Source: an optimization exercise on an open RTL-to-GDS flow (aim: small area, a short achievable clock period and few clock cycles). Production flows keep margins and buffers that such runs may drop. Only simulation tests tie the RTL to the original design; equivalence was not proved. Some runs may be left out. An edit can pass the tests and still lose a function that they never use.

**Run 1: wires at chosen ports, followed through buffers**

The bar under the picture is 100 um long.
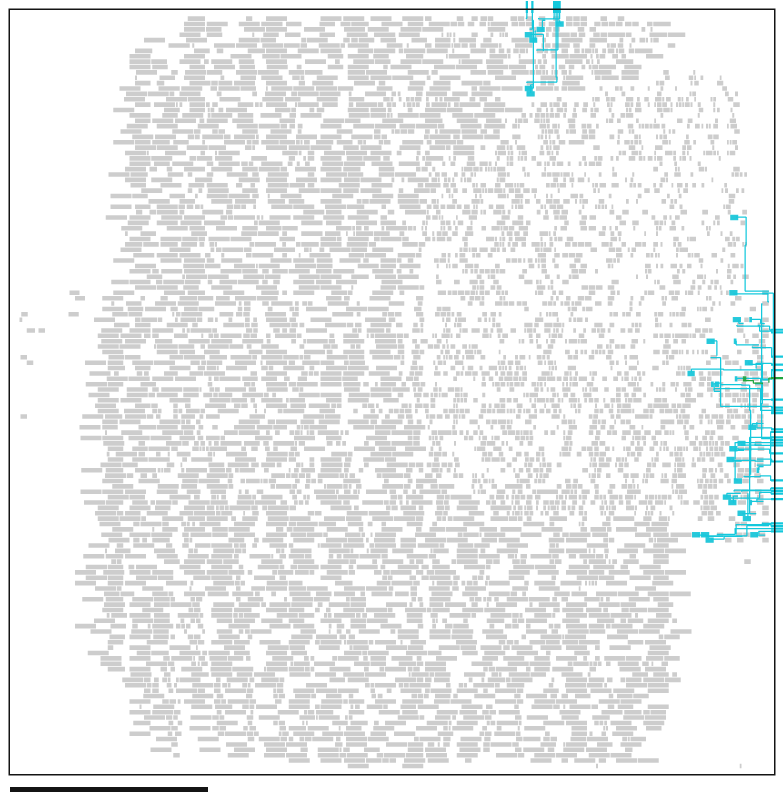
**Run 1: routing congestion**

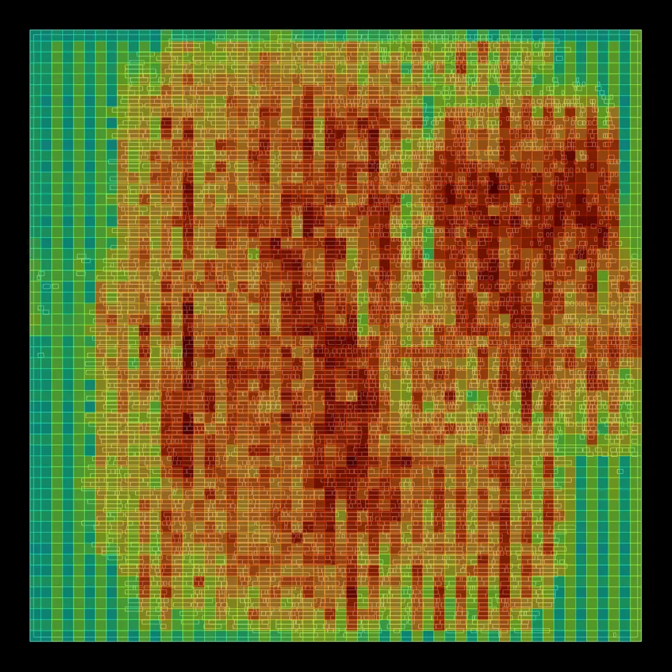
**Run 1: sequential cells colored by netlist name**

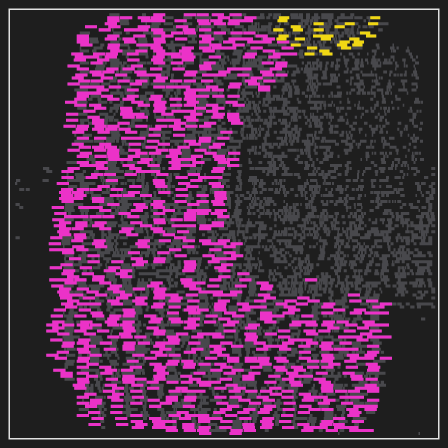
**Run 1: wiring by layer**

The bar under the picture is 100 um long.
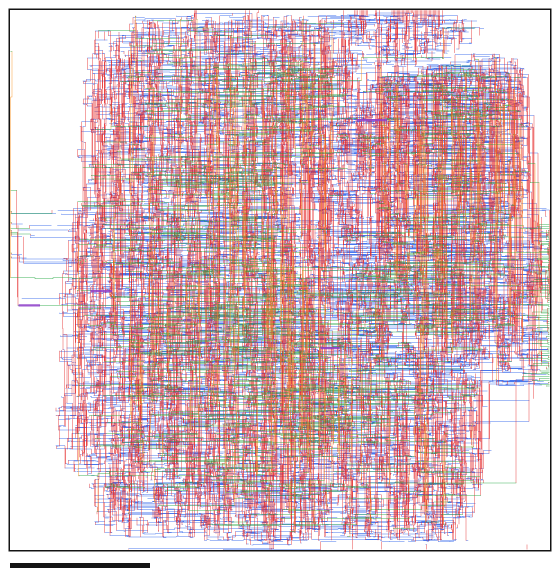
==> flow/design.v <==
module bool(input logic [3:0] ALUOp,
            input logic [31:0] A, B,
	    output logic [31:0] boolout);
always_comb begin
	case(ALUOp)
		4'b1010:	boolout <= A;
		4'b1000:	boolout <= A & B;
		4'b0001:	boolout <= ~(A | B);
		4'b1110:	boolout <= A | B;
		4'b1001:	boolout <= ~(A ^ B);
		4'b0110:	boolout <= (A ^ B);
		default:	boolout <= 32'd0;
	endcase
end
endmodule
module arith(input logic [1:0] op,
             input logic [31:0] A, B,
	     output logic [31:0] arithout,
	     output logic z, v, n);
logic [31:0] two_B;
always_comb begin
	if(op == 2'b0) begin
		two_B <= B;
	end
	else begin
		two_B <= ~B + 1;
	end
end
assign arithout = A + two_B;
always_comb begin
	if((~A[31] & ~two_B[31] & arithout[31]) || (A[31] & two_B[31] & ~arithout[31]))
		v <= 1;
	else
		v <= 0;
end
assign z = (arithout == 0);
assign n = (arithout[31] == 1);
endmodule
module comp(input logic op1, op2,
	    input logic z, v, n,
	    output logic [31:0] compout);
always_comb begin
	if(op1 && !op2) begin
		if(!n && !z && v)	compout <= 1;
		else if((n || z) && !v)	compout <= 1;
		else				compout <= 0;
	end
	else if(!op1 && !op2) begin
		if(!n && z)			compout <= 1;
		else				compout <= 0;
	end
	else if(!op1 && op2) begin
		if(!z && n && !v)	compout <= 1;
		else if(!z && !n && v)	compout <= 1;
		else					compout <= 0;
	end
	else
		compout <= 0;
end
endmodule
module shift(	input logic [1:0] ALUOp, 
				input logic [31:0] A, B,
				output logic [31:0] shiftout);
int A_int;
assign A_int = A;
always_comb begin
	case(ALUOp)
		2'b00:		shiftout <= A << B;
		2'b01:		shiftout <= A >> B;
		2'b11:		shiftout <= A_int >>> B;
		default:	shiftout <= 0;
	endcase
end
endmodule
module alu(input logic [31:0] A, B,
	   input logic [4:0] ALUOp,
	   output logic [31:0] Y,
	   output logic z, v, n);
logic [31:0] boolout, shiftout, arithout, compout;
bool xbool(ALUOp[3:0], A, B, boolout);
arith xarith(ALUOp[1:0],A,B,arithout,z,v,n);
comp xcomp(ALUOp[3], ALUOp[1], z,v,n,compout);
shift xshift(ALUOp[1:0],A,B,shiftout);
always_comb begin
	if(ALUOp >= 5'b10000)			Y <= boolout;
	else if(ALUOp[3:2] == 2'b10)	Y <= shiftout;
	else if(ALUOp[2] == 1'b1 && ALUOp[0] == 1'b1)	Y <= compout;
	else if(ALUOp == 5'b0 || ALUOp == 5'b1)			Y <= arithout;
	else										Y <= 32'b0;
end
endmodule
module ctl(	input logic reset, 
			input logic [5:0] opCode, funct,
			output logic RegDst, ALUSrc, RegWrite,
			output logic MemWrite, MemRead, MemToReg,
			output logic [4:0] ALUOp);
always_comb begin
	if(reset == 1) begin
		RegDst <= 0;
		ALUSrc <= 0;
		RegWrite <= 0;
		MemWrite <= 0;
		MemRead <= 0;
		MemToReg <= 0;
		ALUOp <= 0;
	end
	else begin
		if(opCode == 6'b0) begin
			if(funct == 6'b100000) begin 		 
				RegDst <= 0;
				RegWrite <= 1;
				ALUSrc <= 0;
				MemWrite <= 0;
				MemRead <= 0;
				MemToReg <= 0;
				ALUOp <= 5'b0;
			end
			else if(funct == 6'b100010)	begin
				RegDst <= 0;
				RegWrite <= 1;
				ALUSrc <= 0;
				MemWrite <= 0;
				MemRead <= 0;
				MemToReg <= 0;
				ALUOp <= 5'b1;			 
			end
			else if(funct == 6'b100100)	begin
				RegDst <= 0;
				RegWrite <= 1;
				ALUSrc <= 0;
				MemWrite <= 0;
				MemRead <= 0;
				MemToReg <= 0;
				ALUOp <= 5'b11000;   
			end
			else if(funct == 6'b100111)	begin
				RegDst <= 0;
				RegWrite <= 1;
				ALUSrc <= 0;
				MemWrite <= 0;
				MemRead <= 0;
				MemToReg <= 0;
				ALUOp <= 5'b10001;
			end    
			else if(funct == 6'b100101) begin
				RegDst <= 0;
				RegWrite <= 1;
				ALUSrc <= 0;
				MemWrite <= 0;
				MemRead <= 0;
				MemToReg <= 0;
				ALUOp <= 5'b11110;   
			end
			else if(funct == 6'b100110)	begin
				RegDst <= 0;
				RegWrite <= 1;
				ALUSrc <= 0;
				MemWrite <= 0;
				MemRead <= 0;
				MemToReg <= 0;
				ALUOp <= 5'b10110;   
			end
			else if(funct == 6'b101010) begin
				RegDst <= 0;
				RegWrite <= 1;
				ALUSrc <= 0;
				MemWrite <= 0;
				MemRead <= 0;
				MemToReg <= 0;
				ALUOp <= 5'b00111;
			end
			else if(funct == 6'b0) begin  
				RegDst <= 0;
				ALUSrc <= 1;
				RegWrite <= 1;
				MemWrite <= 0;
				MemRead <= 0;
				MemToReg <= 0;
				ALUOp <= 5'b01000;
			end
			else if(funct == 6'b000010) begin  
				RegDst <= 0;
				ALUSrc <= 1;
				RegWrite <= 1;
				MemWrite <= 0;
				MemRead <= 0;
				MemToReg <= 0;
				ALUOp <= 5'b01001;
			end
			else if(funct == 6'b000011) begin  
				RegDst <= 0;
				ALUSrc <= 1;
				RegWrite <= 1;
				MemWrite <= 0;
				MemRead <= 0;
				MemToReg <= 0;
				ALUOp <= 5'b01011;
			end
			else begin
				RegDst <= 0;
				ALUSrc <= 0;
				RegWrite <= 0;
				MemWrite <= 0;
				MemRead <= 0;
				MemToReg <= 0;
				ALUOp <= 0;
			end
		end
		else if(opCode == 6'b001000) begin  
			RegDst <= 1;
			ALUSrc <= 1;
			RegWrite <= 1;
			MemWrite <= 0;
			MemRead <= 0;
			MemToReg <= 0;
			ALUOp <= 5'b0;
		end
		else if(opCode == 6'b001100) begin  
			RegDst <= 1;
			ALUSrc <= 1;
			RegWrite <= 1;
			MemWrite <= 0;
			MemRead <= 0;
			MemToReg <= 0;
			ALUOp <= 5'b11000;
		end
		else if(opCode == 6'b001101) begin  
			RegDst <= 1;
			ALUSrc <= 1;
			RegWrite <= 1;
			MemWrite <= 0;
			MemRead <= 0;
			MemToReg <= 0;
			ALUOp <= 5'b11110;
		end
		else if(opCode == 6'b001110) begin  
			RegDst <= 1;
			ALUSrc <= 1;
			RegWrite <= 1;
			MemWrite <= 0;
			MemRead <= 0;
			MemToReg <= 0;
			ALUOp <= 5'b10110;
		end
		else if(opCode == 6'b100011) begin  
			RegDst <= 1;
			ALUSrc <= 1;
			RegWrite <= 1;
			MemWrite <= 0;
			MemRead <= 1;
			MemToReg <= 1;
			ALUOp <= 5'b0;
		end
		else if(opCode == 6'b101011) begin  
			RegDst <= 0;
			ALUSrc <= 1;
			RegWrite <= 0;
			MemWrite <= 1;
			MemRead <= 0;
			MemToReg <= 0;
			ALUOp <= 5'b0;
		end
		else begin
			RegDst <= 0;
			ALUSrc <= 0;
			RegWrite <= 0;
			MemWrite <= 0;
			MemRead <= 0;
			MemToReg <= 0;
			ALUOp <= 0;
		end
	end
end
endmodule
module pc(	input logic clk, reset,
			output logic [31:0] ia);
always_ff @(posedge clk or posedge reset) begin
	if(reset==1)
		ia <= 0;
	else
		ia <= ia + 4;
end
endmodule
module regfile(	input logic clk, RegWrite, RegDst,
				input logic [4:0] ra, rb, rc,
				input logic [31:0] wdata,
				output logic [31:0] radata, rbdata);
logic [31:0] memory [31:0];
assign radata = (ra == 5'b0) ? 32'b0 : memory[ra];
assign rbdata = (rb == 5'b0) ? 32'b0 : memory[rb];
always_ff @(posedge clk) begin
	if(RegWrite) begin
		if(!RegDst) memory[rc] <= wdata;
		else 		memory[rb] <= wdata;
	end
end
endmodule
module beta(    input logic clk, reset,
                input logic [31:0] id, memReadData,
                output logic [31:0] ia, memAddr, memWriteData,
                output logic MemRead, MemWrite);
logic RegDst, ALUSrc, RegWrite, MemToReg, z, v, n;
logic [4:0] ALUOp;
logic [31:0] radata, ext_data , alu_2nd_src, rbdata, wdata;
pc pc_module(clk, reset, ia);
ctl ctl_module(reset, id[31:26], id[5:0], RegDst, ALUSrc, RegWrite, MemWrite, MemRead, MemToReg, ALUOp );
regfile regfile_module(clk, RegWrite, RegDst, id[25:21], id[20:16], id[15:11], wdata, radata, rbdata);
alu alu_module(radata, alu_2nd_src, ALUOp, memAddr, z, v, n);
always_comb begin
    if(ALUOp[4] == 1'b1)  
        ext_data <= {{16'b0}, id[15:0]};
    else if(ALUOp == 5'b01000 || ALUOp == 5'b01001 || ALUOp == 5'b01011)  
        ext_data <= {{27'b0}, id[10:6]};  
    else if(ALUOp == 5'b0 || ALUOp == 5'b1 || ALUOp == 5'b00111 || ALUOp == 5'b00101 || ALUOp == 5'b01101  ) 
        ext_data <= {{16{id[15]}}, id[15:0]};  
    else
        ext_data <= 32'b0; 
end
always_comb begin
    case(ALUSrc)
        1'b1:       alu_2nd_src <= ext_data;
        1'b0:       alu_2nd_src <= rbdata;
     default:       alu_2nd_src <= 32'b0;
    endcase
end
always_comb begin
    case (MemToReg)
        1'b1:   wdata <= memReadData;
        1'b0:   wdata <= memAddr;
     default:   wdata <= 32'b0;
    endcase
end
assign memWriteData = rbdata;
endmodule
==> flow/run.sh <==
#!/bin/bash
# synth_recipe.tcl (not shown) runs the flow's synth.tcl, then flattens the netlist and writes it again
# the make line also repeats each setting of config.mk as NAME=value (left out here)
make -C /OpenROAD-flow-scripts/flow DESIGN_CONFIG=/design/flow/config.mk WORK_HOME=/design/flow/orfs CLKGATE_MAP_FILE= SYNTH_SCRIPT=/design/flow/synth_recipe.tcl finish
==> flow/config.mk <==
export PLATFORM = sky130hd
export DESIGN_NAME = beta
export DESIGN_NICKNAME = beta
export VERILOG_FILES = /design/flow/design.v
export SDC_FILE = /design/flow/constraint.sdc
export NUM_CORES = 4
export LEC_CHECK = 0
export CAP_MARGIN = 20
export CORE_MARGIN = 2
export CORE_UTILIZATION = 40
export SLEW_MARGIN = 20
==> flow/constraint.sdc <==
create_clock -name core_clock -period 12.0 [get_ports {clk}]
set_input_delay 2.4000 -clock core_clock [delete_from_list [all_inputs] [get_ports {clk}]]
set_output_delay 2.4000 -clock core_clock [all_outputs]
set_load 0.01 [all_outputs]
==> flow_summary.toml, run 1 <==
[sta]
tightestPinTransition_ns = 1.16
setup_slack_ns = 0.341
finalSetupViolations = 0
maxSlewViolCount = 0

[final_layout]
nets = 4951
final_cell_mix = "edfxtp_1, buf_4, mux4_2, mux2i_1, nor2_1"
fillers = 12700
layout-drive-gt1-share_pct = 26.4

[setup_path]
required_ns = 9.60
crit_path_top_delay_cell = "mux4_2"
path_common_cell = "buf_4"
worstSetupPathType = "primary input to output pin"
worstReg2RegEnd = "regfile_module.memory[21][31]"

[cts]
clk_path_buf_depth = 3
clock-sinks = 1045
ctsHoldBuffers = 0
htreeDepth = 3
cts_tree = "done"
cts_made_buffers = 106

[global_route]
antenna_found_initial = 14

[synthesis]
synthArstFlopShare_pct = 2.87
synth_top_family_by_area = "multiplexers"
yosysMostFrequentCell = "edfxtp_1"
netlist_area_mm2 = 0.0585
synth_edf_count = 1015
synth_top_area_share_pct = 52.1
avgSynthCellArea_um2 = 13.7
synthMuxAreaShare_pct = 21.7
netlist_instances = 4273
synth_fa_ha_area_share_pct = 2.15
yosysTopAreaCell = "edfxtp_1"

[hold_path]
hp-class = "flip-flop to flip-flop"

[die]
die_y_um = 387
start_util_pct = 40.3
core_mm2 = 0.145
dieArea_mm2 = 0.149

[route]
post-route-drc-count = 0
firstDrtPassIters = 9
drtIter0Drc = 6196

[outcome]
status = "timing/DRC/antenna clean"

[placed_design]
post_dp_cell_area_mm2 = 0.0662
gp_congestion = 1.05
Testbench counts for the RTL of run 1, summed over its fixed seeds: cycles 12,992.
Back to the opening pictures, 'wires at chosen ports, followed through buffers':
legend:
  `memReadData`:
    color: cyan
    bits: 32
    direction: input
    edge: 26 east, 6 north
    end_cells: 32
    buffers: 32
    wire: 1260 um
  `MemWrite`:
    color: green
    bits: 1
    direction: output
    edge: east
    end_cells: 1
    buffers: 1
    wire: 15.6 um
I/O Buffers: 161
# IOs: 164

Back to the opening pictures, 'routing congestion':
most used routing layer in global routing: met2
met1 usage: 42.4%
grt met3 use: 7.00%

Back to the opening pictures, 'sequential cells colored by netlist name':
legend:
  `pc_module.ia`:
    color: yellow
    placed_flops: 30
    where: north-east
  `regfile_module.memory`:
    color: magenta
    placed_flops: 1015
sequential cell area share: 44.8%
Post-Route Utilization: 48.0%
Register Area: 0.0312 mm2

Back to the opening pictures, 'wiring by layer':
legend:
  M1:
    color: blue
    wire_length: 92.8 mm
  M4:
    color: orange
    wire_length: 16600 um
  M2:
    color: red
    wire_length: 113 mm
  M3:
    color: green
    wire_length: 27.8 mm
  M5:
    color: purple
    wire_length: 59.8 um
per-cell routed wire length: 36.9 um
WL final: 251000 um
GRT Overall Usage: 32.8%

run 1: cell type report:
type / instances / share of cell area (%)
diodes: 6 / 0.0215
clock buffers: 126 / 3.91
clock inverters: 70 / 1.00
inverters: 94 / 0.506
multi-input cells: 2823 / 37.3
flip-flops and latches: 1045 / 44.8
well taps: 1917 / 3.44
repair buffers: 716 / 9.07
run 1: registers in the layout, summed over array words and instances (netlist names):
name and flops:
regfile_module.memory 1015, pc_module.ia 30
run 1: layer usage:
metal | global-route usage, % | vias up | share of wire, %
met2 | 51.3 | 3063 | 45
met5 | 0 | - | 0.024
met1 | 42.4 | 23200 | 37
li1 | - | 18400 | -
met3 | 7.00 | 698 | 11
met4 | 18.9 | 8 | 6.6
run 1: worst max path at each step:
stage / start / end / slack [ns] / cells past startpoint
floorplan: id[16] / memAddr[0] / 0.65 / 32
global placement: id[19] / memAddr[0] / -0.25 / 31
CTS: id[27] / memAddr[0] / 0.01 / 31
global route: id[27] / memAddr[31] / 0.03 / 31
detailed placement: id[19] / memAddr[0] / -0.30 / 31
finish: id[16] / memAddr[31] / 0.34 / 32
**Run 1: signal wires on met4**

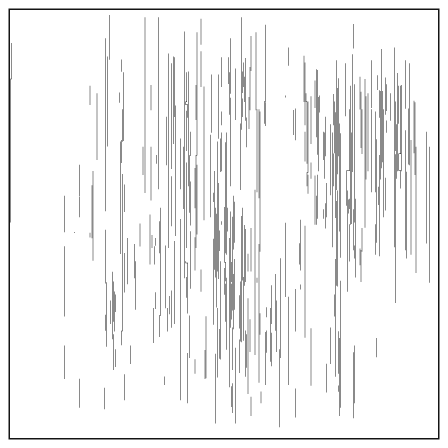

--- run 2 (changed files replaced; the others as in run 1) ---
removed: flow/run.sh
==> flow/design.v <==
module arith(input  logic        cin,
             input  logic [31:0] A, B,
             output logic [31:0] sum);
logic [32:0] s;
assign s   = {A, 1'b1} + {B, cin};
assign sum = s[32:1];
endmodule
module comp(input  logic [31:0] A, nb,
            input  logic        s31,
            output logic        slt);
logic t31, v;
assign t31 = nb[31] ^ (&nb[30:0]);
assign v   = (~A[31] & ~t31 & s31) | (A[31] & t31 & ~s31);
assign slt = ~(&(A ^ nb)) & (s31 ^ v);
endmodule
module shift(input  logic [31:0] A,
             input  logic [4:0]  shamt,
             input  logic        left, arith,
             output logic [31:0] shl, shr);
logic [31:0]        ar, sh;
logic signed [32:0] ax;
logic [32:0]        r;
always_comb
	for (int i = 0; i < 32; i++) ar[i] = left ? A[31-i] : A[i];
assign ax = {arith & A[31], ar};
assign r  = ax >>> shamt;
assign sh = r[31:0];
always_comb
	for (int i = 0; i < 32; i++) shl[i] = sh[31-i];
assign shr = sh;
endmodule
module alu(input  logic [31:0] A, B,
           input  logic [4:0]  shamt,
           input  logic        cin, sAdd, sSlt, sAnd, sOr, sXor, sNor,
           input  logic        sSll, sSrl, sSra,
           output logic [31:0] Y);
logic [31:0] sum, shl, shr;
logic        slt;
arith xarith(cin, A, B, sum);
comp  xcomp(A, B, sum[31], slt);
shift xshift(A, shamt, sSll, sSra, shl, shr);
always_comb begin
	Y = ({32{sAdd}} & sum)
	  | ({32{sAnd}} & (A & B))
	  | ({32{sOr}}  & (A | B))
	  | ({32{sXor}} & (A ^ B))
	  | ({32{sNor}} & ~(A | B))
	  | ({32{sSll}} & shl)
	  | ({32{sSrl | sSra}} & shr)
	  | {31'b0, sSlt & slt};
end
endmodule
module ctl(input  logic [31:0] ins,
           output logic        valid,    
           output logic        usesRt,   
           output logic        imm,      
           output logic        zext,     
           output logic [4:0]  dst,      
           output logic        load, store,
           output logic        sub, sAdd, sSlt, sAnd, sOr, sXor, sNor,
           output logic        sSll, sSrl, sSra);
logic [5:0] op, fn;
logic       rtype, fadd, fsub, fand, for_, fxor, fnor, fslt, fsll, fsrl, fsra;
logic       addi, andi, ori, xori;
assign op = ins[31:26];
assign fn = ins[5:0];
assign rtype = (op == 6'b000000);
assign fadd = rtype & (fn == 6'b100000);
assign fsub = rtype & (fn == 6'b100010);
assign fand = rtype & (fn == 6'b100100);
assign for_ = rtype & (fn == 6'b100101);
assign fxor = rtype & (fn == 6'b100110);
assign fnor = rtype & (fn == 6'b100111);
assign fslt = rtype & (fn == 6'b101010);
assign fsll = rtype & (fn == 6'b000000);
assign fsrl = rtype & (fn == 6'b000010);
assign fsra = rtype & (fn == 6'b000011);
assign addi  = (op == 6'b001000);
assign andi  = (op == 6'b001100);
assign ori   = (op == 6'b001101);
assign xori  = (op == 6'b001110);
assign load  = (op == 6'b100011);
assign store = (op == 6'b101011);
assign sAdd = fadd | fsub | addi | load | store;
assign sub  = fsub | fslt;
assign sSlt = fslt;
assign sAnd = fand | andi;
assign sOr  = for_ | ori;
assign sXor = fxor | xori;
assign sNor = fnor;
assign sSll = fsll;
assign sSrl = fsrl;
assign sSra = fsra;
assign usesRt = fadd | fsub | fand | for_ | fxor | fnor | fslt | store;
assign imm    = addi | andi | ori | xori | load | store;
assign zext   = andi | ori | xori;
assign valid  = usesRt | fsll | fsrl | fsra | imm;
always_comb begin
	if (fadd | fsub | fand | for_ | fxor | fnor | fslt | fsll | fsrl | fsra)
		dst = ins[15:11];
	else if (addi | andi | ori | xori | load)
		dst = ins[20:16];
	else
		dst = 5'b0;
end
endmodule
module pc(input  logic        clk, rst, hold,
          output logic [31:0] ia);
logic [29:0] word;
always_ff @(posedge clk) begin
	if (rst)        word <= 30'b0;
	else if (!hold) word <= word + 30'd1;
end
assign ia = {word, 2'b00};
endmodule
module regfile(input  logic        clk,
               input  logic [4:0]  ra, rb,
               output logic [31:0] rda, rdb,
               input  logic [4:0]  wa,
               input  logic [31:0] wd);
logic [31:0]  r [1:31];
logic [991:0] flat;
logic [31:1]  sa, sb, sw;
dec5 deca(ra, sa);
dec5 decb(rb, sb);
dec5 decw(wa, sw);
always_ff @(posedge clk) begin
	for (int i = 1; i < 32; i++)
		if (sw[i]) r[i] <= wd;
end
always_comb
	for (int i = 1; i < 32; i++) flat[32*(i-1) +: 32] = r[i];
rdport porta(sa, flat, rda);
rdport portb(sb, flat, rdb);
endmodule
module dec5(input  logic [4:0]  a,
            output logic [31:1] sel);
always_comb
	for (int i = 1; i < 32; i++) sel[i] = (a == i[4:0]);
endmodule
module rdport(input  logic [31:1]  sel,
              input  logic [991:0] d,
              output logic [31:0]  q);
always_comb begin
	q = 32'b0;
	for (int i = 1; i < 32; i++)
		q = q | ({32{sel[i]}} & d[32*(i-1) +: 32]);
end
endmodule
module beta(    input logic clk, reset,
                input logic [31:0] id, memReadData,
                output logic [31:0] ia, memAddr, memWriteData,
                output logic MemRead, MemWrite);
logic        stall, rst;
always_ff @(posedge clk or posedge reset) begin
	if (reset) rst <= 1'b1;
	else       rst <= 1'b0;
end
logic [31:0] IR;
logic        vD;
pc pc_module(clk, rst, stall, ia);
always_ff @(posedge clk) begin
	if (rst)         vD <= 1'b0;
	else if (!stall) vD <= 1'b1;
end
always_ff @(posedge clk) begin
	if (!stall) IR <= id;
end
logic        valid, usesRt, immI, zext, load, store;
logic        sub, sAdd, sSlt, sAnd, sOr, sXor, sNor, sSll, sSrl, sSra;
logic [4:0]  dst, rs, rt;
logic [31:0] rfa, rfb, fa, fb, immval, mval, Y, wb;
logic [4:0]  dE, dM, dW;
logic        ldE, stE;
logic        hitEa, hitMa, hitWa, hitEb, hitMb, hitWb;
ctl ctl_module(IR, valid, usesRt, immI, zext, dst, load, store,
               sub, sAdd, sSlt, sAnd, sOr, sXor, sNor, sSll, sSrl, sSra);
assign rs = IR[25:21];
assign rt = IR[20:16];
regfile regfile_module(clk, rs, rt, rfa, rfb, dW, wb);
assign hitEa = (dE == rs) & (rs != 5'b0);
assign hitMa = (dM == rs) & (rs != 5'b0);
assign hitWa = (dW == rs) & (rs != 5'b0);
assign hitEb = (dE == rt) & (rt != 5'b0);
assign hitMb = (dM == rt) & (rt != 5'b0);
assign hitWb = (dW == rt) & (rt != 5'b0);
assign mval = MemRead ? memReadData : memAddr;
always_comb begin
	if (hitEa)      fa = Y;
	else if (hitMa) fa = mval;
	else if (hitWa) fa = wb;
	else            fa = rfa;
	if (hitEb)      fb = Y;
	else if (hitMb) fb = mval;
	else if (hitWb) fb = wb;
	else            fb = rfb;
end
assign immval = {zext ? 16'b0 : {16{IR[15]}}, IR[15:0]};
assign stall = vD & valid & ldE & ((dE == rs) | (usesRt & (dE == rt))) & (dE != 5'b0);
logic [31:0] A, Bop, Bv;
logic [4:0]  shE;
logic        subE, sAddE, sSltE, sAndE, sOrE, sXorE, sNorE, sSllE, sSrlE, sSraE;
always_ff @(posedge clk) begin
	A     <= fa;
	Bop   <= immI ? immval : (fb ^ {32{sub}});
	Bv    <= fb;
	shE   <= IR[10:6];
	subE  <= sub;
	sAddE <= sAdd;
	sSltE <= sSlt;
	sAndE <= sAnd;
	sOrE  <= sOr;
	sXorE <= sXor;
	sNorE <= sNor;
	sSllE <= sSll;
	sSrlE <= sSrl;
	sSraE <= sSra;
end
always_ff @(posedge clk) begin
	if (rst) begin
		dE  <= 5'b0;
		ldE <= 1'b0;
		stE <= 1'b0;
	end else begin
		dE  <= (vD & !stall) ? dst : 5'b0;
		ldE <= vD & !stall & load;
		stE <= vD & !stall & store;
	end
end
alu alu_module(A, Bop, shE, subE, sAddE, sSltE, sAndE, sOrE, sXorE, sNorE,
               sSllE, sSrlE, sSraE, Y);
always_ff @(posedge clk) begin
	memAddr      <= Y;
	memWriteData <= Bv;
end
always_ff @(posedge clk) begin
	if (rst) dM <= 5'b0;
	else     dM <= dE;
end
always_ff @(posedge clk or posedge reset) begin
	if (reset) begin
		MemRead  <= 1'b0;
		MemWrite <= 1'b0;
	end else begin
		MemRead  <= ldE;
		MemWrite <= stE;
	end
end
always_ff @(posedge clk) begin
	wb <= mval;
end
always_ff @(posedge clk) begin
	if (rst) dW <= 5'b0;
	else     dW <= dM;
end
endmodule
==> flow/flow/run.sh <==
#!/bin/bash
set -euo pipefail
MARGIN=$(cat flow/margin.txt)
bash standard.sh SETUP_SLACK_MARGIN=$MARGIN finish > flow_make.log 2>&1
==> flow/flow/margin.txt <==
9.0
==> flow/standard.sh <==
#!/bin/bash
# synth_recipe.tcl (not shown) runs the flow's synth.tcl, then flattens the netlist and writes it again
# the make line also repeats each setting of config.mk as NAME=value (left out here)
make -C /OpenROAD-flow-scripts/flow DESIGN_CONFIG=/design/flow/config.mk WORK_HOME=/design/flow/orfs CLKGATE_MAP_FILE= SYNTH_SCRIPT=/design/flow/synth_recipe.tcl "${@:-finish}"
==> flow/config.mk <==
export PLATFORM = sky130hd
export DESIGN_NAME = beta
export DESIGN_NICKNAME = beta
export VERILOG_FILES = /design/flow/design.v
export SDC_FILE = /design/flow/constraint.sdc
export NUM_CORES = 4
export LEC_CHECK = 0
export CAP_MARGIN = 20
export CORE_MARGIN = 2
export CORE_UTILIZATION = 40
export SLEW_MARGIN = 20
export SYNTH_HIERARCHICAL = 1
**Run 2: signal wires on met4**

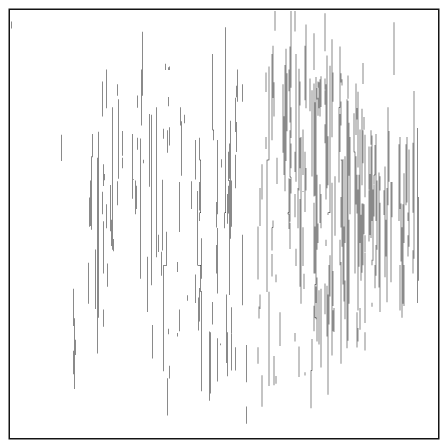
share of all routed wire: 5.8%
main direction: vertical
wire length on this layer: 14700 um
longest straight run: 229 um
nets with wire on the layer: 216

**Run 2: routing congestion**

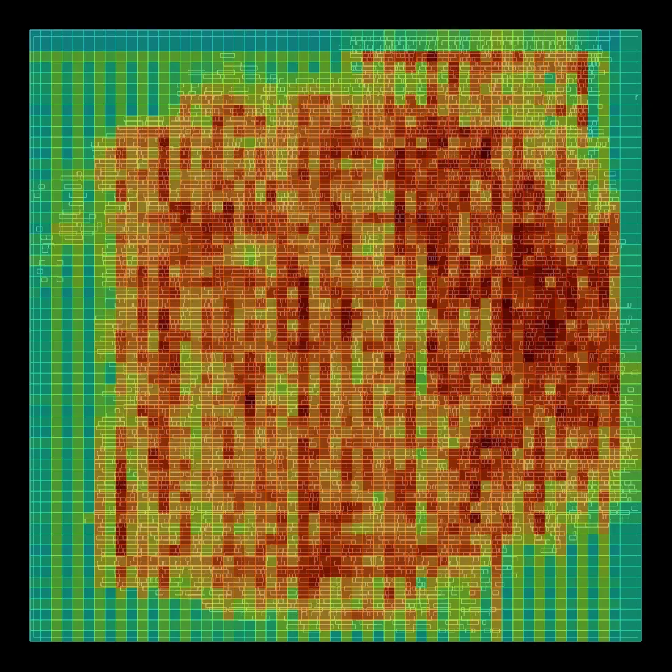
GRT Overall Usage: 31.4%
grt met3 use: 9.13%
per-cell routed wire length: 35.4 um
met2 global-route usage: 47.6%
Post-Route Utilization: 50.0%

**Run 2: wires at chosen ports, followed through buffers**

The bar under the picture is 100 um long.
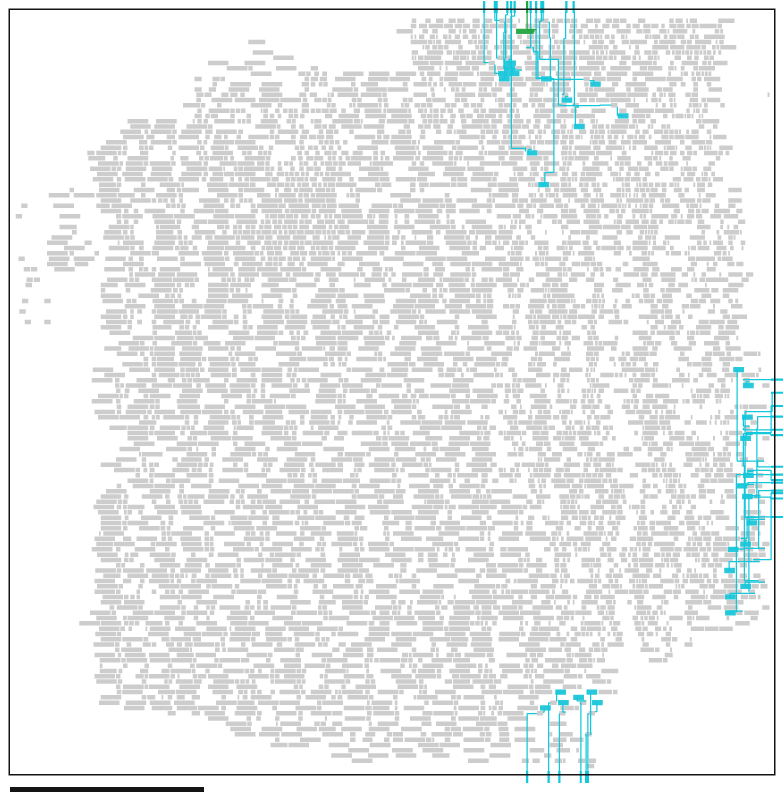
legend:
  `MemWrite`:
    color: green
    bits: 1
    direction: output
    edge: north
    end_cells: 1
    buffers: 1
    wire: 15.1 um
  `memReadData`:
    color: cyan
    bits: 32
    direction: input
    edge: 14 east, 12 north, 6 south
    end_cells: 32
    buffers: 32
    wire: 1700 um

==> run 2 against run 1 <==
Still clean. First-iteration DRC count rose by 24%. Utilization rose by 2.0 points. Final area rose by 7.6%. Register-to-register slack improved by 3.2 ns. Area after synthesis rose by 3.5%. Wire length rose by 1.6%. Global-route usage fell by 1.5 points. Critical endpoint is now Bop[1]. Highest routed layer unchanged.
==> flow_summary.toml, run 2 <==
[setup_path]
crit_path_top_delay_cell = "mux4_2"
required_ns = 12.66
path_common_cell = "mux2i_2"
critical_path.startpoint = "sSllE"

[final_layout]
regMostFlops = "regfile_module.r"
clock_area_share_pct = 5.86
layout-drive-gt1-share_pct = 29.7
nNonClkBuffers = 625
largest_cell_class = "registers"
design.seq.count = 1282
multi_input_cells = 2935
buf_share_pct = 8.60
final_cell_mix = "edfxtp_1, a22oi_1, buf_4, buf_6, nand3_1"
largest_reg_flops = 992
num_antenna_cells = 2
multi_input_area_share_pct = 33.4
sh_seq_area_pct = 48.3
regArea_mm2 = 0.0363
nets = 5234
n_all_inverters = 88
clkbuf_count = 174

[route]
wl_um = 255000
drtIter0Drc = 7659
firstDrtPassIters = 8
post-route-drc-count = 0

[die]
taps = 2016
dieArea_mm2 = 0.155
pin_count = 164
die_y_um = 393
core_mm2 = 0.150

[cts]
cts_tree = "done"
clock-sinks = 1282
ctsHoldBuffers = 0
htreeDepth = 4

[synthesis]
synth_edf_count = 1024
yosysTopAreaCell = "edfxtp_1"
synthArstFlopShare_pct = 0.234
netlist_instances = 4670
avgSynthCellArea_um2 = 13.0

[placed_design]
post_dp_cell_area_mm2 = 0.0646
gp_congestion = 1.06

[sta]
setup_slack_ns = 8.17
maxSlewViolCount = 0
tightestPinTransition_ns = 1.23

[global_route]
antenna_found_initial = 12

[outcome]
status = "timing/DRC/antenna clean"
Testbench counts for the RTL of run 2, summed over its fixed seeds: cycles 13,274.
run 2: kinds of logic (layout without fill, tap and decap cells):
kind of cell | after synthesis | after routing | synth area share (%)
other | 2 | 5 | 0.0124
multiplexers | 203 | 203 | 4.39
AND/OR/NAND/NOR | 1015 | 1019 | 9.20
AO/OA/AOI/OAI | 1505 | 1505 | 19.9
adder cells (fa/ha/maj) | 98 | 98 | 2.03
XOR/XNOR | 107 | 107 | 1.55
buffers and inverters | 458 | 960 | 3.58
flip-flops | 1282 | 1282 | 59.3
run 2: path summary, 6_finish.rpt:
kind                                   end  slack (ns)  depth (start not counted)
max in group asynchronous              rst       10.04                          2
min in group asynchronous         MemWrite        1.75                          2
setup / recovery                    Bop[1]        8.17                         14
setup reg to reg                    Bop[1]        8.17                         14
hold / removal             memWriteData[9]        0.32                          0
hold reg to reg            memWriteData[9]        0.32                          0
run 2: per-layer routing:
layer  part of all wire, %  track usage, %  vias up
li1                      -               -    20000
met4                   5.8            15.9        8
met3                    13            9.13      688
met2                    45            47.6     3701
met1                    37            40.9    24700
met5                 0.015               0        -
**Run 2: wiring by layer**

The bar under the picture is 100 um long.
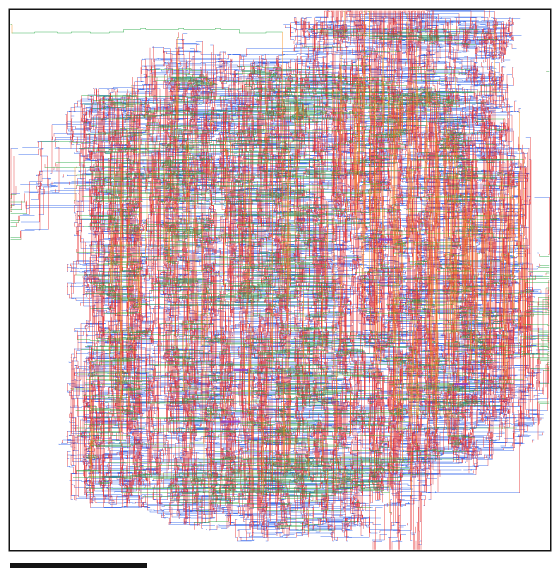

--- run 3 (diff from run 2) ---
--- a/flow/design.v
+++ b/flow/design.v
@@ -15,19 +15,14 @@
 endmodule
 module shift(input  logic [31:0] A,
              input  logic [4:0]  shamt,
-             input  logic        left, arith,
+             input  logic        arith,
              output logic [31:0] shl, shr);
-logic [31:0]        ar, sh;
 logic signed [32:0] ax;
 logic [32:0]        r;
-always_comb
-	for (int i = 0; i < 32; i++) ar[i] = left ? A[31-i] : A[i];
-assign ax = {arith & A[31], ar};
-assign r  = ax >>> shamt;
-assign sh = r[31:0];
-always_comb
-	for (int i = 0; i < 32; i++) shl[i] = sh[31-i];
-assign shr = sh;
+assign ax  = {arith & A[31], A};
+assign r   = ax >>> shamt;
+assign shl = A << shamt;
+assign shr = r[31:0];
 endmodule
 module alu(input  logic [31:0] A, B,
            input  logic [4:0]  shamt,
@@ -38,7 +33,7 @@
 logic        slt;
 arith xarith(cin, A, B, sum);
 comp  xcomp(A, B, sum[31], slt);
-shift xshift(A, shamt, sSll, sSra, shl, shr);
+shift xshift(A, shamt, sSra, shl, shr);
 always_comb begin
 	Y = ({32{sAdd}} & sum)
 	  | ({32{sAnd}} & (A & B))
@@ -171,7 +166,7 @@
 logic [4:0]  dst, rs, rt;
 logic [31:0] rfa, rfb, fa, fb, immval, mval, Y, wb;
 logic [4:0]  dE, dM, dW;
-logic        ldE, stE;
+logic        ldE, stE, ldM;
 logic        hitEa, hitMa, hitWa, hitEb, hitMb, hitWb;
 ctl ctl_module(IR, valid, usesRt, immI, zext, dst, load, store,
                sub, sAdd, sSlt, sAnd, sOr, sXor, sNor, sSll, sSrl, sSra);
@@ -184,7 +179,7 @@
 assign hitEb = (dE == rt) & (rt != 5'b0);
 assign hitMb = (dM == rt) & (rt != 5'b0);
 assign hitWb = (dW == rt) & (rt != 5'b0);
-assign mval = MemRead ? memReadData : memAddr;
+assign mval = ldM ? memReadData : memAddr;
 always_comb begin
 	if (hitEa)      fa = Y;
 	else if (hitMa) fa = mval;
@@ -234,8 +229,13 @@
 	memWriteData <= Bv;
 end
 always_ff @(posedge clk) begin
-	if (rst) dM <= 5'b0;
-	else     dM <= dE;
+	if (rst) begin
+		dM  <= 5'b0;
+		ldM <= 1'b0;
+	end else begin
+		dM  <= dE;
+		ldM <= ldE;
+	end
 end
 always_ff @(posedge clk or posedge reset) begin
 	if (reset) begin
==> flow/flow/margin.txt (replaced) <==
8.6
**Run 3: wiring by layer**

The bar under the picture is 100 um long.
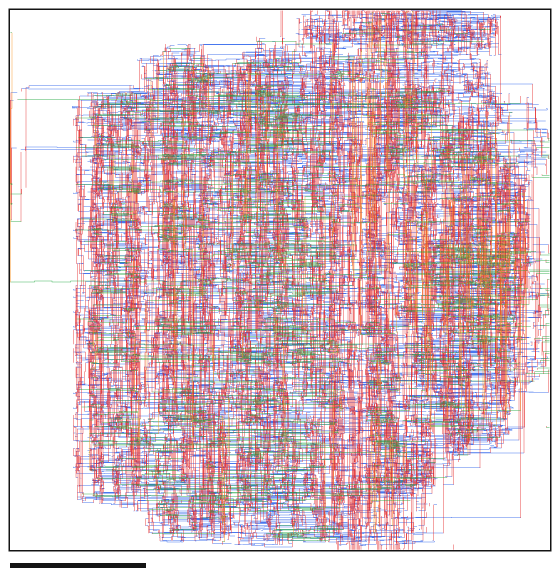
legend:
  M2:
    color: red
    wire_length: 108 mm
  M4:
    color: orange
    wire_length: 10600 um
  M1:
    color: blue
    wire_length: 92.7 mm
  M3:
    color: green
    wire_length: 27.1 mm
GRT Overall Usage: 29.2%
via count: 48400
WL final: 238000 um
per-cell routed wire length: 33.1 um

**Run 3: routing congestion**

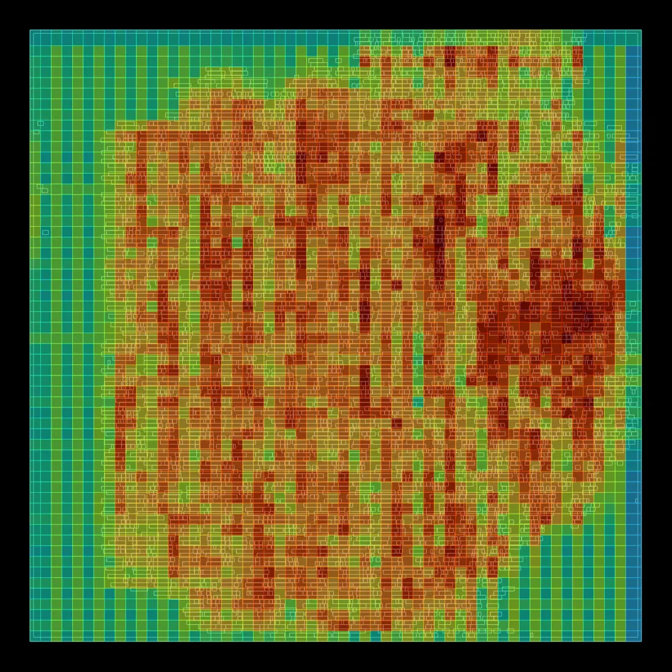
met2 global-route usage: 45.0%
grt met3 use: 6.78%
Post-Route Utilization: 47.9%

==> run 3 against run 2 <==
Die area grew 1.7%. Largest cell class unchanged. Critical endpoint is now Bop[15]. Register-to-register slack gained 0.05 ns. Critical path type unchanged. Flip-flop and latch count grew 1. Via count shrank 1.4%. Clock-buffer cell count grew 7. Still clean on timing, DRC and antenna. First-iteration DRC count grew 1.6%. Critical path depth grew 3.
==> flow_summary.toml, run 3 <==
[outcome]
status = "timing/DRC/antenna clean"

[synthesis]
yosys.area_share.simple_pct = 9.38
netlist_instances = 4781
synthMuxAreaShare_pct = 5.34
synth_fa_ha_area_share_pct = 2.00
synthArstFlopShare_pct = 0.234
avgSynthCellArea_um2 = 12.9
synth_compound_area_share_pct = 20.1
yosysTopAreaCell = "edfxtp_1"
netlist_area_mm2 = 0.0616
synth_top_family_by_area = "compound AO/OA/AOI/OAI gates"
synth_xor_area_share_pct = 1.51
synth_edf_count = 1024

[setup_path]
crit_path_top_delay_cell = "fa_2"
worstReg2RegEnd = "Bop[15]"
rr_worst_depth = 17
critical_path.startpoint = "Bop[0]"
required_ns = 12.67
path_common_cell = "buf_6"
crit_end = "Bop[15]"
r2r_setup_slack_ns = 8.21

[hold_path]
hold-path-endpoint = "memWriteData[16]"
min_path_cells = 0

[route]
wirelength_met1_um = 92700
wl_met2_um = 108000
drtIter0Drc = 7781
post-route-drc-count = 0
firstDrtPassIters = 9
wl_met3_um = 27100

[sta]
fmax_ghz = 0.264
tightestPinTransition_ns = 1.04
setup_slack_ns = 8.21
fin_setup_tns_ns = 0
hold_slack_ns = 0.325

[global_route]
antenna_found_initial = 13
grt_use_met1_pct = 39.5
gr-max-usage-layer = "met2"
grt_pass1_vias = 45600

[final_layout]
layout-drive-gt1-share_pct = 25.3
regArea_mm2 = 0.0363
regMostFlops = "regfile_module.r"
nets = 5205
largest_reg_flops = 992
final_cell_mix = "edfxtp_1, a22oi_1, buf_4, nor2_1, nand3_1"

[die]
core_mm2 = 0.154
die_y_um = 397
dieArea_mm2 = 0.157
pin_count = 164

[cts]
clock-sinks = 1283
ctsHoldBuffers = 0
cts_tree = "done"
htreeDepth = 4

[placed_design]
post_dp_cell_area_mm2 = 0.0658
gp_congestion = 0.995
Testbench counts for the RTL of run 3, summed over its fixed seeds: cycles 13,274.
**Run 3: sequential cells colored by netlist name**

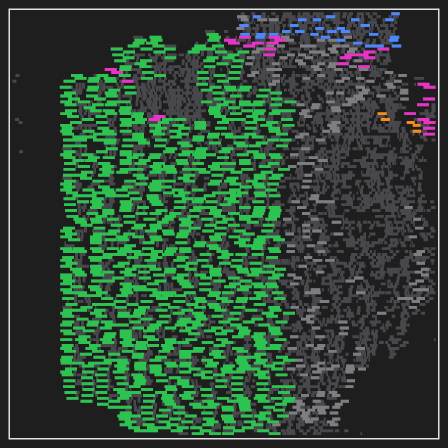
legend:
  `shE`:
    color: orange
    placed_flops: 5
    where: north-east
  `pc_module.word`:
    color: blue
    placed_flops: 30
  `IR`:
    color: magenta
    placed_flops: 32
    where: a band across the top
  `regfile_module.r`:
    color: green
    placed_flops: 992
not colored: 224

[run 3: cells by family (layout without fill, tap and decap cells)]
group,after synthesis,after routing
multiplexers,235,235
AND/OR/NAND/NOR,1061,1061
other,2,8
adder cells (fa/ha/maj),98,98
buffers and inverters,451,813
XOR/XNOR,106,106
flip-flops,1283,1283
AO/OA/AOI/OAI,1545,1545
[run 3: area by class of cell]
cell class | instances | share of cell area [%]
Sequential cell | 1283 | 49.4
Clock buffer | 181 | 5.09
Clock inverter | 60 | 0.739
Inverter | 86 | 0.441
Timing Repair Buffer | 486 | 6.40
Antenna cell | 5 | 0.0170
Tap cell | 2044 | 3.48
Multi-Input combinational cell | 3048 | 34.4
[run 3: critical path, delay by kind of cell, from the launching register on]
family	cells	cell delay, ns
buf+inv	3	0.48
flops	1	0.35
compound gates	7	1.18
xor+xnor	1	0.18
simple gates	4	0.92
mux	1	0.14
fa+ha+maj	1	0.39
[run 3: repair_timing]
action                     CTS  global route
gates resized for setup    886           103
buffers inserted           141            31
pin swaps                   94            58
gates cloned                10             1
setup endpoints to repair  277           187
**Run 3: wires at chosen ports, followed through buffers**

The bar under the picture is 100 um long.
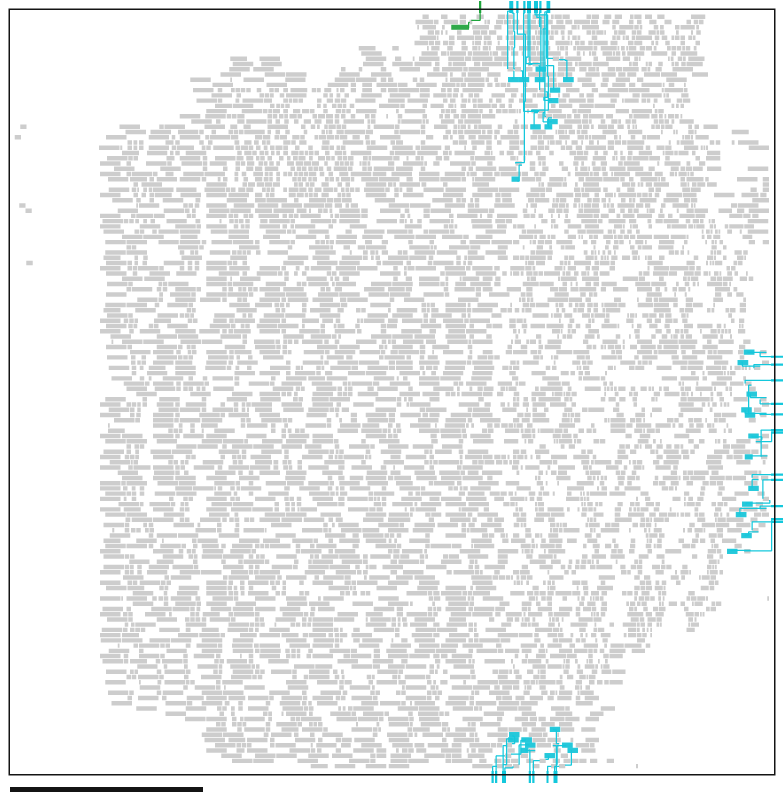

--- run 4 (diff from run 3) ---
--- a/flow/design.v
+++ b/flow/design.v
@@ -164,7 +164,8 @@
 logic        valid, usesRt, immI, zext, load, store;
 logic        sub, sAdd, sSlt, sAnd, sOr, sXor, sNor, sSll, sSrl, sSra;
 logic [4:0]  dst, rs, rt;
-logic [31:0] rfa, rfb, fa, fb, immval, mval, Y, wb;
+logic [31:0] rfa, rfb, fa, fb, faE, fbE, bop, immval, mval, Y, wb;
+logic        selEa, selMa, selOa, selEb, selMb, selOb;
 logic [4:0]  dE, dM, dW;
 logic        ldE, stE, ldM;
 logic        hitEa, hitMa, hitWa, hitEb, hitMb, hitWb;
@@ -181,15 +182,24 @@
 assign hitWb = (dW == rt) & (rt != 5'b0);
 assign mval = ldM ? memReadData : memAddr;
 always_comb begin
-	if (hitEa)      fa = Y;
-	else if (hitMa) fa = mval;
-	else if (hitWa) fa = wb;
-	else            fa = rfa;
-	if (hitEb)      fb = Y;
-	else if (hitMb) fb = mval;
-	else if (hitWb) fb = wb;
-	else            fb = rfb;
-end
+	if (hitMa)      faE = memAddr;
+	else if (hitWa) faE = wb;
+	else            faE = rfa;
+	if (hitMb)      fbE = memAddr;
+	else if (hitWb) fbE = wb;
+	else            fbE = rfb;
+end
+assign selEa = hitEa;
+assign selMa = ~hitEa & hitMa & ldM;
+assign selOa = ~hitEa & ~(hitMa & ldM);
+assign selEb = hitEb;
+assign selMb = ~hitEb & hitMb & ldM;
+assign selOb = ~hitEb & ~(hitMb & ldM);
+fwd fwda(selEa, selMa, selOa, Y, memReadData, faE, fa);
+fwd fwdb(selEb, selMb, selOb, Y, memReadData, fbE, fb);
+fwd fwdo(selEb & ~immI, selMb & ~immI, selOb | immI,
+         Y ^ {32{sub}}, memReadData ^ {32{sub}},
+         immI ? immval : (fbE ^ {32{sub}}), bop);
 assign immval = {zext ? 16'b0 : {16{IR[15]}}, IR[15:0]};
 assign stall = vD & valid & ldE & ((dE == rs) | (usesRt & (dE == rt))) & (dE != 5'b0);
 logic [31:0] A, Bop, Bv;
@@ -197,7 +207,7 @@
 logic        subE, sAddE, sSltE, sAndE, sOrE, sXorE, sNorE, sSllE, sSrlE, sSraE;
 always_ff @(posedge clk) begin
 	A     <= fa;
-	Bop   <= immI ? immval : (fb ^ {32{sub}});
+	Bop   <= bop;
 	Bv    <= fb;
 	shE   <= IR[10:6];
 	subE  <= sub;
@@ -254,3 +264,8 @@
 	else     dW <= dM;
 end
 endmodule
+module fwd(input  logic        sE, sM, sO,
+           input  logic [31:0] e, m, o,
+           output logic [31:0] q);
+assign q = ({32{sE}} & e) | ({32{sM}} & m) | ({32{sO}} & o);
+endmodule
==> flow/flow/run.sh (replaced) <==
#!/bin/bash
set -euo pipefail
MARGIN=$(cat flow/margin.txt)
bash standard.sh SETUP_SLACK_MARGIN=$MARGIN \
  "BUFFER_PORTS_ARGS=-buffer_cell sky130_fd_sc_hd__buf_4" \
  finish > flow_make.log 2>&1
--- a/flow/config.mk
+++ b/flow/config.mk
@@ -7,6 +7,8 @@
 export LEC_CHECK = 0
 export CAP_MARGIN = 20
 export CORE_MARGIN = 2
-export CORE_UTILIZATION = 40
+export CORE_UTILIZATION = 55
+export CTS_CLUSTER_DIAMETER = 60
+export CTS_CLUSTER_SIZE = 24
 export SLEW_MARGIN = 20
 export SYNTH_HIERARCHICAL = 1
**Run 4: wires at chosen ports, followed through buffers**

The bar under the picture is 100 um long.
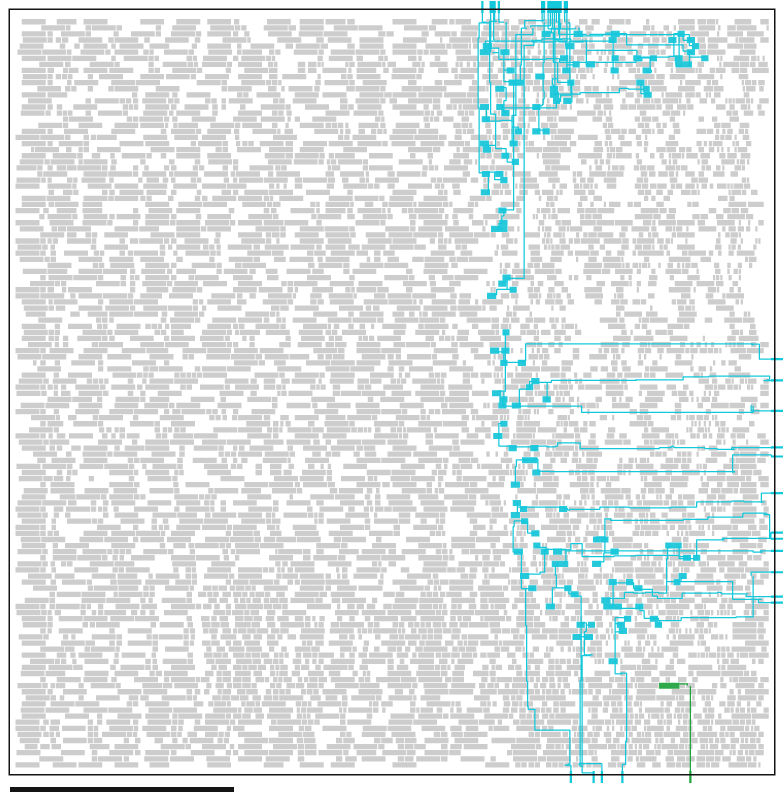
legend:
  `memReadData`:
    color: cyan
    bits: 32
    direction: input
    edge: 16 north, 12 east, 4 south
    end_cells: 128
    buffers: 32
    wire: 3550 um
  `MemWrite`:
    color: green
    bits: 1
    direction: output
    edge: south
    end_cells: 1
    buffers: 1
    wire: 43.3 um

**Run 4: signal wires on met4**

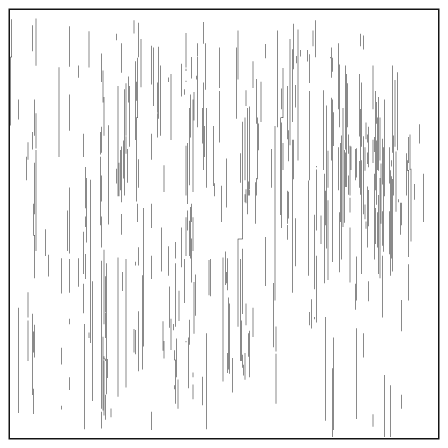
nets with wire on the layer: 245
main direction: vertical
longest straight run: 139 um
wire length on this layer: 13300 um
share of all routed wire: 5.4%

**Run 4: sequential cells colored by netlist name**

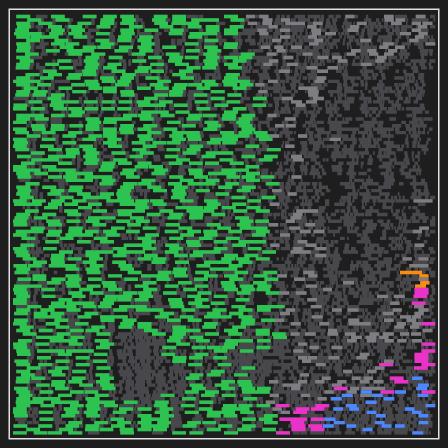
legend:
  `regfile_module.r`:
    color: green
    placed_flops: 992
  `pc_module.word`:
    color: blue
    placed_flops: 30
    where: south-east
  `shE`:
    color: orange
    placed_flops: 5
  `IR`:
    color: magenta
    placed_flops: 32
    where: south-east
not colored: 224
Register Area: 0.0363 mm2
sequential cell area share: 48.8%

==> run 4 against run 3 <==
Via count rose by 5.5%. Cell count fell by 5.2%. Wire length rose by 4.6%. Sequential share of layout area fell by 0.65 points. Setup slack improved by 0.054 ns. Area after synthesis rose by 1.4%. Clock skew rose by 0.020 ns. Hold slack got worse by 0.0032 ns. Non-clock buffer count rose by 80.
==> flow_summary.toml, run 4 <==
[synthesis]
synth_fa_ha_area_share_pct = 1.97
synth_edf_count = 1024
avgSynthCellArea_um2 = 12.7
netlist_area_mm2 = 0.0625

[final_layout]
regMostFlops = "regfile_module.r"
nets = 5386
layout-drive-gt1-share_pct = 27.7
largest_reg_flops = 992

[outcome]
status = "timing/DRC/antenna clean"

[die]
dieArea_mm2 = 0.116
die_y_um = 341
core_mm2 = 0.113
pin_count = 164

[global_route]
gr-max-usage-layer = "met2"
grt_use_met1_pct = 55.2
track_usage_pct = 41.3
use_met2_pct = 62.0
antenna_found_initial = 14

[route]
drtIter0Drc = 9303
wl_met3_um = 34800
wl_per_cell_um = 36.5
wl_um = 249000
post-route-drc-count = 0
num_vias = 51100

[cts]
clock-sinks = 1283
cts_tree = "done"

[sta]
fmax_ghz = 0.268
tightestPinTransition_ns = 1.42
setup_slack_ns = 8.27
fin_setup_tns_ns = 0

[placed_design]
post_dp_cell_area_mm2 = 0.0655
gp_congestion = 0.995

[setup_path]
path_common_cell = "buf_12"
worstReg2RegEnd = "Bv[6]"
cp_top_family = "simple AND/OR/NAND/NOR gates"
crit_path_top_delay_cell = "or4_4"
required_ns = 12.60
r2r_setup_slack_ns = 8.27
rr_worst_depth = 15

[hold_path]
min_path_cells = 0
hold-path-endpoint = "memWriteData[26]"
Testbench counts for the RTL of run 4, summed over its fixed seeds: cycles 13,274.
-- run 4: changes by cell type after synthesis, moves of 31 or more --
cell      before  now
xor2_1        36  102
a21oi_1       64   95
a211oi_1      50   16
a21o_1        50   18
a222oi_1      70  166
nor2_1       268  222
nand2_1       89  138
nor3_1        59   13
o32a_1        32    0
inv_1         86  182
o21ai_1       10   74
-- run 4: what timing repair did --
item | 4_1_cts | 5_1_grt
pin swaps | 95 | 140
buffers inserted | 166 | 70
setup endpoints to repair | 221 | 224
cloned | 8 | 9
gates resized for setup | 545 | 233
-- run 4: how the worst max path moves through the flow --
stage	endpoint	depth (start not counted)	slack, ns	startpoint
global route	Bop[0]	15	8.12	A[0]
floorplan	Bop[0]	15	8.60	A[0]
global placement	Bop[0]	15	7.51	A[6]
CTS	Bop[0]	15	8.27	A[13]
finish	Bv[6]	15	8.27	IR[20]
detailed placement	Bop[0]	15	7.47	A[6]
-- run 4: final cells by class --
class | instances | share of cell area [%]
clock inverter | 88 | 1.47
multi-input combinational | 3084 | 35.0
timing repair buffer | 566 | 7.66
antenna | 2 | 0.00672
clock buffer | 111 | 3.61
timing repair inverter | 1 | 0.00672
tap | 1500 | 2.52
sequential | 1283 | 48.8
inverter | 182 | 0.922
**Run 4: wiring by layer**

The bar under the picture is 100 um long.
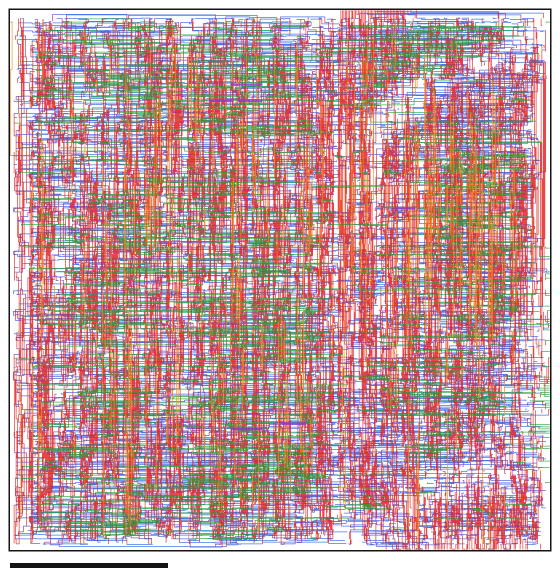

--- run 5 (diff from run 4) ---
--- a/flow/design.v
+++ b/flow/design.v
@@ -1,17 +1,14 @@
 module arith(input  logic        cin,
              input  logic [31:0] A, B,
-             output logic [31:0] sum);
+             output logic [31:0] sum,
+             output logic        slt);
 logic [32:0] s;
+logic        t31, v;
 assign s   = {A, 1'b1} + {B, cin};
 assign sum = s[32:1];
-endmodule
-module comp(input  logic [31:0] A, nb,
-            input  logic        s31,
-            output logic        slt);
-logic t31, v;
-assign t31 = nb[31] ^ (&nb[30:0]);
-assign v   = (~A[31] & ~t31 & s31) | (A[31] & t31 & ~s31);
-assign slt = ~(&(A ^ nb)) & (s31 ^ v);
+assign t31 = B[31] ^ (&B[30:0]);
+assign v   = (~A[31] & ~t31 & sum[31]) | (A[31] & t31 & ~sum[31]);
+assign slt = ~(&(A ^ B)) & (sum[31] ^ v);
 endmodule
 module shift(input  logic [31:0] A,
              input  logic [4:0]  shamt,
@@ -28,21 +25,20 @@
            input  logic [4:0]  shamt,
            input  logic        cin, sAdd, sSlt, sAnd, sOr, sXor, sNor,
            input  logic        sSll, sSrl, sSra,
-           output logic [31:0] Y);
-logic [31:0] sum, shl, shr;
-logic        slt;
-arith xarith(cin, A, B, sum);
-comp  xcomp(A, B, sum[31], slt);
+           output logic [31:0] sum,
+           output logic        slt,
+           output logic [31:0] Yo, Y);
+logic [31:0] shl, shr;
+arith xarith(cin, A, B, sum, slt);
 shift xshift(A, shamt, sSra, shl, shr);
 always_comb begin
-	Y = ({32{sAdd}} & sum)
-	  | ({32{sAnd}} & (A & B))
-	  | ({32{sOr}}  & (A | B))
-	  | ({32{sXor}} & (A ^ B))
-	  | ({32{sNor}} & ~(A | B))
-	  | ({32{sSll}} & shl)
-	  | ({32{sSrl | sSra}} & shr)
-	  | {31'b0, sSlt & slt};
+	Yo = ({32{sAnd}} & (A & B))
+	   | ({32{sOr}}  & (A | B))
+	   | ({32{sXor}} & (A ^ B))
+	   | ({32{sNor}} & ~(A | B))
+	   | ({32{sSll}} & shl)
+	   | ({32{sSrl | sSra}} & shr);
+	Y = ({32{sAdd}} & sum) | {31'b0, sSlt & slt} | Yo;
 end
 endmodule
 module ctl(input  logic [31:0] ins,
@@ -165,7 +161,9 @@
 logic        sub, sAdd, sSlt, sAnd, sOr, sXor, sNor, sSll, sSrl, sSra;
 logic [4:0]  dst, rs, rt;
 logic [31:0] rfa, rfb, fa, fb, faE, fbE, bop, immval, mval, Y, wb;
-logic        selEa, selMa, selOa, selEb, selMb, selOb;
+logic        selSa, selTa, selYa, selMa, selOa, selSb, selTb, selYb, selMb, selOb;
+logic        np, nn, slt;
+logic [31:0] sum, Yo;
 logic [4:0]  dE, dM, dW;
 logic        ldE, stE, ldM;
 logic        hitEa, hitMa, hitWa, hitEb, hitMb, hitWb;
@@ -189,17 +187,23 @@
 	else if (hitWb) fbE = wb;
 	else            fbE = rfb;
 end
-assign selEa = hitEa;
+assign selSa = hitEa & sAddE;
+assign selTa = hitEa & sSltE;
+assign selYa = hitEa & ~sAddE & ~sSltE;
 assign selMa = ~hitEa & hitMa & ldM;
 assign selOa = ~hitEa & ~(hitMa & ldM);
-assign selEb = hitEb;
+assign selSb = hitEb & sAddE;
+assign selTb = hitEb & sSltE;
+assign selYb = hitEb & ~sAddE & ~sSltE;
 assign selMb = ~hitEb & hitMb & ldM;
 assign selOb = ~hitEb & ~(hitMb & ldM);
-fwd fwda(selEa, selMa, selOa, Y, memReadData, faE, fa);
-fwd fwdb(selEb, selMb, selOb, Y, memReadData, fbE, fb);
-fwd fwdo(selEb & ~immI, selMb & ~immI, selOb | immI,
-         Y ^ {32{sub}}, memReadData ^ {32{sub}},
-         immI ? immval : (fbE ^ {32{sub}}), bop);
+assign np = ~immI & ~sub;
+assign nn = ~immI & sub;
+fwd fwda(selSa, selTa, selYa, selMa, selOa, sum, slt, Yo, memReadData, faE, fa);
+fwd fwdb(selSb, selTb, selYb, selMb, selOb, sum, slt, Yo, memReadData, fbE, fb);
+fwdx fwdo(selSb & np, selSb & nn, selTb & np, selTb & nn, selYb & np, selYb & nn,
+          selMb & np, selMb & nn, selOb | immI,
+          sum, slt, Yo, memReadData, immI ? immval : (fbE ^ {32{sub}}), bop);
 assign immval = {zext ? 16'b0 : {16{IR[15]}}, IR[15:0]};
 assign stall = vD & valid & ldE & ((dE == rs) | (usesRt & (dE == rt))) & (dE != 5'b0);
 logic [31:0] A, Bop, Bv;
@@ -233,7 +237,7 @@
 	end
 end
 alu alu_module(A, Bop, shE, subE, sAddE, sSltE, sAndE, sOrE, sXorE, sNorE,
-               sSllE, sSrlE, sSraE, Y);
+               sSllE, sSrlE, sSraE, sum, slt, Yo, Y);
 always_ff @(posedge clk) begin
 	memAddr      <= Y;
 	memWriteData <= Bv;
@@ -264,8 +268,22 @@
 	else     dW <= dM;
 end
 endmodule
-module fwd(input  logic        sE, sM, sO,
-           input  logic [31:0] e, m, o,
+module fwd(input  logic        sS, sT, sY, sM, sO,
+           input  logic [31:0] s,
+           input  logic        t,
+           input  logic [31:0] y, m, o,
            output logic [31:0] q);
-assign q = ({32{sE}} & e) | ({32{sM}} & m) | ({32{sO}} & o);
-endmodule
+assign q = ({32{sS}} & s) | {31'b0, sT & t} | ({32{sY}} & y)
+         | ({32{sM}} & m) | ({32{sO}} & o);
+endmodule
+module fwdx(input  logic        sSp, sSn, sTp, sTn, sYp, sYn, sMp, sMn, sO,
+            input  logic [31:0] s,
+            input  logic        t,
+            input  logic [31:0] y, m, o,
+            output logic [31:0] q);
+assign q = ({32{sSp}} & s) | ({32{sSn}} & ~s)
+         | {31'b0, sTp & t} | {{31{sTn}}, sTn & ~t}
+         | ({32{sYp}} & y) | ({32{sYn}} & ~y)
+         | ({32{sMp}} & m) | ({32{sMn}} & ~m)
+         | ({32{sO}} & o);
+endmodule
**Run 5: wiring by layer**

The bar under the picture is 100 um long.
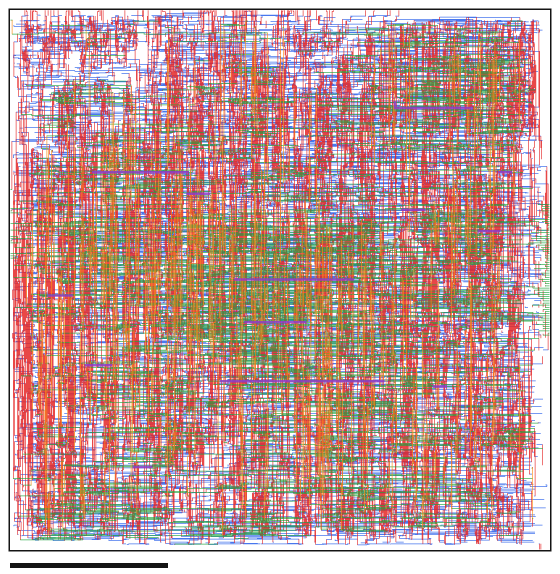
legend:
  M5:
    color: purple
    wire_length: 424 um
  M3:
    color: green
    wire_length: 44.0 mm
  M2:
    color: red
    wire_length: 118 mm
  M1:
    color: blue
    wire_length: 96.1 mm
  M4:
    color: orange
    wire_length: 21.0 mm

**Run 5: wires at chosen ports, followed through buffers**

The bar under the picture is 100 um long.
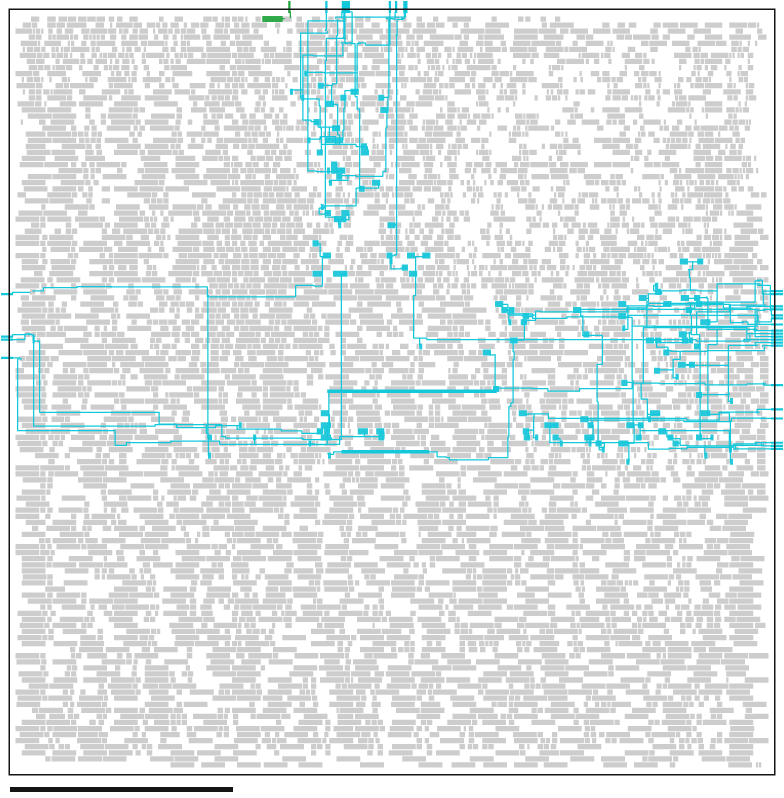
legend:
  `memReadData`:
    color: cyan
    bits: 32
    direction: input
    edge: 19 east, 9 north, 4 west
    end_cells: 128
    buffers: 32
    wire: 4640 um
  `MemWrite`:
    color: green
    bits: 1
    direction: output
    edge: north
    end_cells: 1
    buffers: 1
    wire: 5.00 um

==> run 5 against run 4 <==
First-iteration DRC count increased by 19%. Setup slack got worse by 0.00097 ns. Critical path depth is 14 lower. Register-to-register slack gained 0.20 ns. Global-route usage up 4.1 points. Fmax is essentially flat. Still clean on timing, DRC and antenna.
==> flow_summary.toml, run 5 <==
[cts]
cts_resized = 342
cts_tree = "done"
postCtsSetupBuffers = 131
clock-sinks = 1283

[sta]
setup_slack_ns = 8.27
fmax_ghz = 0.268

[die]
pin_count = 164
dieArea_mm2 = 0.117
die_y_um = 343
core_mm2 = 0.114

[hold_path]
min_path_cells = 0
hold-path-endpoint = "memWriteData[13]"

[setup_path]
required_ns = 9.60
worstReg2RegEnd = "A[21]"
rr_worst_depth = 14
cp.depth = 1

[route]
num_vias = 54000
wl_um = 279000
post-route-drc-count = 0
wl_met3_um = 44000

[final_layout]
layout-drive-gt1-share_pct = 25.2
largest_reg_flops = 992
regMostFlops = "regfile_module.r"

[outcome]
status = "timing/DRC/antenna clean"

[placed_design]
gp_congestion = 1.01
post_dp_cell_area_mm2 = 0.0661

[global_route]
antenna_found_initial = 18
track_usage_pct = 45.4

[synthesis]
netlist_area_mm2 = 0.0631
avgSynthCellArea_um2 = 12.5
Testbench counts for the RTL of run 5, summed over its fixed seeds: cycles 13,274.
**Run 5: sequential cells colored by netlist name**

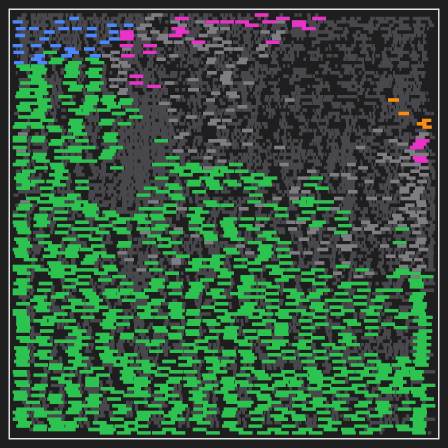
legend:
  `IR`:
    color: magenta
    placed_flops: 32
  `pc_module.word`:
    color: blue
    placed_flops: 30
    where: north-west
  `regfile_module.r`:
    color: green
    placed_flops: 992
  `shE`:
    color: orange
    placed_flops: 5
    where: north-east
not colored: 224
Post-Route Utilization: 65.2%
sequential cell area share: 48.8%
Register Area: 0.0363 mm2

==> run 5: changes by cell type after synthesis, sizes merged, moves of 57 or more <==
| cell | delta |
|---|---|
| nand4 | +65 |
| nand2 | +74 |
| a22oi | +75 |
| a32o | +64 |
| inv | -57 |
| xor2 | -60 |
| mux2i | +129 |
| a222oi | -65 |
==> run 5: cell families after synthesis <==
family	Yosys count	share of synthesized area, %
xor+xnor	73	1.01
simple gates	1078	9.18
other cells	2	0.0119
flops	1283	57.0
buf+inv	525	3.99
compound gates	1656	20.4
mux	317	6.43
fa+ha+maj	98	1.95
==> run 5: final cells by class <==
class                           count  share of cell area (%)
Antenna cell                        7                  0.0236
Clock buffer                      119                    3.86
Clock inverter                     91                    1.62
Inverter                          125                   0.640
Multi-Input combinational cell   3226                    35.3
Sequential cell                  1283                    48.8
Tap cell                         1512                    2.55
Timing Repair Buffer              550                    7.19
Timing Repair inverter              1                 0.00674
**Run 5: routing congestion**

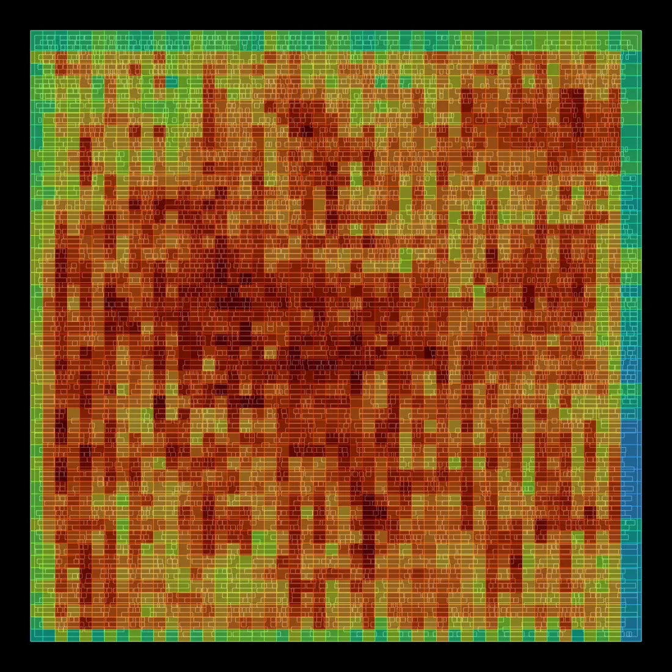

--- run 6 (diff from run 5) ---
--- a/flow/design.v
+++ b/flow/design.v
@@ -160,32 +160,26 @@
 logic        valid, usesRt, immI, zext, load, store;
 logic        sub, sAdd, sSlt, sAnd, sOr, sXor, sNor, sSll, sSrl, sSra;
 logic [4:0]  dst, rs, rt;
-logic [31:0] rfa, rfb, fa, fb, faE, fbE, bop, immval, mval, Y, wb;
+logic [31:0] rfa, rfb, fa, fb, faE, fbE, bop, immval, mval, Y;
 logic        selSa, selTa, selYa, selMa, selOa, selSb, selTb, selYb, selMb, selOb;
 logic        np, nn, slt;
 logic [31:0] sum, Yo;
-logic [4:0]  dE, dM, dW;
+logic [4:0]  dE, dM;
 logic        ldE, stE, ldM;
-logic        hitEa, hitMa, hitWa, hitEb, hitMb, hitWb;
+logic        hitEa, hitMa, hitEb, hitMb;
 ctl ctl_module(IR, valid, usesRt, immI, zext, dst, load, store,
                sub, sAdd, sSlt, sAnd, sOr, sXor, sNor, sSll, sSrl, sSra);
 assign rs = IR[25:21];
 assign rt = IR[20:16];
-regfile regfile_module(clk, rs, rt, rfa, rfb, dW, wb);
+regfile regfile_module(clk, rs, rt, rfa, rfb, dM, mval);
 assign hitEa = (dE == rs) & (rs != 5'b0);
 assign hitMa = (dM == rs) & (rs != 5'b0);
-assign hitWa = (dW == rs) & (rs != 5'b0);
 assign hitEb = (dE == rt) & (rt != 5'b0);
 assign hitMb = (dM == rt) & (rt != 5'b0);
-assign hitWb = (dW == rt) & (rt != 5'b0);
 assign mval = ldM ? memReadData : memAddr;
 always_comb begin
-	if (hitMa)      faE = memAddr;
-	else if (hitWa) faE = wb;
-	else            faE = rfa;
-	if (hitMb)      fbE = memAddr;
-	else if (hitWb) fbE = wb;
-	else            fbE = rfb;
+	faE = hitMa ? memAddr : rfa;
+	fbE = hitMb ? memAddr : rfb;
 end
 assign selSa = hitEa & sAddE;
 assign selTa = hitEa & sSltE;
@@ -260,13 +254,6 @@
 		MemWrite <= stE;
 	end
 end
-always_ff @(posedge clk) begin
-	wb <= mval;
-end
-always_ff @(posedge clk) begin
-	if (rst) dW <= 5'b0;
-	else     dW <= dM;
-end
 endmodule
 module fwd(input  logic        sS, sT, sY, sM, sO,
            input  logic [31:0] s,
--- a/flow/config.mk
+++ b/flow/config.mk
@@ -12,3 +12,4 @@
 export CTS_CLUSTER_SIZE = 24
 export SLEW_MARGIN = 20
 export SYNTH_HIERARCHICAL = 1
+export TNS_END_PERCENT = 10
**Run 6: routing congestion**

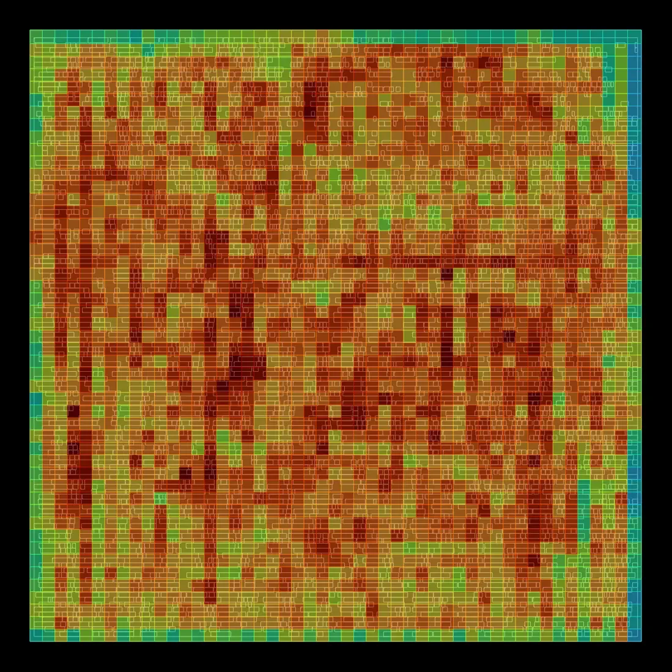
per-cell routed wire length: 36.8 um
met2 global-route usage: 60.5%
met1 usage: 56.3%
grt met3 use: 9.91%

**Run 6: signal wires on met4**

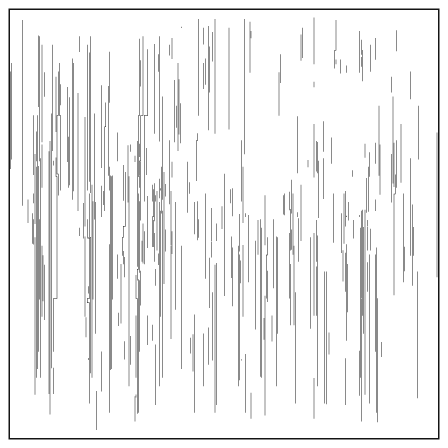
longest straight run: 216 um
main direction: vertical
nets with wire on the layer: 225
via count: 49900
WL final: 244000 um

==> run 6 against run 5 <==
Setup slack improved by 0.0093 ns. Still clean on timing, DRC and antenna. Largest cell class unchanged. Area after synthesis decreased by 2.2%.
==> flow_summary.toml, run 6 <==
[outcome]
status = "timing/DRC/antenna clean"

[sta]
setup_slack_ns = 8.28
fmax_ghz = 0.269
relSlewSlack_pct = 30.0

[route]
post-route-drc-count = 0
ant_nets = 0
wl_met3_um = 32300

[final_layout]
fin_util_pct = 62.9
largest_reg_flops = 992
regMostFlops = "regfile_module.r"
layout-drive-gt1-share_pct = 21.2

[placed_design]
post_dp_cell_area_mm2 = 0.0645
gp_congestion = 1.02

[synthesis]
synth_common_cells = "edfxtp_1, a22oi_1, nand2_1"
avgSynthCellArea_um2 = 12.5
netlist_area_mm2 = 0.0617
synth_fa_ha_area_share_pct = 2.00
synth_top_family_by_area = "compound AO/OA/AOI/OAI gates"
yosys.area_share.simple_pct = 10.5
synth_compound_area_share_pct = 19.1

[global_route]
antenna_found_initial = 13
track_usage_pct = 41.1

[die]
pin_count = 164
dieArea_mm2 = 0.115
core_mm2 = 0.111
die_y_um = 339

[setup_path]
critical_path.max_stage_delay_ns = 0.45
rr_worst_depth = 11
required_ns = 9.60
worstReg2RegEnd = "Bop[15]"
cp.depth = 1

[hold_path]
hold-path-endpoint = "memWriteData[16]"
min_path_cells = 0

[cts]
cts_resized = 120
cts_tree = "done"
postCtsSetupBuffers = 24
Testbench counts for the RTL of run 6, summed over its fixed seeds: cycles 13,274.
**Run 6: sequential cells colored by netlist name**

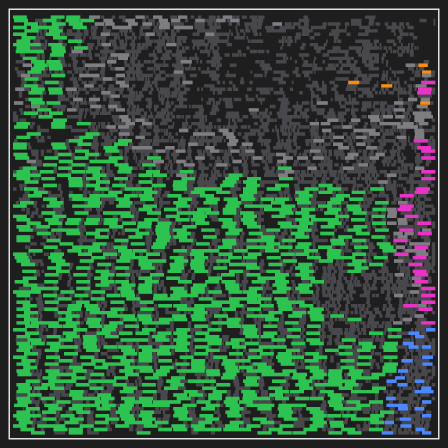
legend:
  `pc_module.word`:
    color: blue
    placed_flops: 30
    where: south-east
  `shE`:
    color: orange
    placed_flops: 5
    where: north-east
  `IR`:
    color: magenta
    placed_flops: 32
    where: east
  `regfile_module.r`:
    color: green
    placed_flops: 992

run 6: cell count changes after synthesis, moves of 18 or more:
| cell | before | now |
|---|---|---|
| a21oi_1 | 121 | 91 |
| inv_1 | 125 | 94 |
| dfxtp_1 | 256 | 219 |
| mux2_2 | 20 | 84 |
| or3_1 | 13 | 44 |
| nand2_1 | 213 | 266 |
| xor2_1 | 42 | 24 |
| nor2_1 | 194 | 212 |
| mux2i_1 | 227 | 163 |
| nand3_1 | 183 | 213 |
| o21ai_1 | 45 | 13 |
| a32o_1 | 65 | 1 |
run 6: through the flow:
stage	hold WS, ns
2_1_floorplan	0.310
3_3_place_gp	0.311
3_5_place_dp	0.312
4_1_cts	0.329
5_1_grt	0.339
6_report	0.328
run 6: final cells by class:
type | instances | area [um2]
timing repair buffer | 373 | 3010
sequential | 1246 | 35400
inverter | 94 | 357
fill | 8490 | 41200
antenna | 6 | 15.0
clock inverter | 89 | 1220
tap | 1488 | 1860
multi-input combinational | 3213 | 25000
clock buffer | 116 | 2810
**Run 6: wires at chosen ports, followed through buffers**

The bar under the picture is 100 um long.
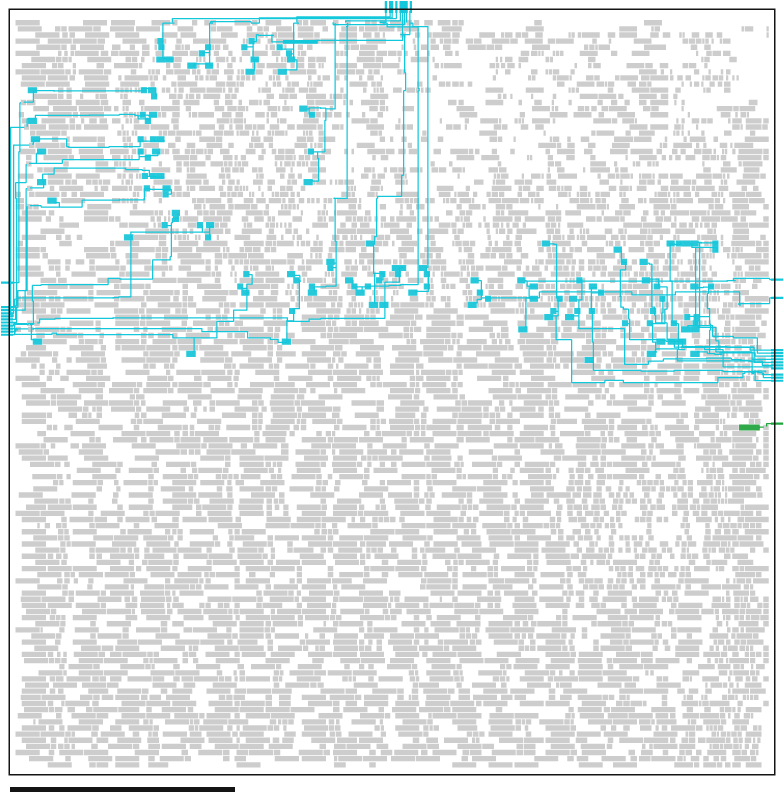

--- run 7 (diff from run 6) ---
==> flow/flow/run.sh (replaced) <==
#!/bin/bash
set -euo pipefail
MARGIN=$(cat flow/margin.txt)
bash standard.sh SETUP_SLACK_MARGIN=$MARGIN \
  "BUFFER_PORTS_ARGS=-buffer_cell sky130_fd_sc_hd__buf_2" \
  finish > flow_make.log 2>&1
==> flow/flow/margin.txt (replaced) <==
8.35
--- a/flow/config.mk
+++ b/flow/config.mk
@@ -8,7 +8,7 @@
 export CAP_MARGIN = 20
 export CORE_MARGIN = 2
 export CORE_UTILIZATION = 55
-export CTS_CLUSTER_DIAMETER = 60
+export CTS_CLUSTER_DIAMETER = 100
 export CTS_CLUSTER_SIZE = 24
 export SLEW_MARGIN = 20
 export SYNTH_HIERARCHICAL = 1
**Run 7: wires at chosen ports, followed through buffers**

The bar under the picture is 100 um long.
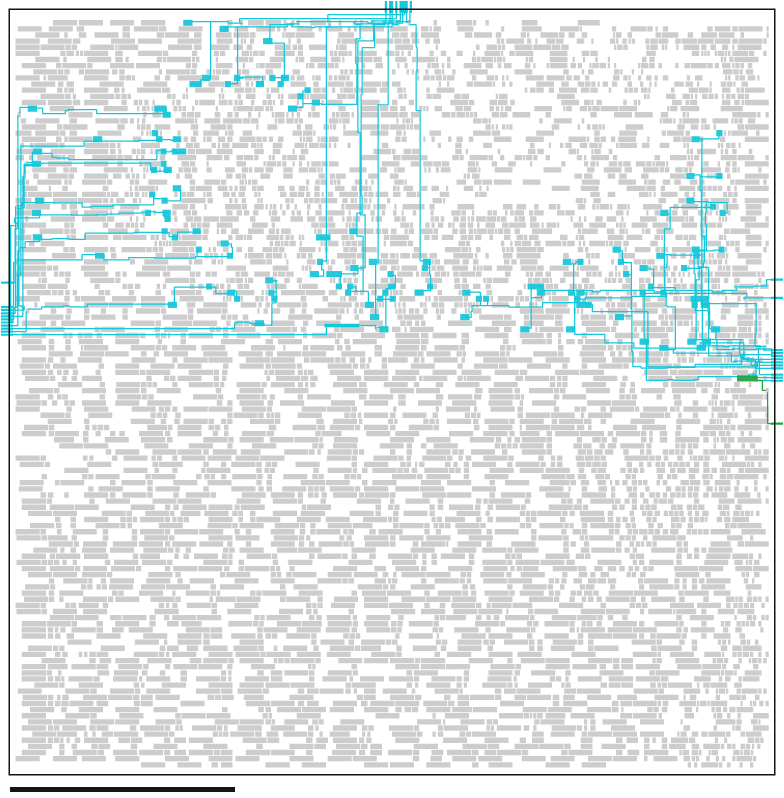
legend:
  `MemWrite`:
    color: green
    bits: 1
    direction: output
    edge: east
    end_cells: 1
    buffers: 1
    wire: 23.9 um
  `memReadData`:
    color: cyan
    bits: 32
    direction: input
    edge: 12 east, 11 west, 9 north
    end_cells: 128
    buffers: 32
    wire: 4550 um

**Run 7: wiring by layer**

The bar under the picture is 100 um long.
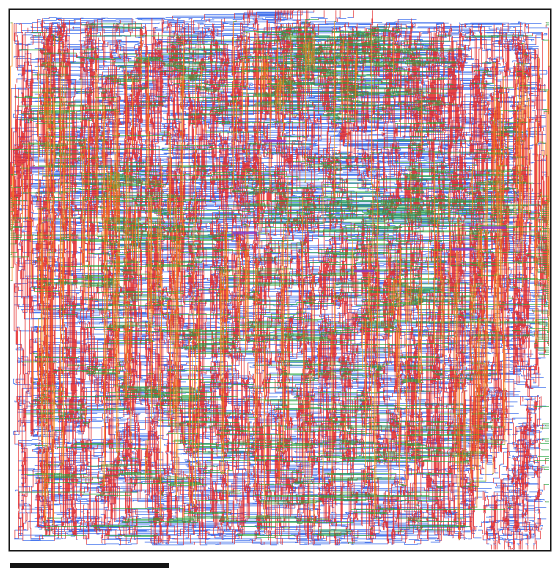
legend:
  M3:
    color: green
    wire_length: 28.5 mm
  M1:
    color: blue
    wire_length: 88.2 mm
  M4:
    color: orange
    wire_length: 17400 um
  M2:
    color: red
    wire_length: 104 mm
  M5:
    color: purple
    wire_length: 70.8 um
via count: 48700
WL final: 238000 um

**Run 7: sequential cells colored by netlist name**

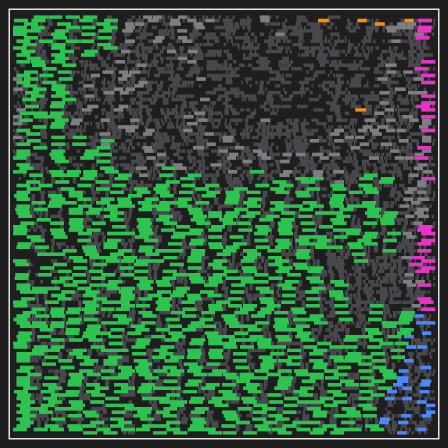
legend:
  `shE`:
    color: orange
    placed_flops: 5
    where: north-east
  `pc_module.word`:
    color: blue
    placed_flops: 30
    where: south-east
  `regfile_module.r`:
    color: green
    placed_flops: 992
  `IR`:
    color: magenta
    placed_flops: 32

==> run 7 against run 6 <==
Die area stayed put. Clock-buffer cell count is 26 lower. Register-to-register slack worse by 0.10 ns. Setup slack better by 0.015 ns. Area after synthesis stayed put. Synthesized cell count stayed put. First-iteration DRC count is 9.4% lower. Final area is 4.8% lower. Clock skew is 0.024 ns higher. Hold slack better by 0.0044 ns. Critical endpoint is now memAddr[30]. Largest cell class unchanged.
==> flow_summary.toml, run 7 <==
[synthesis]
yosys.area_share.simple_pct = 10.5
synth_compound_area_share_pct = 19.1
synth_fa_ha_area_share_pct = 2.00
synth_top_family_by_area = "compound AO/OA/AOI/OAI gates"
synth_common_cells = "edfxtp_1, a22oi_1, nand2_1"
avgSynthCellArea_um2 = 12.5

[placed_design]
post_dp_cell_area_mm2 = 0.0640
gp_congestion = 1.04

[outcome]
status = "timing/DRC/antenna clean"

[route]
wl_per_cell_um = 36.7
post-route-drc-count = 0

[sta]
relSlewSlack_pct = 31.9
fmax_ghz = 0.270
hold_slack_ns = 0.332
setup_slack_ns = 8.29

[global_route]
track_usage_pct = 40.2
use_met2_pct = 59.6

[cts]
postCtsSetupBuffers = 14

[final_layout]
fin_util_pct = 59.9
largest_reg_flops = 992

[die]
pin_count = 164
==> run 7: cell count changes in the layout (fill, tap and decap cells not counted), sizes merged <==
cell | before | now
buf | 373 | 337
and3 | 18 | 17
clkinv | 28 | 2
inv | 139 | 98
clkinvlp | 10 | 0
clkbuf | 116 | 92
bufinv | 6 | 0
diode | 6 | 9
nor2 | 215 | 214
==> run 7: final timing paths <==
check | startpoint | end | slack [ns] | cells after the start
max | memAddr[30] | memAddr[30] | 8.29 | 1
min | Bv[2] | memWriteData[2] | 0.33 | 0
max reg2reg | IR[19] | Bop[18] | 8.30 | 10
min reg2reg | Bv[2] | memWriteData[2] | 0.33 | 0
max in group asynchronous | reset | rst | 10.26 | 2
min in group asynchronous | reset | MemRead | 1.53 | 2
==> run 7: cell type report <==
class                   count  area [um2]  share of cell area, %
well taps                1488        1860                   2.80
clock buffers              90        1620                   2.44
flip-flops and latches   1246       35400                   53.3
repair buffers            339        2270                   3.42
diodes                      9        22.5                 0.0339
inverters                  94         353                  0.531
clock inverters             6         129                  0.194
multi-input cells        3211       24800                   37.3
**Run 7: routing congestion**

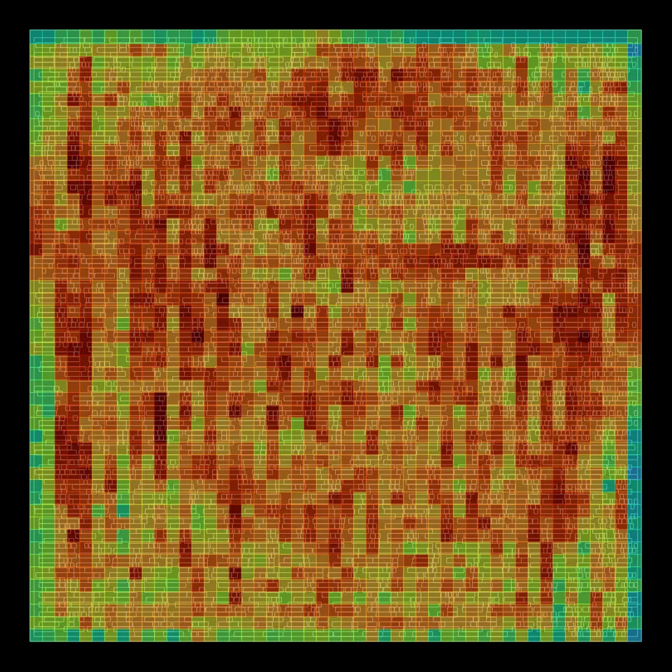

--- run 8 (diff from run 7) ---
--- a/flow/design.v
+++ b/flow/design.v
@@ -160,7 +160,7 @@
 logic        valid, usesRt, immI, zext, load, store;
 logic        sub, sAdd, sSlt, sAnd, sOr, sXor, sNor, sSll, sSrl, sSra;
 logic [4:0]  dst, rs, rt;
-logic [31:0] rfa, rfb, fa, fb, faE, fbE, bop, immval, mval, Y;
+logic [31:0] rfa, rfb, fa, fb, faE, fbE, bop, immval, mval, Y, res;
 logic        selSa, selTa, selYa, selMa, selOa, selSb, selTb, selYb, selMb, selOb;
 logic        np, nn, slt;
 logic [31:0] sum, Yo;
@@ -176,10 +176,10 @@
 assign hitMa = (dM == rs) & (rs != 5'b0);
 assign hitEb = (dE == rt) & (rt != 5'b0);
 assign hitMb = (dM == rt) & (rt != 5'b0);
-assign mval = ldM ? memReadData : memAddr;
-always_comb begin
-	faE = hitMa ? memAddr : rfa;
-	fbE = hitMb ? memAddr : rfb;
+assign mval = ldM ? memReadData : res;
+always_comb begin
+	faE = hitMa ? res : rfa;
+	fbE = hitMb ? res : rfb;
 end
 assign selSa = hitEa & sAddE;
 assign selTa = hitEa & sSltE;
@@ -233,7 +233,8 @@
 alu alu_module(A, Bop, shE, subE, sAddE, sSltE, sAndE, sOrE, sXorE, sNorE,
                sSllE, sSrlE, sSraE, sum, slt, Yo, Y);
 always_ff @(posedge clk) begin
-	memAddr      <= Y;
+	res          <= Y;
+	memAddr      <= {32{ldE | stE}} & Y;
 	memWriteData <= Bv;
 end
 always_ff @(posedge clk) begin
**Run 8: routing congestion**

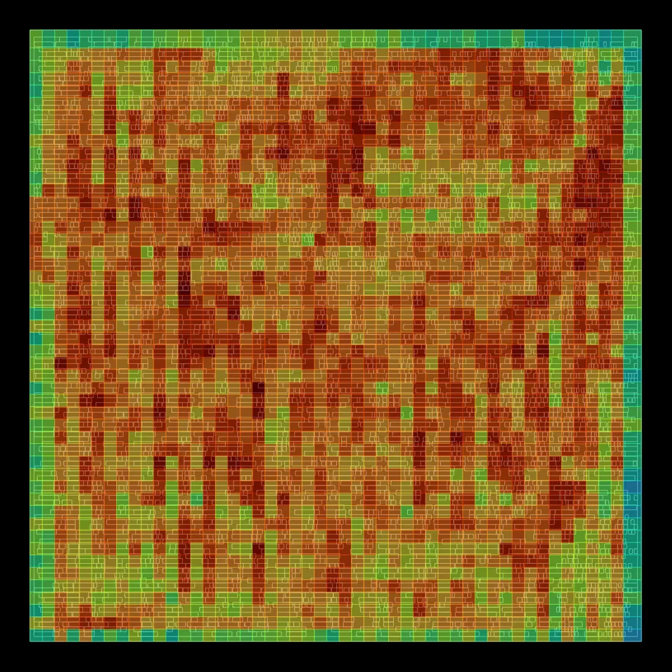
Post-Route Utilization: 59.7%
per-cell routed wire length: 37.0 um

**Run 8: signal wires on met4**

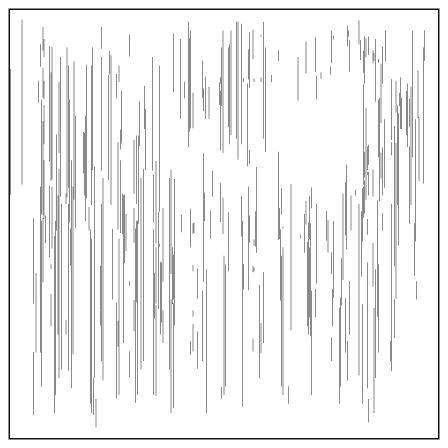
main direction: vertical
longest straight run: 182 um
wire length on this layer: 16400 um
share of all routed wire: 6.8%
WL final: 243000 um
via count: 49300

==> run 8 against run 7 <==
Still clean. Register-to-register slack improved by 0.02 ns. Setup slack got worse by 0.013 ns. Area after synthesis increased by 1.4%. Die area grew 1.4%. Final area grew 1.2%. First-iteration DRC count grew 1.8%. Global-route usage grew 0.42 points. Hold slack improved by 0.00098 ns. Utilization is 0.17 points lower. Fmax down 0.35%. Via count grew 1.3%. Critical path type unchanged. Largest cell class unchanged.
==> flow_summary.toml, run 8 <==
[synthesis]
avgSynthCellArea_um2 = 12.5
synth_common_cells = "edfxtp_1, a22oi_1, nand2_1"

[hold_path]
min_from = "Bv[11]"
min_path_cells = 0
hold-path-endpoint = "memWriteData[11]"

[placed_design]
gp_congestion = 1.01

[final_layout]
clock_area_share_pct = 2.61
multi_input_area_mm2 = 0.0251
design.seq.count = 1278
num_antenna_cells = 10
buf_share_pct = 3.25
multi_input_cells = 3261
multi_input_area_share_pct = 37.4
largest_reg_flops = 992
nNonClkBuffers = 337
regArea_mm2 = 0.0359
largest_cell_class = "registers"
sh_seq_area_pct = 53.4
clkbuf_count = 89

[cts]
postCtsSetupBuffers = 7
path_clk_slew_ns = 0.10

[setup_path]
r2r_setup_slack_ns = 8.32
critical_path.startpoint = "memAddr[29]"
worstReg2RegEnd = "memAddr[0]"
crit_end = "memAddr[29]"
rr_worst_depth = 9
r2r_start = "A[20]"

[sta]
relSlewSlack_pct = 27.4
final-hold-violation-count = 0
hold_slack_ns = 0.333
fmax_ghz = 0.269
setup_slack_ns = 8.28

[outcome]
status = "timing/DRC/antenna clean"

[global_route]
track_usage_pct = 40.7
use_met2_pct = 60.2

[route]
post-route-drc-count = 0

[die]
taps = 1500
pin_count = 164
Testbench counts for the RTL of run 8, summed over its fixed seeds: cycles 13,274.
**Run 8: wires at chosen ports, followed through buffers**

The bar under the picture is 100 um long.
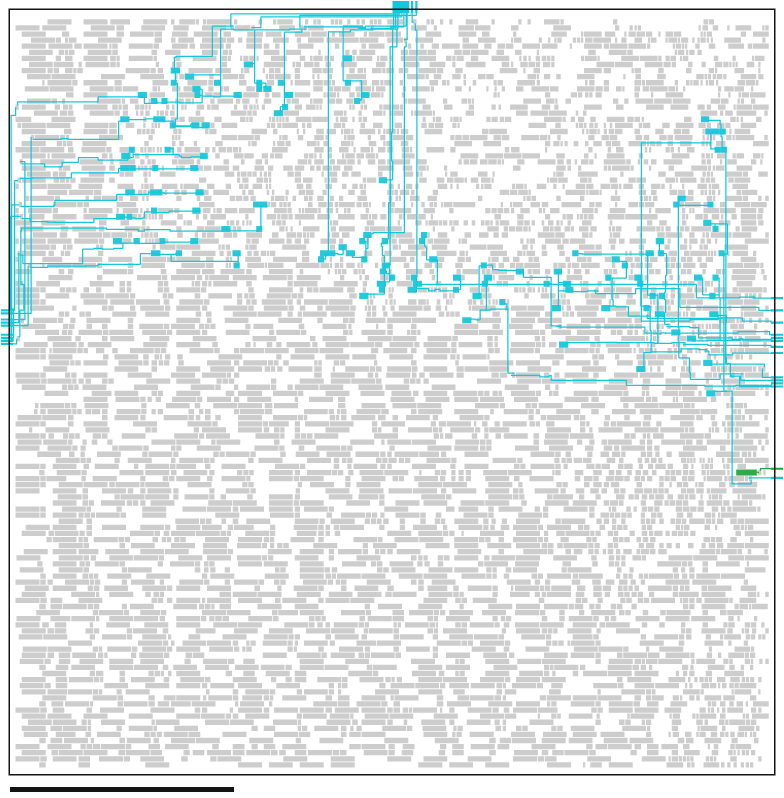
legend:
  `memReadData`:
    color: cyan
    bits: 32
    direction: input
    edge: 13 east, 10 north, 9 west
    end_cells: 128
    buffers: 32
    wire: 4830 um
  `MemWrite`:
    color: green
    bits: 1
    direction: output
    edge: east
    end_cells: 1
    buffers: 1
    wire: 7.90 um

run 8: cell count changes in the layout (fill, tap and decap cells not counted), sizes merged, moves of 16 or more:
cell and change:
o21ai +16, nor4 -16, a31oi -16, nor2b +32
nor2 +17, dfxtp +32, and2 +17
run 8: modules after synthesis, one instance, submodules excluded, a selection:
| module | cells | area [um2] | flops+latches | times used |
|---|---|---|---|---|
| alu | 323 | 2350 | 0 | 1 |
| shift | 431 | 3940 | 0 | 1 |
| fwd | 108 | 682 | 0 | 2 |
| pc | 169 | 1490 | 30 | 1 |
| fwdx | 186 | 1460 | 0 | 1 |
| rdport | 733 | 5340 | 0 | 2 |
run 8: kinds of logic (layout without fill, tap and decap cells):
group / after synthesis / in the layout / synth area share (%)
flops: 1278 / 1278 / 57.3
fa+ha+maj: 98 / 98 / 1.97
xor+xnor: 63 / 63 / 0.882
compound gates: 1499 / 1499 / 18.8
mux: 317 / 317 / 6.61
other cells: 2 / 13 / 0.0120
simple gates: 1280 / 1281 / 10.8
buf+inv: 476 / 529 / 3.62
**Run 8: wiring by layer**

The bar under the picture is 100 um long.
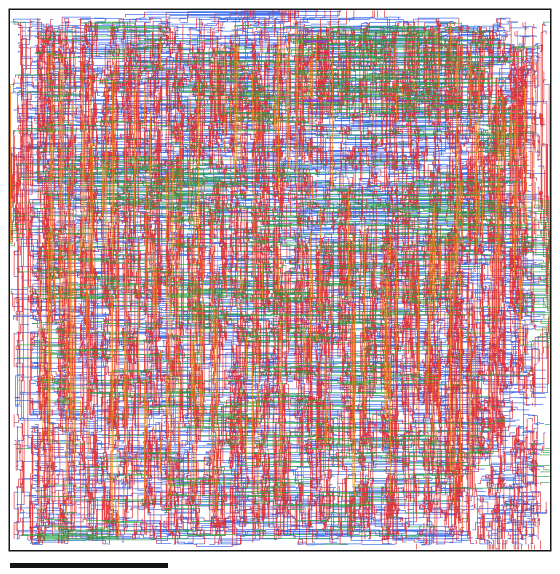

--- run 9 (diff from run 8) ---
--- a/flow/design.v
+++ b/flow/design.v
@@ -172,10 +172,23 @@
 assign rs = IR[25:21];
 assign rt = IR[20:16];
 regfile regfile_module(clk, rs, rt, rfa, rfb, dM, mval);
-assign hitEa = (dE == rs) & (rs != 5'b0);
-assign hitMa = (dM == rs) & (rs != 5'b0);
-assign hitEb = (dE == rt) & (rt != 5'b0);
-assign hitMb = (dM == rt) & (rt != 5'b0);
+logic [4:0] nrs, nrt, dstD;
+assign nrs  = stall ? IR[25:21] : id[25:21];
+assign nrt  = stall ? IR[20:16] : id[20:16];
+assign dstD = vD ? dst : 5'b0;
+always_ff @(posedge clk) begin
+	if (rst) begin
+		hitEa <= 1'b0;
+		hitEb <= 1'b0;
+		hitMa <= 1'b0;
+		hitMb <= 1'b0;
+	end else begin
+		hitEa <= ~stall & (dstD != 5'b0) & (dstD == id[25:21]);
+		hitEb <= ~stall & (dstD != 5'b0) & (dstD == id[20:16]);
+		hitMa <= (dE != 5'b0) & (dE == nrs);
+		hitMb <= (dE != 5'b0) & (dE == nrt);
+	end
+end
 assign mval = ldM ? memReadData : res;
 always_comb begin
 	faE = hitMa ? res : rfa;
@@ -199,7 +212,7 @@
           selMb & np, selMb & nn, selOb | immI,
           sum, slt, Yo, memReadData, immI ? immval : (fbE ^ {32{sub}}), bop);
 assign immval = {zext ? 16'b0 : {16{IR[15]}}, IR[15:0]};
-assign stall = vD & valid & ldE & ((dE == rs) | (usesRt & (dE == rt))) & (dE != 5'b0);
+assign stall = vD & valid & ldE & (hitEa | (usesRt & hitEb));
 logic [31:0] A, Bop, Bv;
 logic [4:0]  shE;
 logic        subE, sAddE, sSltE, sAndE, sOrE, sXorE, sNorE, sSllE, sSrlE, sSraE;
==> flow/flow/run.sh (replaced) <==
#!/bin/bash
set -euo pipefail
MARGIN=$(cat flow/margin.txt)
bash standard.sh SETUP_SLACK_MARGIN=$MARGIN \
  "BUFFER_PORTS_ARGS=-buffer_cell sky130_fd_sc_hd__buf_4" \
  finish > flow_make.log 2>&1
==> flow/flow/margin.txt (replaced) <==
8.6
**Run 9: wiring by layer**

The bar under the picture is 100 um long.
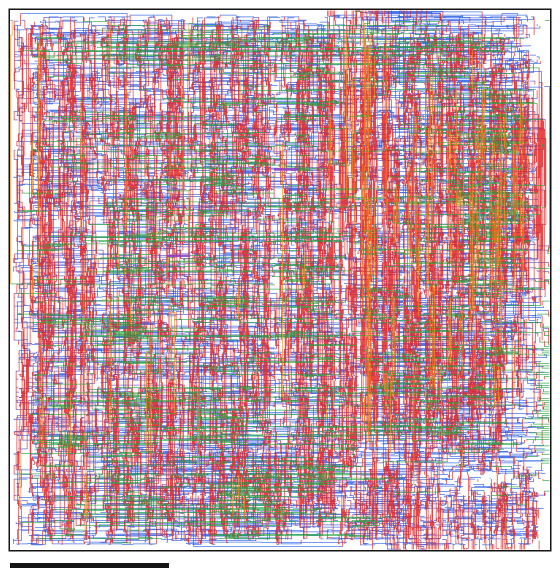
legend:
  M5:
    color: purple
    wire_length: 26.7 um
  M1:
    color: blue
    wire_length: 89.5 mm
  M4:
    color: orange
    wire_length: 10400 um
  M3:
    color: green
    wire_length: 29.2 mm
  M2:
    color: red
    wire_length: 105 mm

**Run 9: sequential cells colored by netlist name**

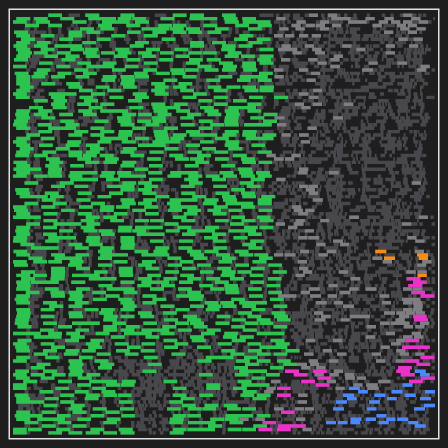
legend:
  `shE`:
    color: orange
    placed_flops: 5
    where: east
  `pc_module.word`:
    color: blue
    placed_flops: 30
    where: south-east
  `IR`:
    color: magenta
    placed_flops: 32
  `regfile_module.r`:
    color: green
    placed_flops: 992
not colored: 223
Register Area: 0.0361 mm2
Post-Route Utilization: 61.4%
sequential cell area share: 52.4%

==> run 9 against run 8 <==
Final area grew 2.4%. Critical endpoint unchanged. Via count fell by 2.0%. Die area is 0.68% lower. Cell count fell by 2.0%. Critical path type unchanged. Clock skew decreased by 0.037 ns.
==> flow_summary.toml, run 9 <==
[hold_path]
hold-path-endpoint = "memWriteData[20]"
min_from = "Bv[20]"
min_path_cells = 0

[setup_path]
r2r_setup_slack_ns = 8.39
cp_top_family = "flip-flops"
crit_path_top_delay_cell = "dfxtp_4"
critical_path.startpoint = "memAddr[29]"
critPathCaptureType = "output pin"
crit_end = "memAddr[29]"
rr_worst_depth = 9
cp_max_fo = 1

[route]
wl_um = 234000
num_vias = 48400
wl_per_cell_um = 36.3
firstDrtPassIters = 8
post-route-drc-count = 0
wirelength_met1_um = 89500

[synthesis]
synth_compound_area_share_pct = 19.1
synth_common_cells = "edfxtp_1, a22oi_1, dfxtp_1"
synth_xor_area_share_pct = 1.24
synth_fa_ha_area_share_pct = 1.98
yosys.area_share.simple_pct = 8.86
synth_top_area_share_pct = 49.5
synth_top_family_by_area = "compound AO/OA/AOI/OAI gates"
synthMuxAreaShare_pct = 7.37
avgSynthCellArea_um2 = 12.8

[sta]
final-hold-violation-count = 0
fmax_ghz = 0.276
hold_slack_ns = 0.320
relSlewSlack_pct = 18.7
setup_slack_ns = 8.38

[global_route]
track_usage_pct = 38.4
grt_pass1_wl_um = 323000
use_met2_pct = 58.6

[outcome]
status = "timing/DRC/antenna clean"

[final_layout]
regMostFlops = "regfile_module.r"
largest_reg_flops = 992

[cts]
clkLatencyLatePin_ns = 0.70
path_clk_slew_ns = 0.11
clock-sinks = 1282

[die]
pin_count = 164
num_rows = 123

[placed_design]
gp_congestion = 1.06
Testbench counts for the RTL of run 9, summed over its fixed seeds: cycles 13,274.
**Run 9: wires at chosen ports, followed through buffers**

The bar under the picture is 100 um long.
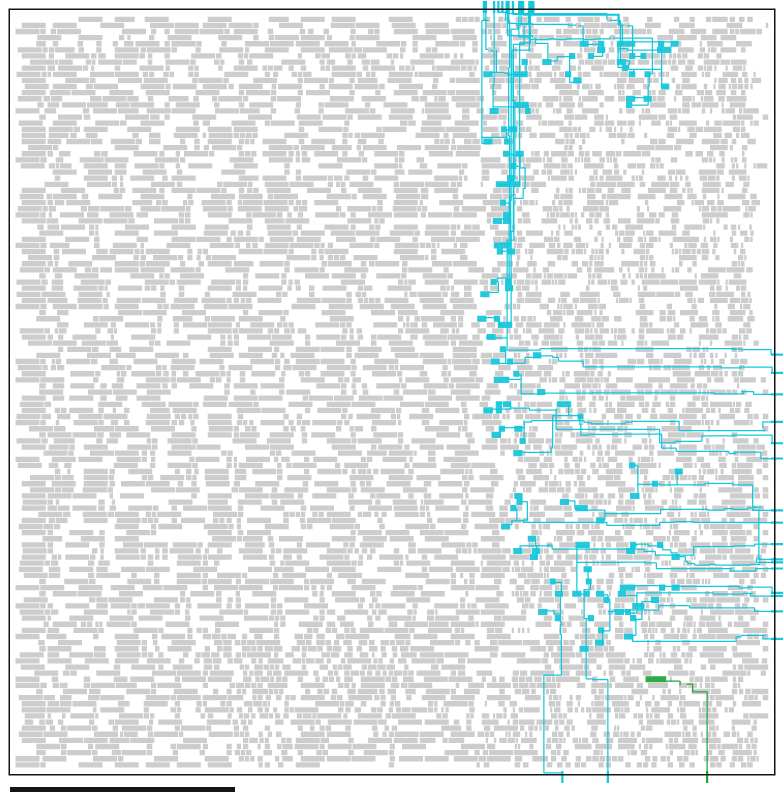
legend:
  `MemWrite`:
    color: green
    bits: 1
    direction: output
    edge: south
    end_cells: 1
    buffers: 1
    wire: 57.0 um
  `memReadData`:
    color: cyan
    bits: 32
    direction: input
    edge: 16 east, 14 north, 2 south
    end_cells: 128
    buffers: 32
    wire: 3730 um

==> run 9: changes by cell type after synthesis, sizes merged, moves of 7 or more <==
cell	before	now
mux2i	163	170
nand3	213	183
xnor2	36	66
clkbuf	237	221
o21ai	96	103
or3	45	14
mux2	86	119
and2	50	22
nor2	230	199
inv	94	101
nand4	221	189
nand2	268	172
==> run 9: kinds of logic after synthesis <==
group / Yosys count
simple gates: 1022
fa+ha+maj: 98
xor+xnor: 88
other cells: 2
flops: 1282
mux: 357
buf+inv: 468
compound gates: 1518
==> run 9: final cells by class <==
| cell class | instances | area (um2) | share of cell area (%) |
|---|---|---|---|
| timing repair inverter | 1 | 5.00 | 0.00727 |
| antenna | 2 | 5.00 | 0.00727 |
| inverter | 101 | 387 | 0.561 |
| timing repair buffer | 377 | 3290 | 4.77 |
| multi-input combinational | 3090 | 25300 | 36.7 |
| tap | 1500 | 1880 | 2.72 |
| clock inverter | 9 | 159 | 0.231 |
| clock buffer | 85 | 1790 | 2.59 |
| sequential | 1282 | 36100 | 52.4 |
==> run 9: repair_timing <==
action,in CTS,in global routing
gates resized for setup,83,236
hold buffers,0,0
pin swaps,10,104
endpoints found under the setup margin,263,229
setup buffers,17,64
gates cloned,3,12
**Run 9: signal wires on met4**

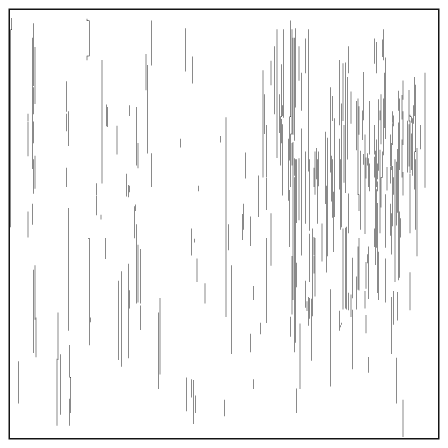

--- run 10 (diff from run 9) ---
--- a/flow/design.v
+++ b/flow/design.v
@@ -247,7 +247,7 @@
                sSllE, sSrlE, sSraE, sum, slt, Yo, Y);
 always_ff @(posedge clk) begin
 	res          <= Y;
-	memAddr      <= {32{ldE | stE}} & Y;
+	memAddr      <= sum;
 	memWriteData <= Bv;
 end
 always_ff @(posedge clk) begin
--- a/flow/config.mk
+++ b/flow/config.mk
@@ -9,7 +9,7 @@
 export CORE_MARGIN = 2
 export CORE_UTILIZATION = 55
 export CTS_CLUSTER_DIAMETER = 100
-export CTS_CLUSTER_SIZE = 24
+export CTS_CLUSTER_SIZE = 20
 export SLEW_MARGIN = 20
 export SYNTH_HIERARCHICAL = 1
 export TNS_END_PERCENT = 10
**Run 10: signal wires on met4**

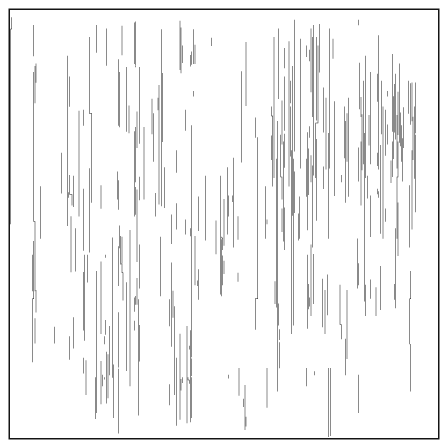
wire length on this layer: 12000 um
share of all routed wire: 5.0%
WL final: 242000 um
via count: 48900

**Run 10: routing congestion**

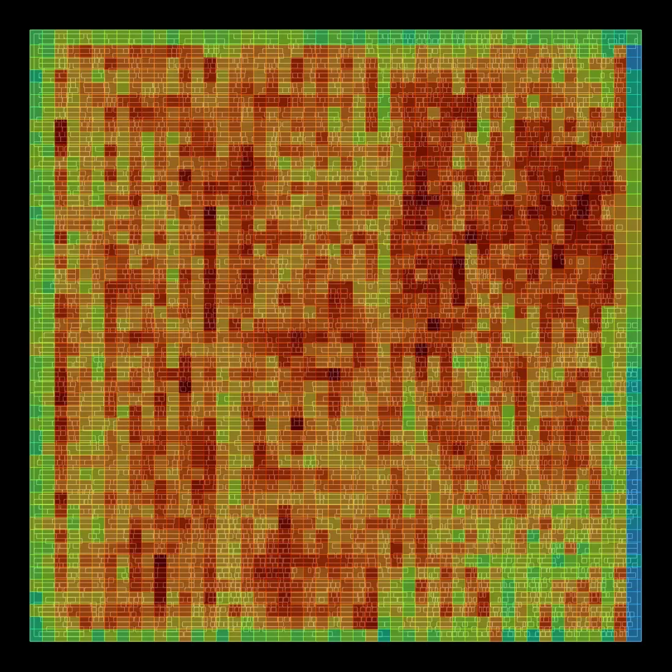
met2 global-route usage: 60.3%
Post-Route Utilization: 61.6%
met1 usage: 55.6%

==> run 10 against run 9 <==
Still clean on timing, DRC and antenna. Sequential share of layout area decreased by 0.19 points. Final area rose by 0.23%. Clock-buffer cell count up 9. Wire length grew 3.3%. Critical path depth unchanged. Critical path type unchanged.
==> flow_summary.toml, run 10 <==
[outcome]
status = "timing/DRC/antenna clean"

[synthesis]
synth_compound_area_share_pct = 19.2
ys_seq_elements = 1282
synth_top_family_by_area = "compound AO/OA/AOI/OAI gates"
yosys.area_share.simple_pct = 8.56
synth_fa_ha_area_share_pct = 1.99
synthTopCellsByArea = "edfxtp_1, a22oi_1, dfxtp_1"
synthMuxAreaShare_pct = 7.40
synth_xor_area_share_pct = 1.25

[setup_path]
cp_top_family = "flip-flops"
critical_path.startpoint = "memAddr[25]"
rr_worst_depth = 13
r2r_setup_slack_ns = 8.42
crit_end = "memAddr[25]"
crit_path_top_delay_cell = "dfxtp_2"
critPathCaptureType = "output pin"
cp_max_fo = 1

[die]
start_util_pct = 55.2
num_rows = 123

[cts]
clkLatencyLatePin_ns = 0.71
path_clk_slew_ns = 0.10
clock-sinks = 1282
cts_resized = 124
postCtsSetupBuffers = 45

[final_layout]
regMostFlops = "regfile_module.r"
largest_reg_flops = 992

[sta]
final-hold-violation-count = 0
relSlewSlack_pct = 21.1
fmax_ghz = 0.276
tightestPinTransition_ns = 1.18

[hold_path]
min_from = "stE"
hold-path-endpoint = "MemWrite"
min_path_cells = 0

[global_route]
track_usage_pct = 40.2
grt_pass1_wl_um = 335000

[placed_design]
post_dp_cell_area_mm2 = 0.0647
gp_congestion = 0.993

[route]
post-route-drc-count = 0
wl_per_cell_um = 37.6
Testbench counts for the RTL of run 10, summed over its fixed seeds: cycles 13,274.
**Run 10: wires at chosen ports, followed through buffers**

The bar under the picture is 100 um long.
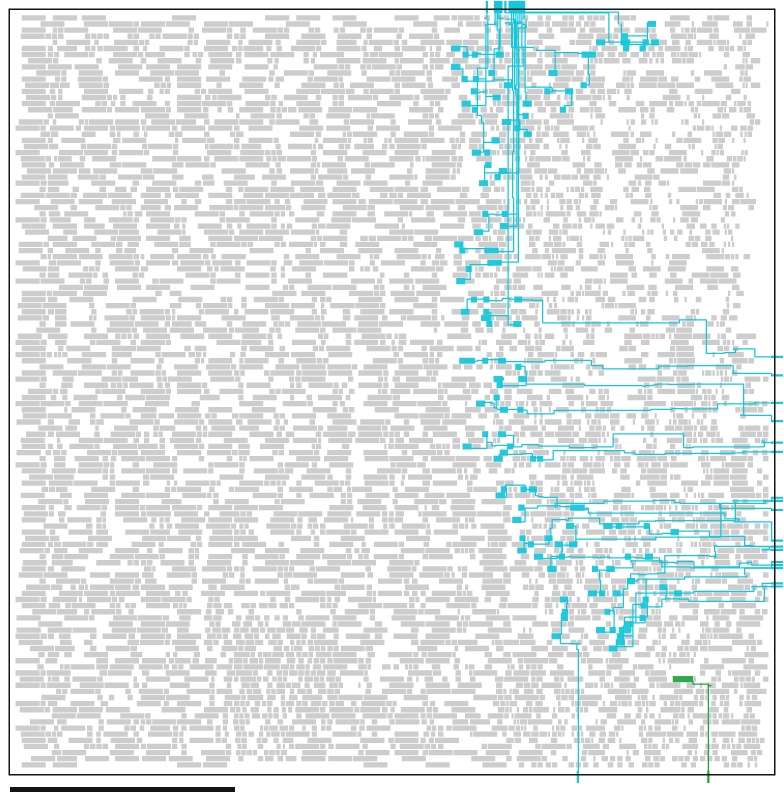
legend:
  `memReadData`:
    color: cyan
    bits: 32
    direction: input
    edge: 17 east, 14 north, 1 south
    end_cells: 128
    buffers: 32
    wire: 3740 um
  `MemWrite`:
    color: green
    bits: 1
    direction: output
    edge: south
    end_cells: 1
    buffers: 1
    wire: 48.9 um

==> run 10: cell types whose count changed in the layout (fill, tap and decap cells not counted), sizes merged, moves of 2 or more <==
cell      delta
buf         +18
bufbuf       -2
clkbuf       +9
clkinv       +2
clkinvlp     -2
diode        +3
nand2        +3
nand3b       -2
nor2b       -31
==> run 10: layout make-up <==
| class | instances | area (um2) | area share, % |
|---|---|---|---|
| Clock inverter | 9 | 164 | 0.237 |
| Tap cell | 1500 | 1880 | 2.72 |
| Timing Repair Buffer | 393 | 3570 | 5.18 |
| Multi-Input combinational cell | 3058 | 25000 | 36.3 |
| Clock buffer | 94 | 1950 | 2.82 |
| Antenna cell | 5 | 12.5 | 0.0181 |
| Inverter | 101 | 379 | 0.549 |
| Sequential cell | 1282 | 36000 | 52.2 |
==> run 10: per-stage QoR <==
step	setup slack [ns]	hold WS (ns)
final	8.38	0.329
after global routing	8.35	0.332
after CTS	8.35	0.330
after detailed placement	7.93	0.312
after global placement	7.91	0.310
after floorplan	8.63	0.310
==> run 10: per-layer routing <==
metal  routed length, um  up-vias  GRT usage (%)
met4               12000        6           16.7
met3               32700      676           10.9
li1                    -    19800              -
met5                  40        -              0
met2              106000     3849           60.3
met1               90800    24500           55.6
**Run 10: wiring by layer**

The bar under the picture is 100 um long.
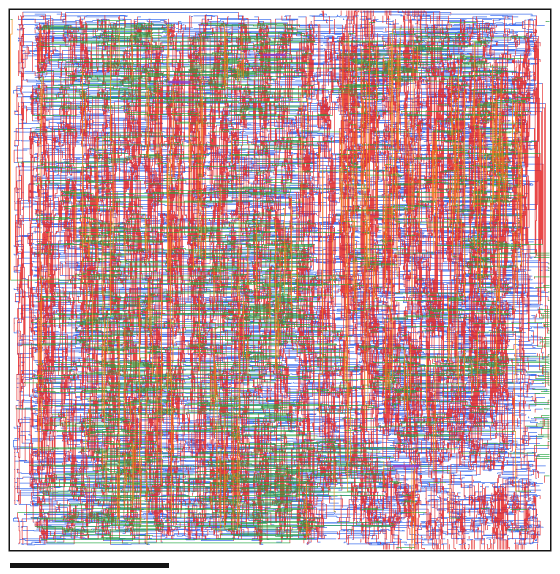

--- run 11 (diff from run 10) ---
==> flow/flow/margin.txt (replaced) <==
8.45
**Run 11: wiring by layer**

The bar under the picture is 100 um long.
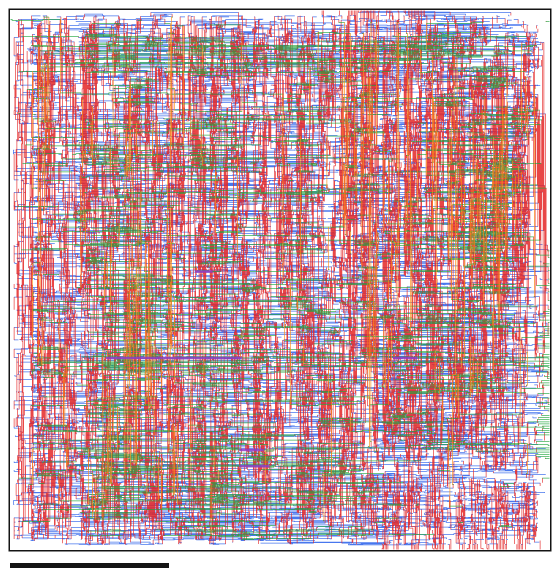
legend:
  M5:
    color: purple
    wire_length: 138 um
  M1:
    color: blue
    wire_length: 88.1 mm
  M3:
    color: green
    wire_length: 29.3 mm
  M2:
    color: red
    wire_length: 105 mm
  M4:
    color: orange
    wire_length: 11300 um
per-cell routed wire length: 36.5 um
GRT Overall Usage: 39.2%
WL final: 233000 um

**Run 11: signal wires on met4**

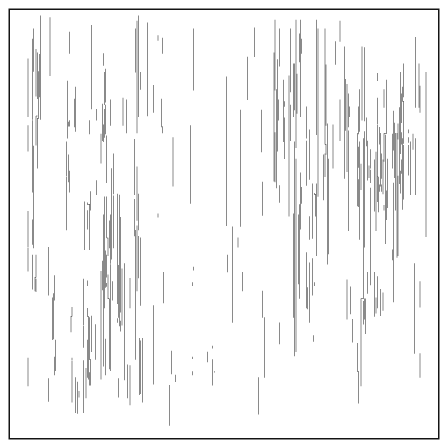
share of all routed wire: 4.8%
main direction: vertical
longest straight run: 170 um
via count: 48000

**Run 11: routing congestion**

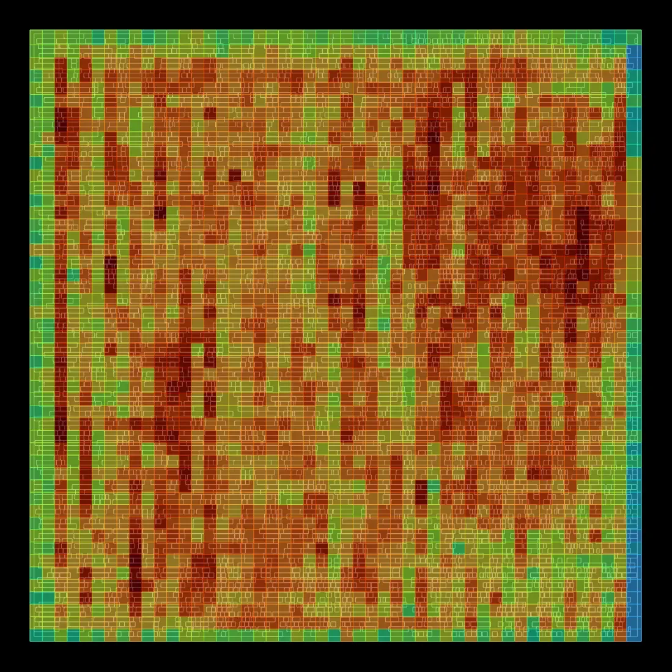
Post-Route Utilization: 60.7%
met1 usage: 53.7%

==> run 11 against run 10 <==
Critical endpoint is now Bop[9]. Hold slack lost 0.022 ns. Fmax shrank 3.1%. Final area shrank 1.6%. Non-clock buffer count shrank 55. Via count shrank 1.9%.
==> flow_summary.toml, run 11 <==
[route]
post-route-drc-count = 0
wl_met2_um = 105000
highest_layer = "met5"
wirelength_met1_um = 88100
wl_met3_um = 29300

[synthesis]
synth_common_cells = "edfxtp_1, a22oi_1, dfxtp_1"
yosys.area_share.simple_pct = 8.56
synth_top_family_by_area = "compound AO/OA/AOI/OAI gates"
synthTopCellsByArea = "edfxtp_1, a22oi_1, dfxtp_1"
netlist_instances = 4797
synth_xor_area_share_pct = 1.25
synthMuxAreaShare_pct = 7.40
synth_compound_area_share_pct = 19.2
synth_fa_ha_area_share_pct = 1.99
ys_seq_elements = 1282

[setup_path]
crit_end = "Bop[9]"
crit_path_top_delay_cell = "nor2b_2"
r2r_start = "shE[3]"
critical_path.startpoint = "shE[3]"
critPathCaptureType = "flip-flop"
cp_max_fo = 62
rr_worst_depth = 8
r2r_setup_slack_ns = 8.27

[final_layout]
regMostFlops = "regfile_module.r"
nets = 5020
area_growth_pct = 9.83
largest_reg_flops = 992

[cts]
path_clk_slew_ns = 0.09
clock-sinks = 1282
clkLatencyLatePin_ns = 0.73

[hold_path]
hold-path-endpoint = "memWriteData[0]"
min_from = "Bv[0]"
min_path_cells = 0

[sta]
maxSlewViolCount = 0
relSlewSlack_pct = 23.4
setup_slack_ns = 8.27
fmax_ghz = 0.268
final-hold-violation-count = 0
rsz0062_at_grt = "yes"

[die]
num_rows = 123
core_mm2 = 0.112
start_util_pct = 55.2

[global_route]
grt_overflow = 0
grt_pass1_wl_um = 327000

[placed_design]
gp_congestion = 1.01
post_dp_cell_area_mm2 = 0.0646
place_ws_ns = 7.86

[outcome]
status = "timing/DRC/antenna clean"
[run 11: cell counts after synthesis]
No cell type changed its count.
[run 11: final cells by class]
| class | count | area, um2 |
|---|---|---|
| flip-flops and latches | 1282 | 36100 |
| clock inverters | 13 | 273 |
| well taps | 1500 | 1880 |
| diodes | 6 | 15.0 |
| fillers | 8884 | 44100 |
| multi-input cells | 3058 | 24700 |
| repair buffers | 338 | 2700 |
| inverters | 101 | 383 |
| clock buffers | 93 | 1980 |
[run 11: metrics by stage]
step / hold WS [ns] / cells
floorplan: 0.310 / 4798
global placement: 0.310 / 6223
detailed placement: 0.312 / 6223
CTS: 0.310 / 6351
global route: 0.324 / 6385
finish: 0.308 / 6391
[run 11: what timing repair did]
action | CTS | global route
hold buffers | 0 | 0
setup endpoints to repair | 202 | 181
endpoints found under the hold margin | 0 | 0
resized for setup | 78 | 116
buffers inserted | 18 | 34
gates cloned | 4 | 0
pin swaps | 8 | 36
[run 11: per-layer routing]
metal | GRT usage (%) | vias to the layer above
li1 | - | 19700
met1 | 53.7 | 23900
met2 | 60.3 | 3604
met3 | 9.69 | 672
met4 | 15.8 | 10
met5 | 0 | -

what the ideal ports hide:
The results above use ideal ports. As a check the final layouts listed here were re-extracted and re-timed, cells and wires unchanged. Step 1 (the two cells are an assumption about what drives the block):
set clk [get_ports {clk}]
set_driving_cell -lib_cell sky130_fd_sc_hd__clkbuf_16 $clk
set_driving_cell -lib_cell sky130_fd_sc_hd__buf_2 [delete_from_list [all_inputs] $clk]
Step 2 also shifts input and output timing later by t, the mid clock arrival at the registers, as if the neighbouring blocks saw the same clock. Three values: no drivers, after step 1, after step 2; two values: the first two.
run	t, ns	slack for setup (ns)	cell pins on the clock port's net
run 1	0.804	0.341 / 0.275 / 0.275	1
run 2	0.878	8.166 / 8.166 / 7.881	1
run 3	0.861	8.214 / 8.199 / 7.977	1
run 4	0.823	8.268 / 8.256 / 8.268	1
run 5	0.833	8.267 / 8.185 / 8.469	1
run 6	0.832	8.276 / 8.190 / 8.401	1
run 7	0.815	8.291 / 8.211 / 8.303	1
run 8	0.820	8.278 / 8.193 / 8.319	1
run 9	0.754	8.383 / 8.313 / 8.378	1
run 10	0.756	8.381 / 8.309 / 8.363	1
run 11	0.792	8.266 / 8.266 / 8.266	1
After both steps every run listed still meets setup and hold. For run 2, which loses most, drivers alone change the setup slack by 0.000 ns; drivers and shift together by -0.285 ns.
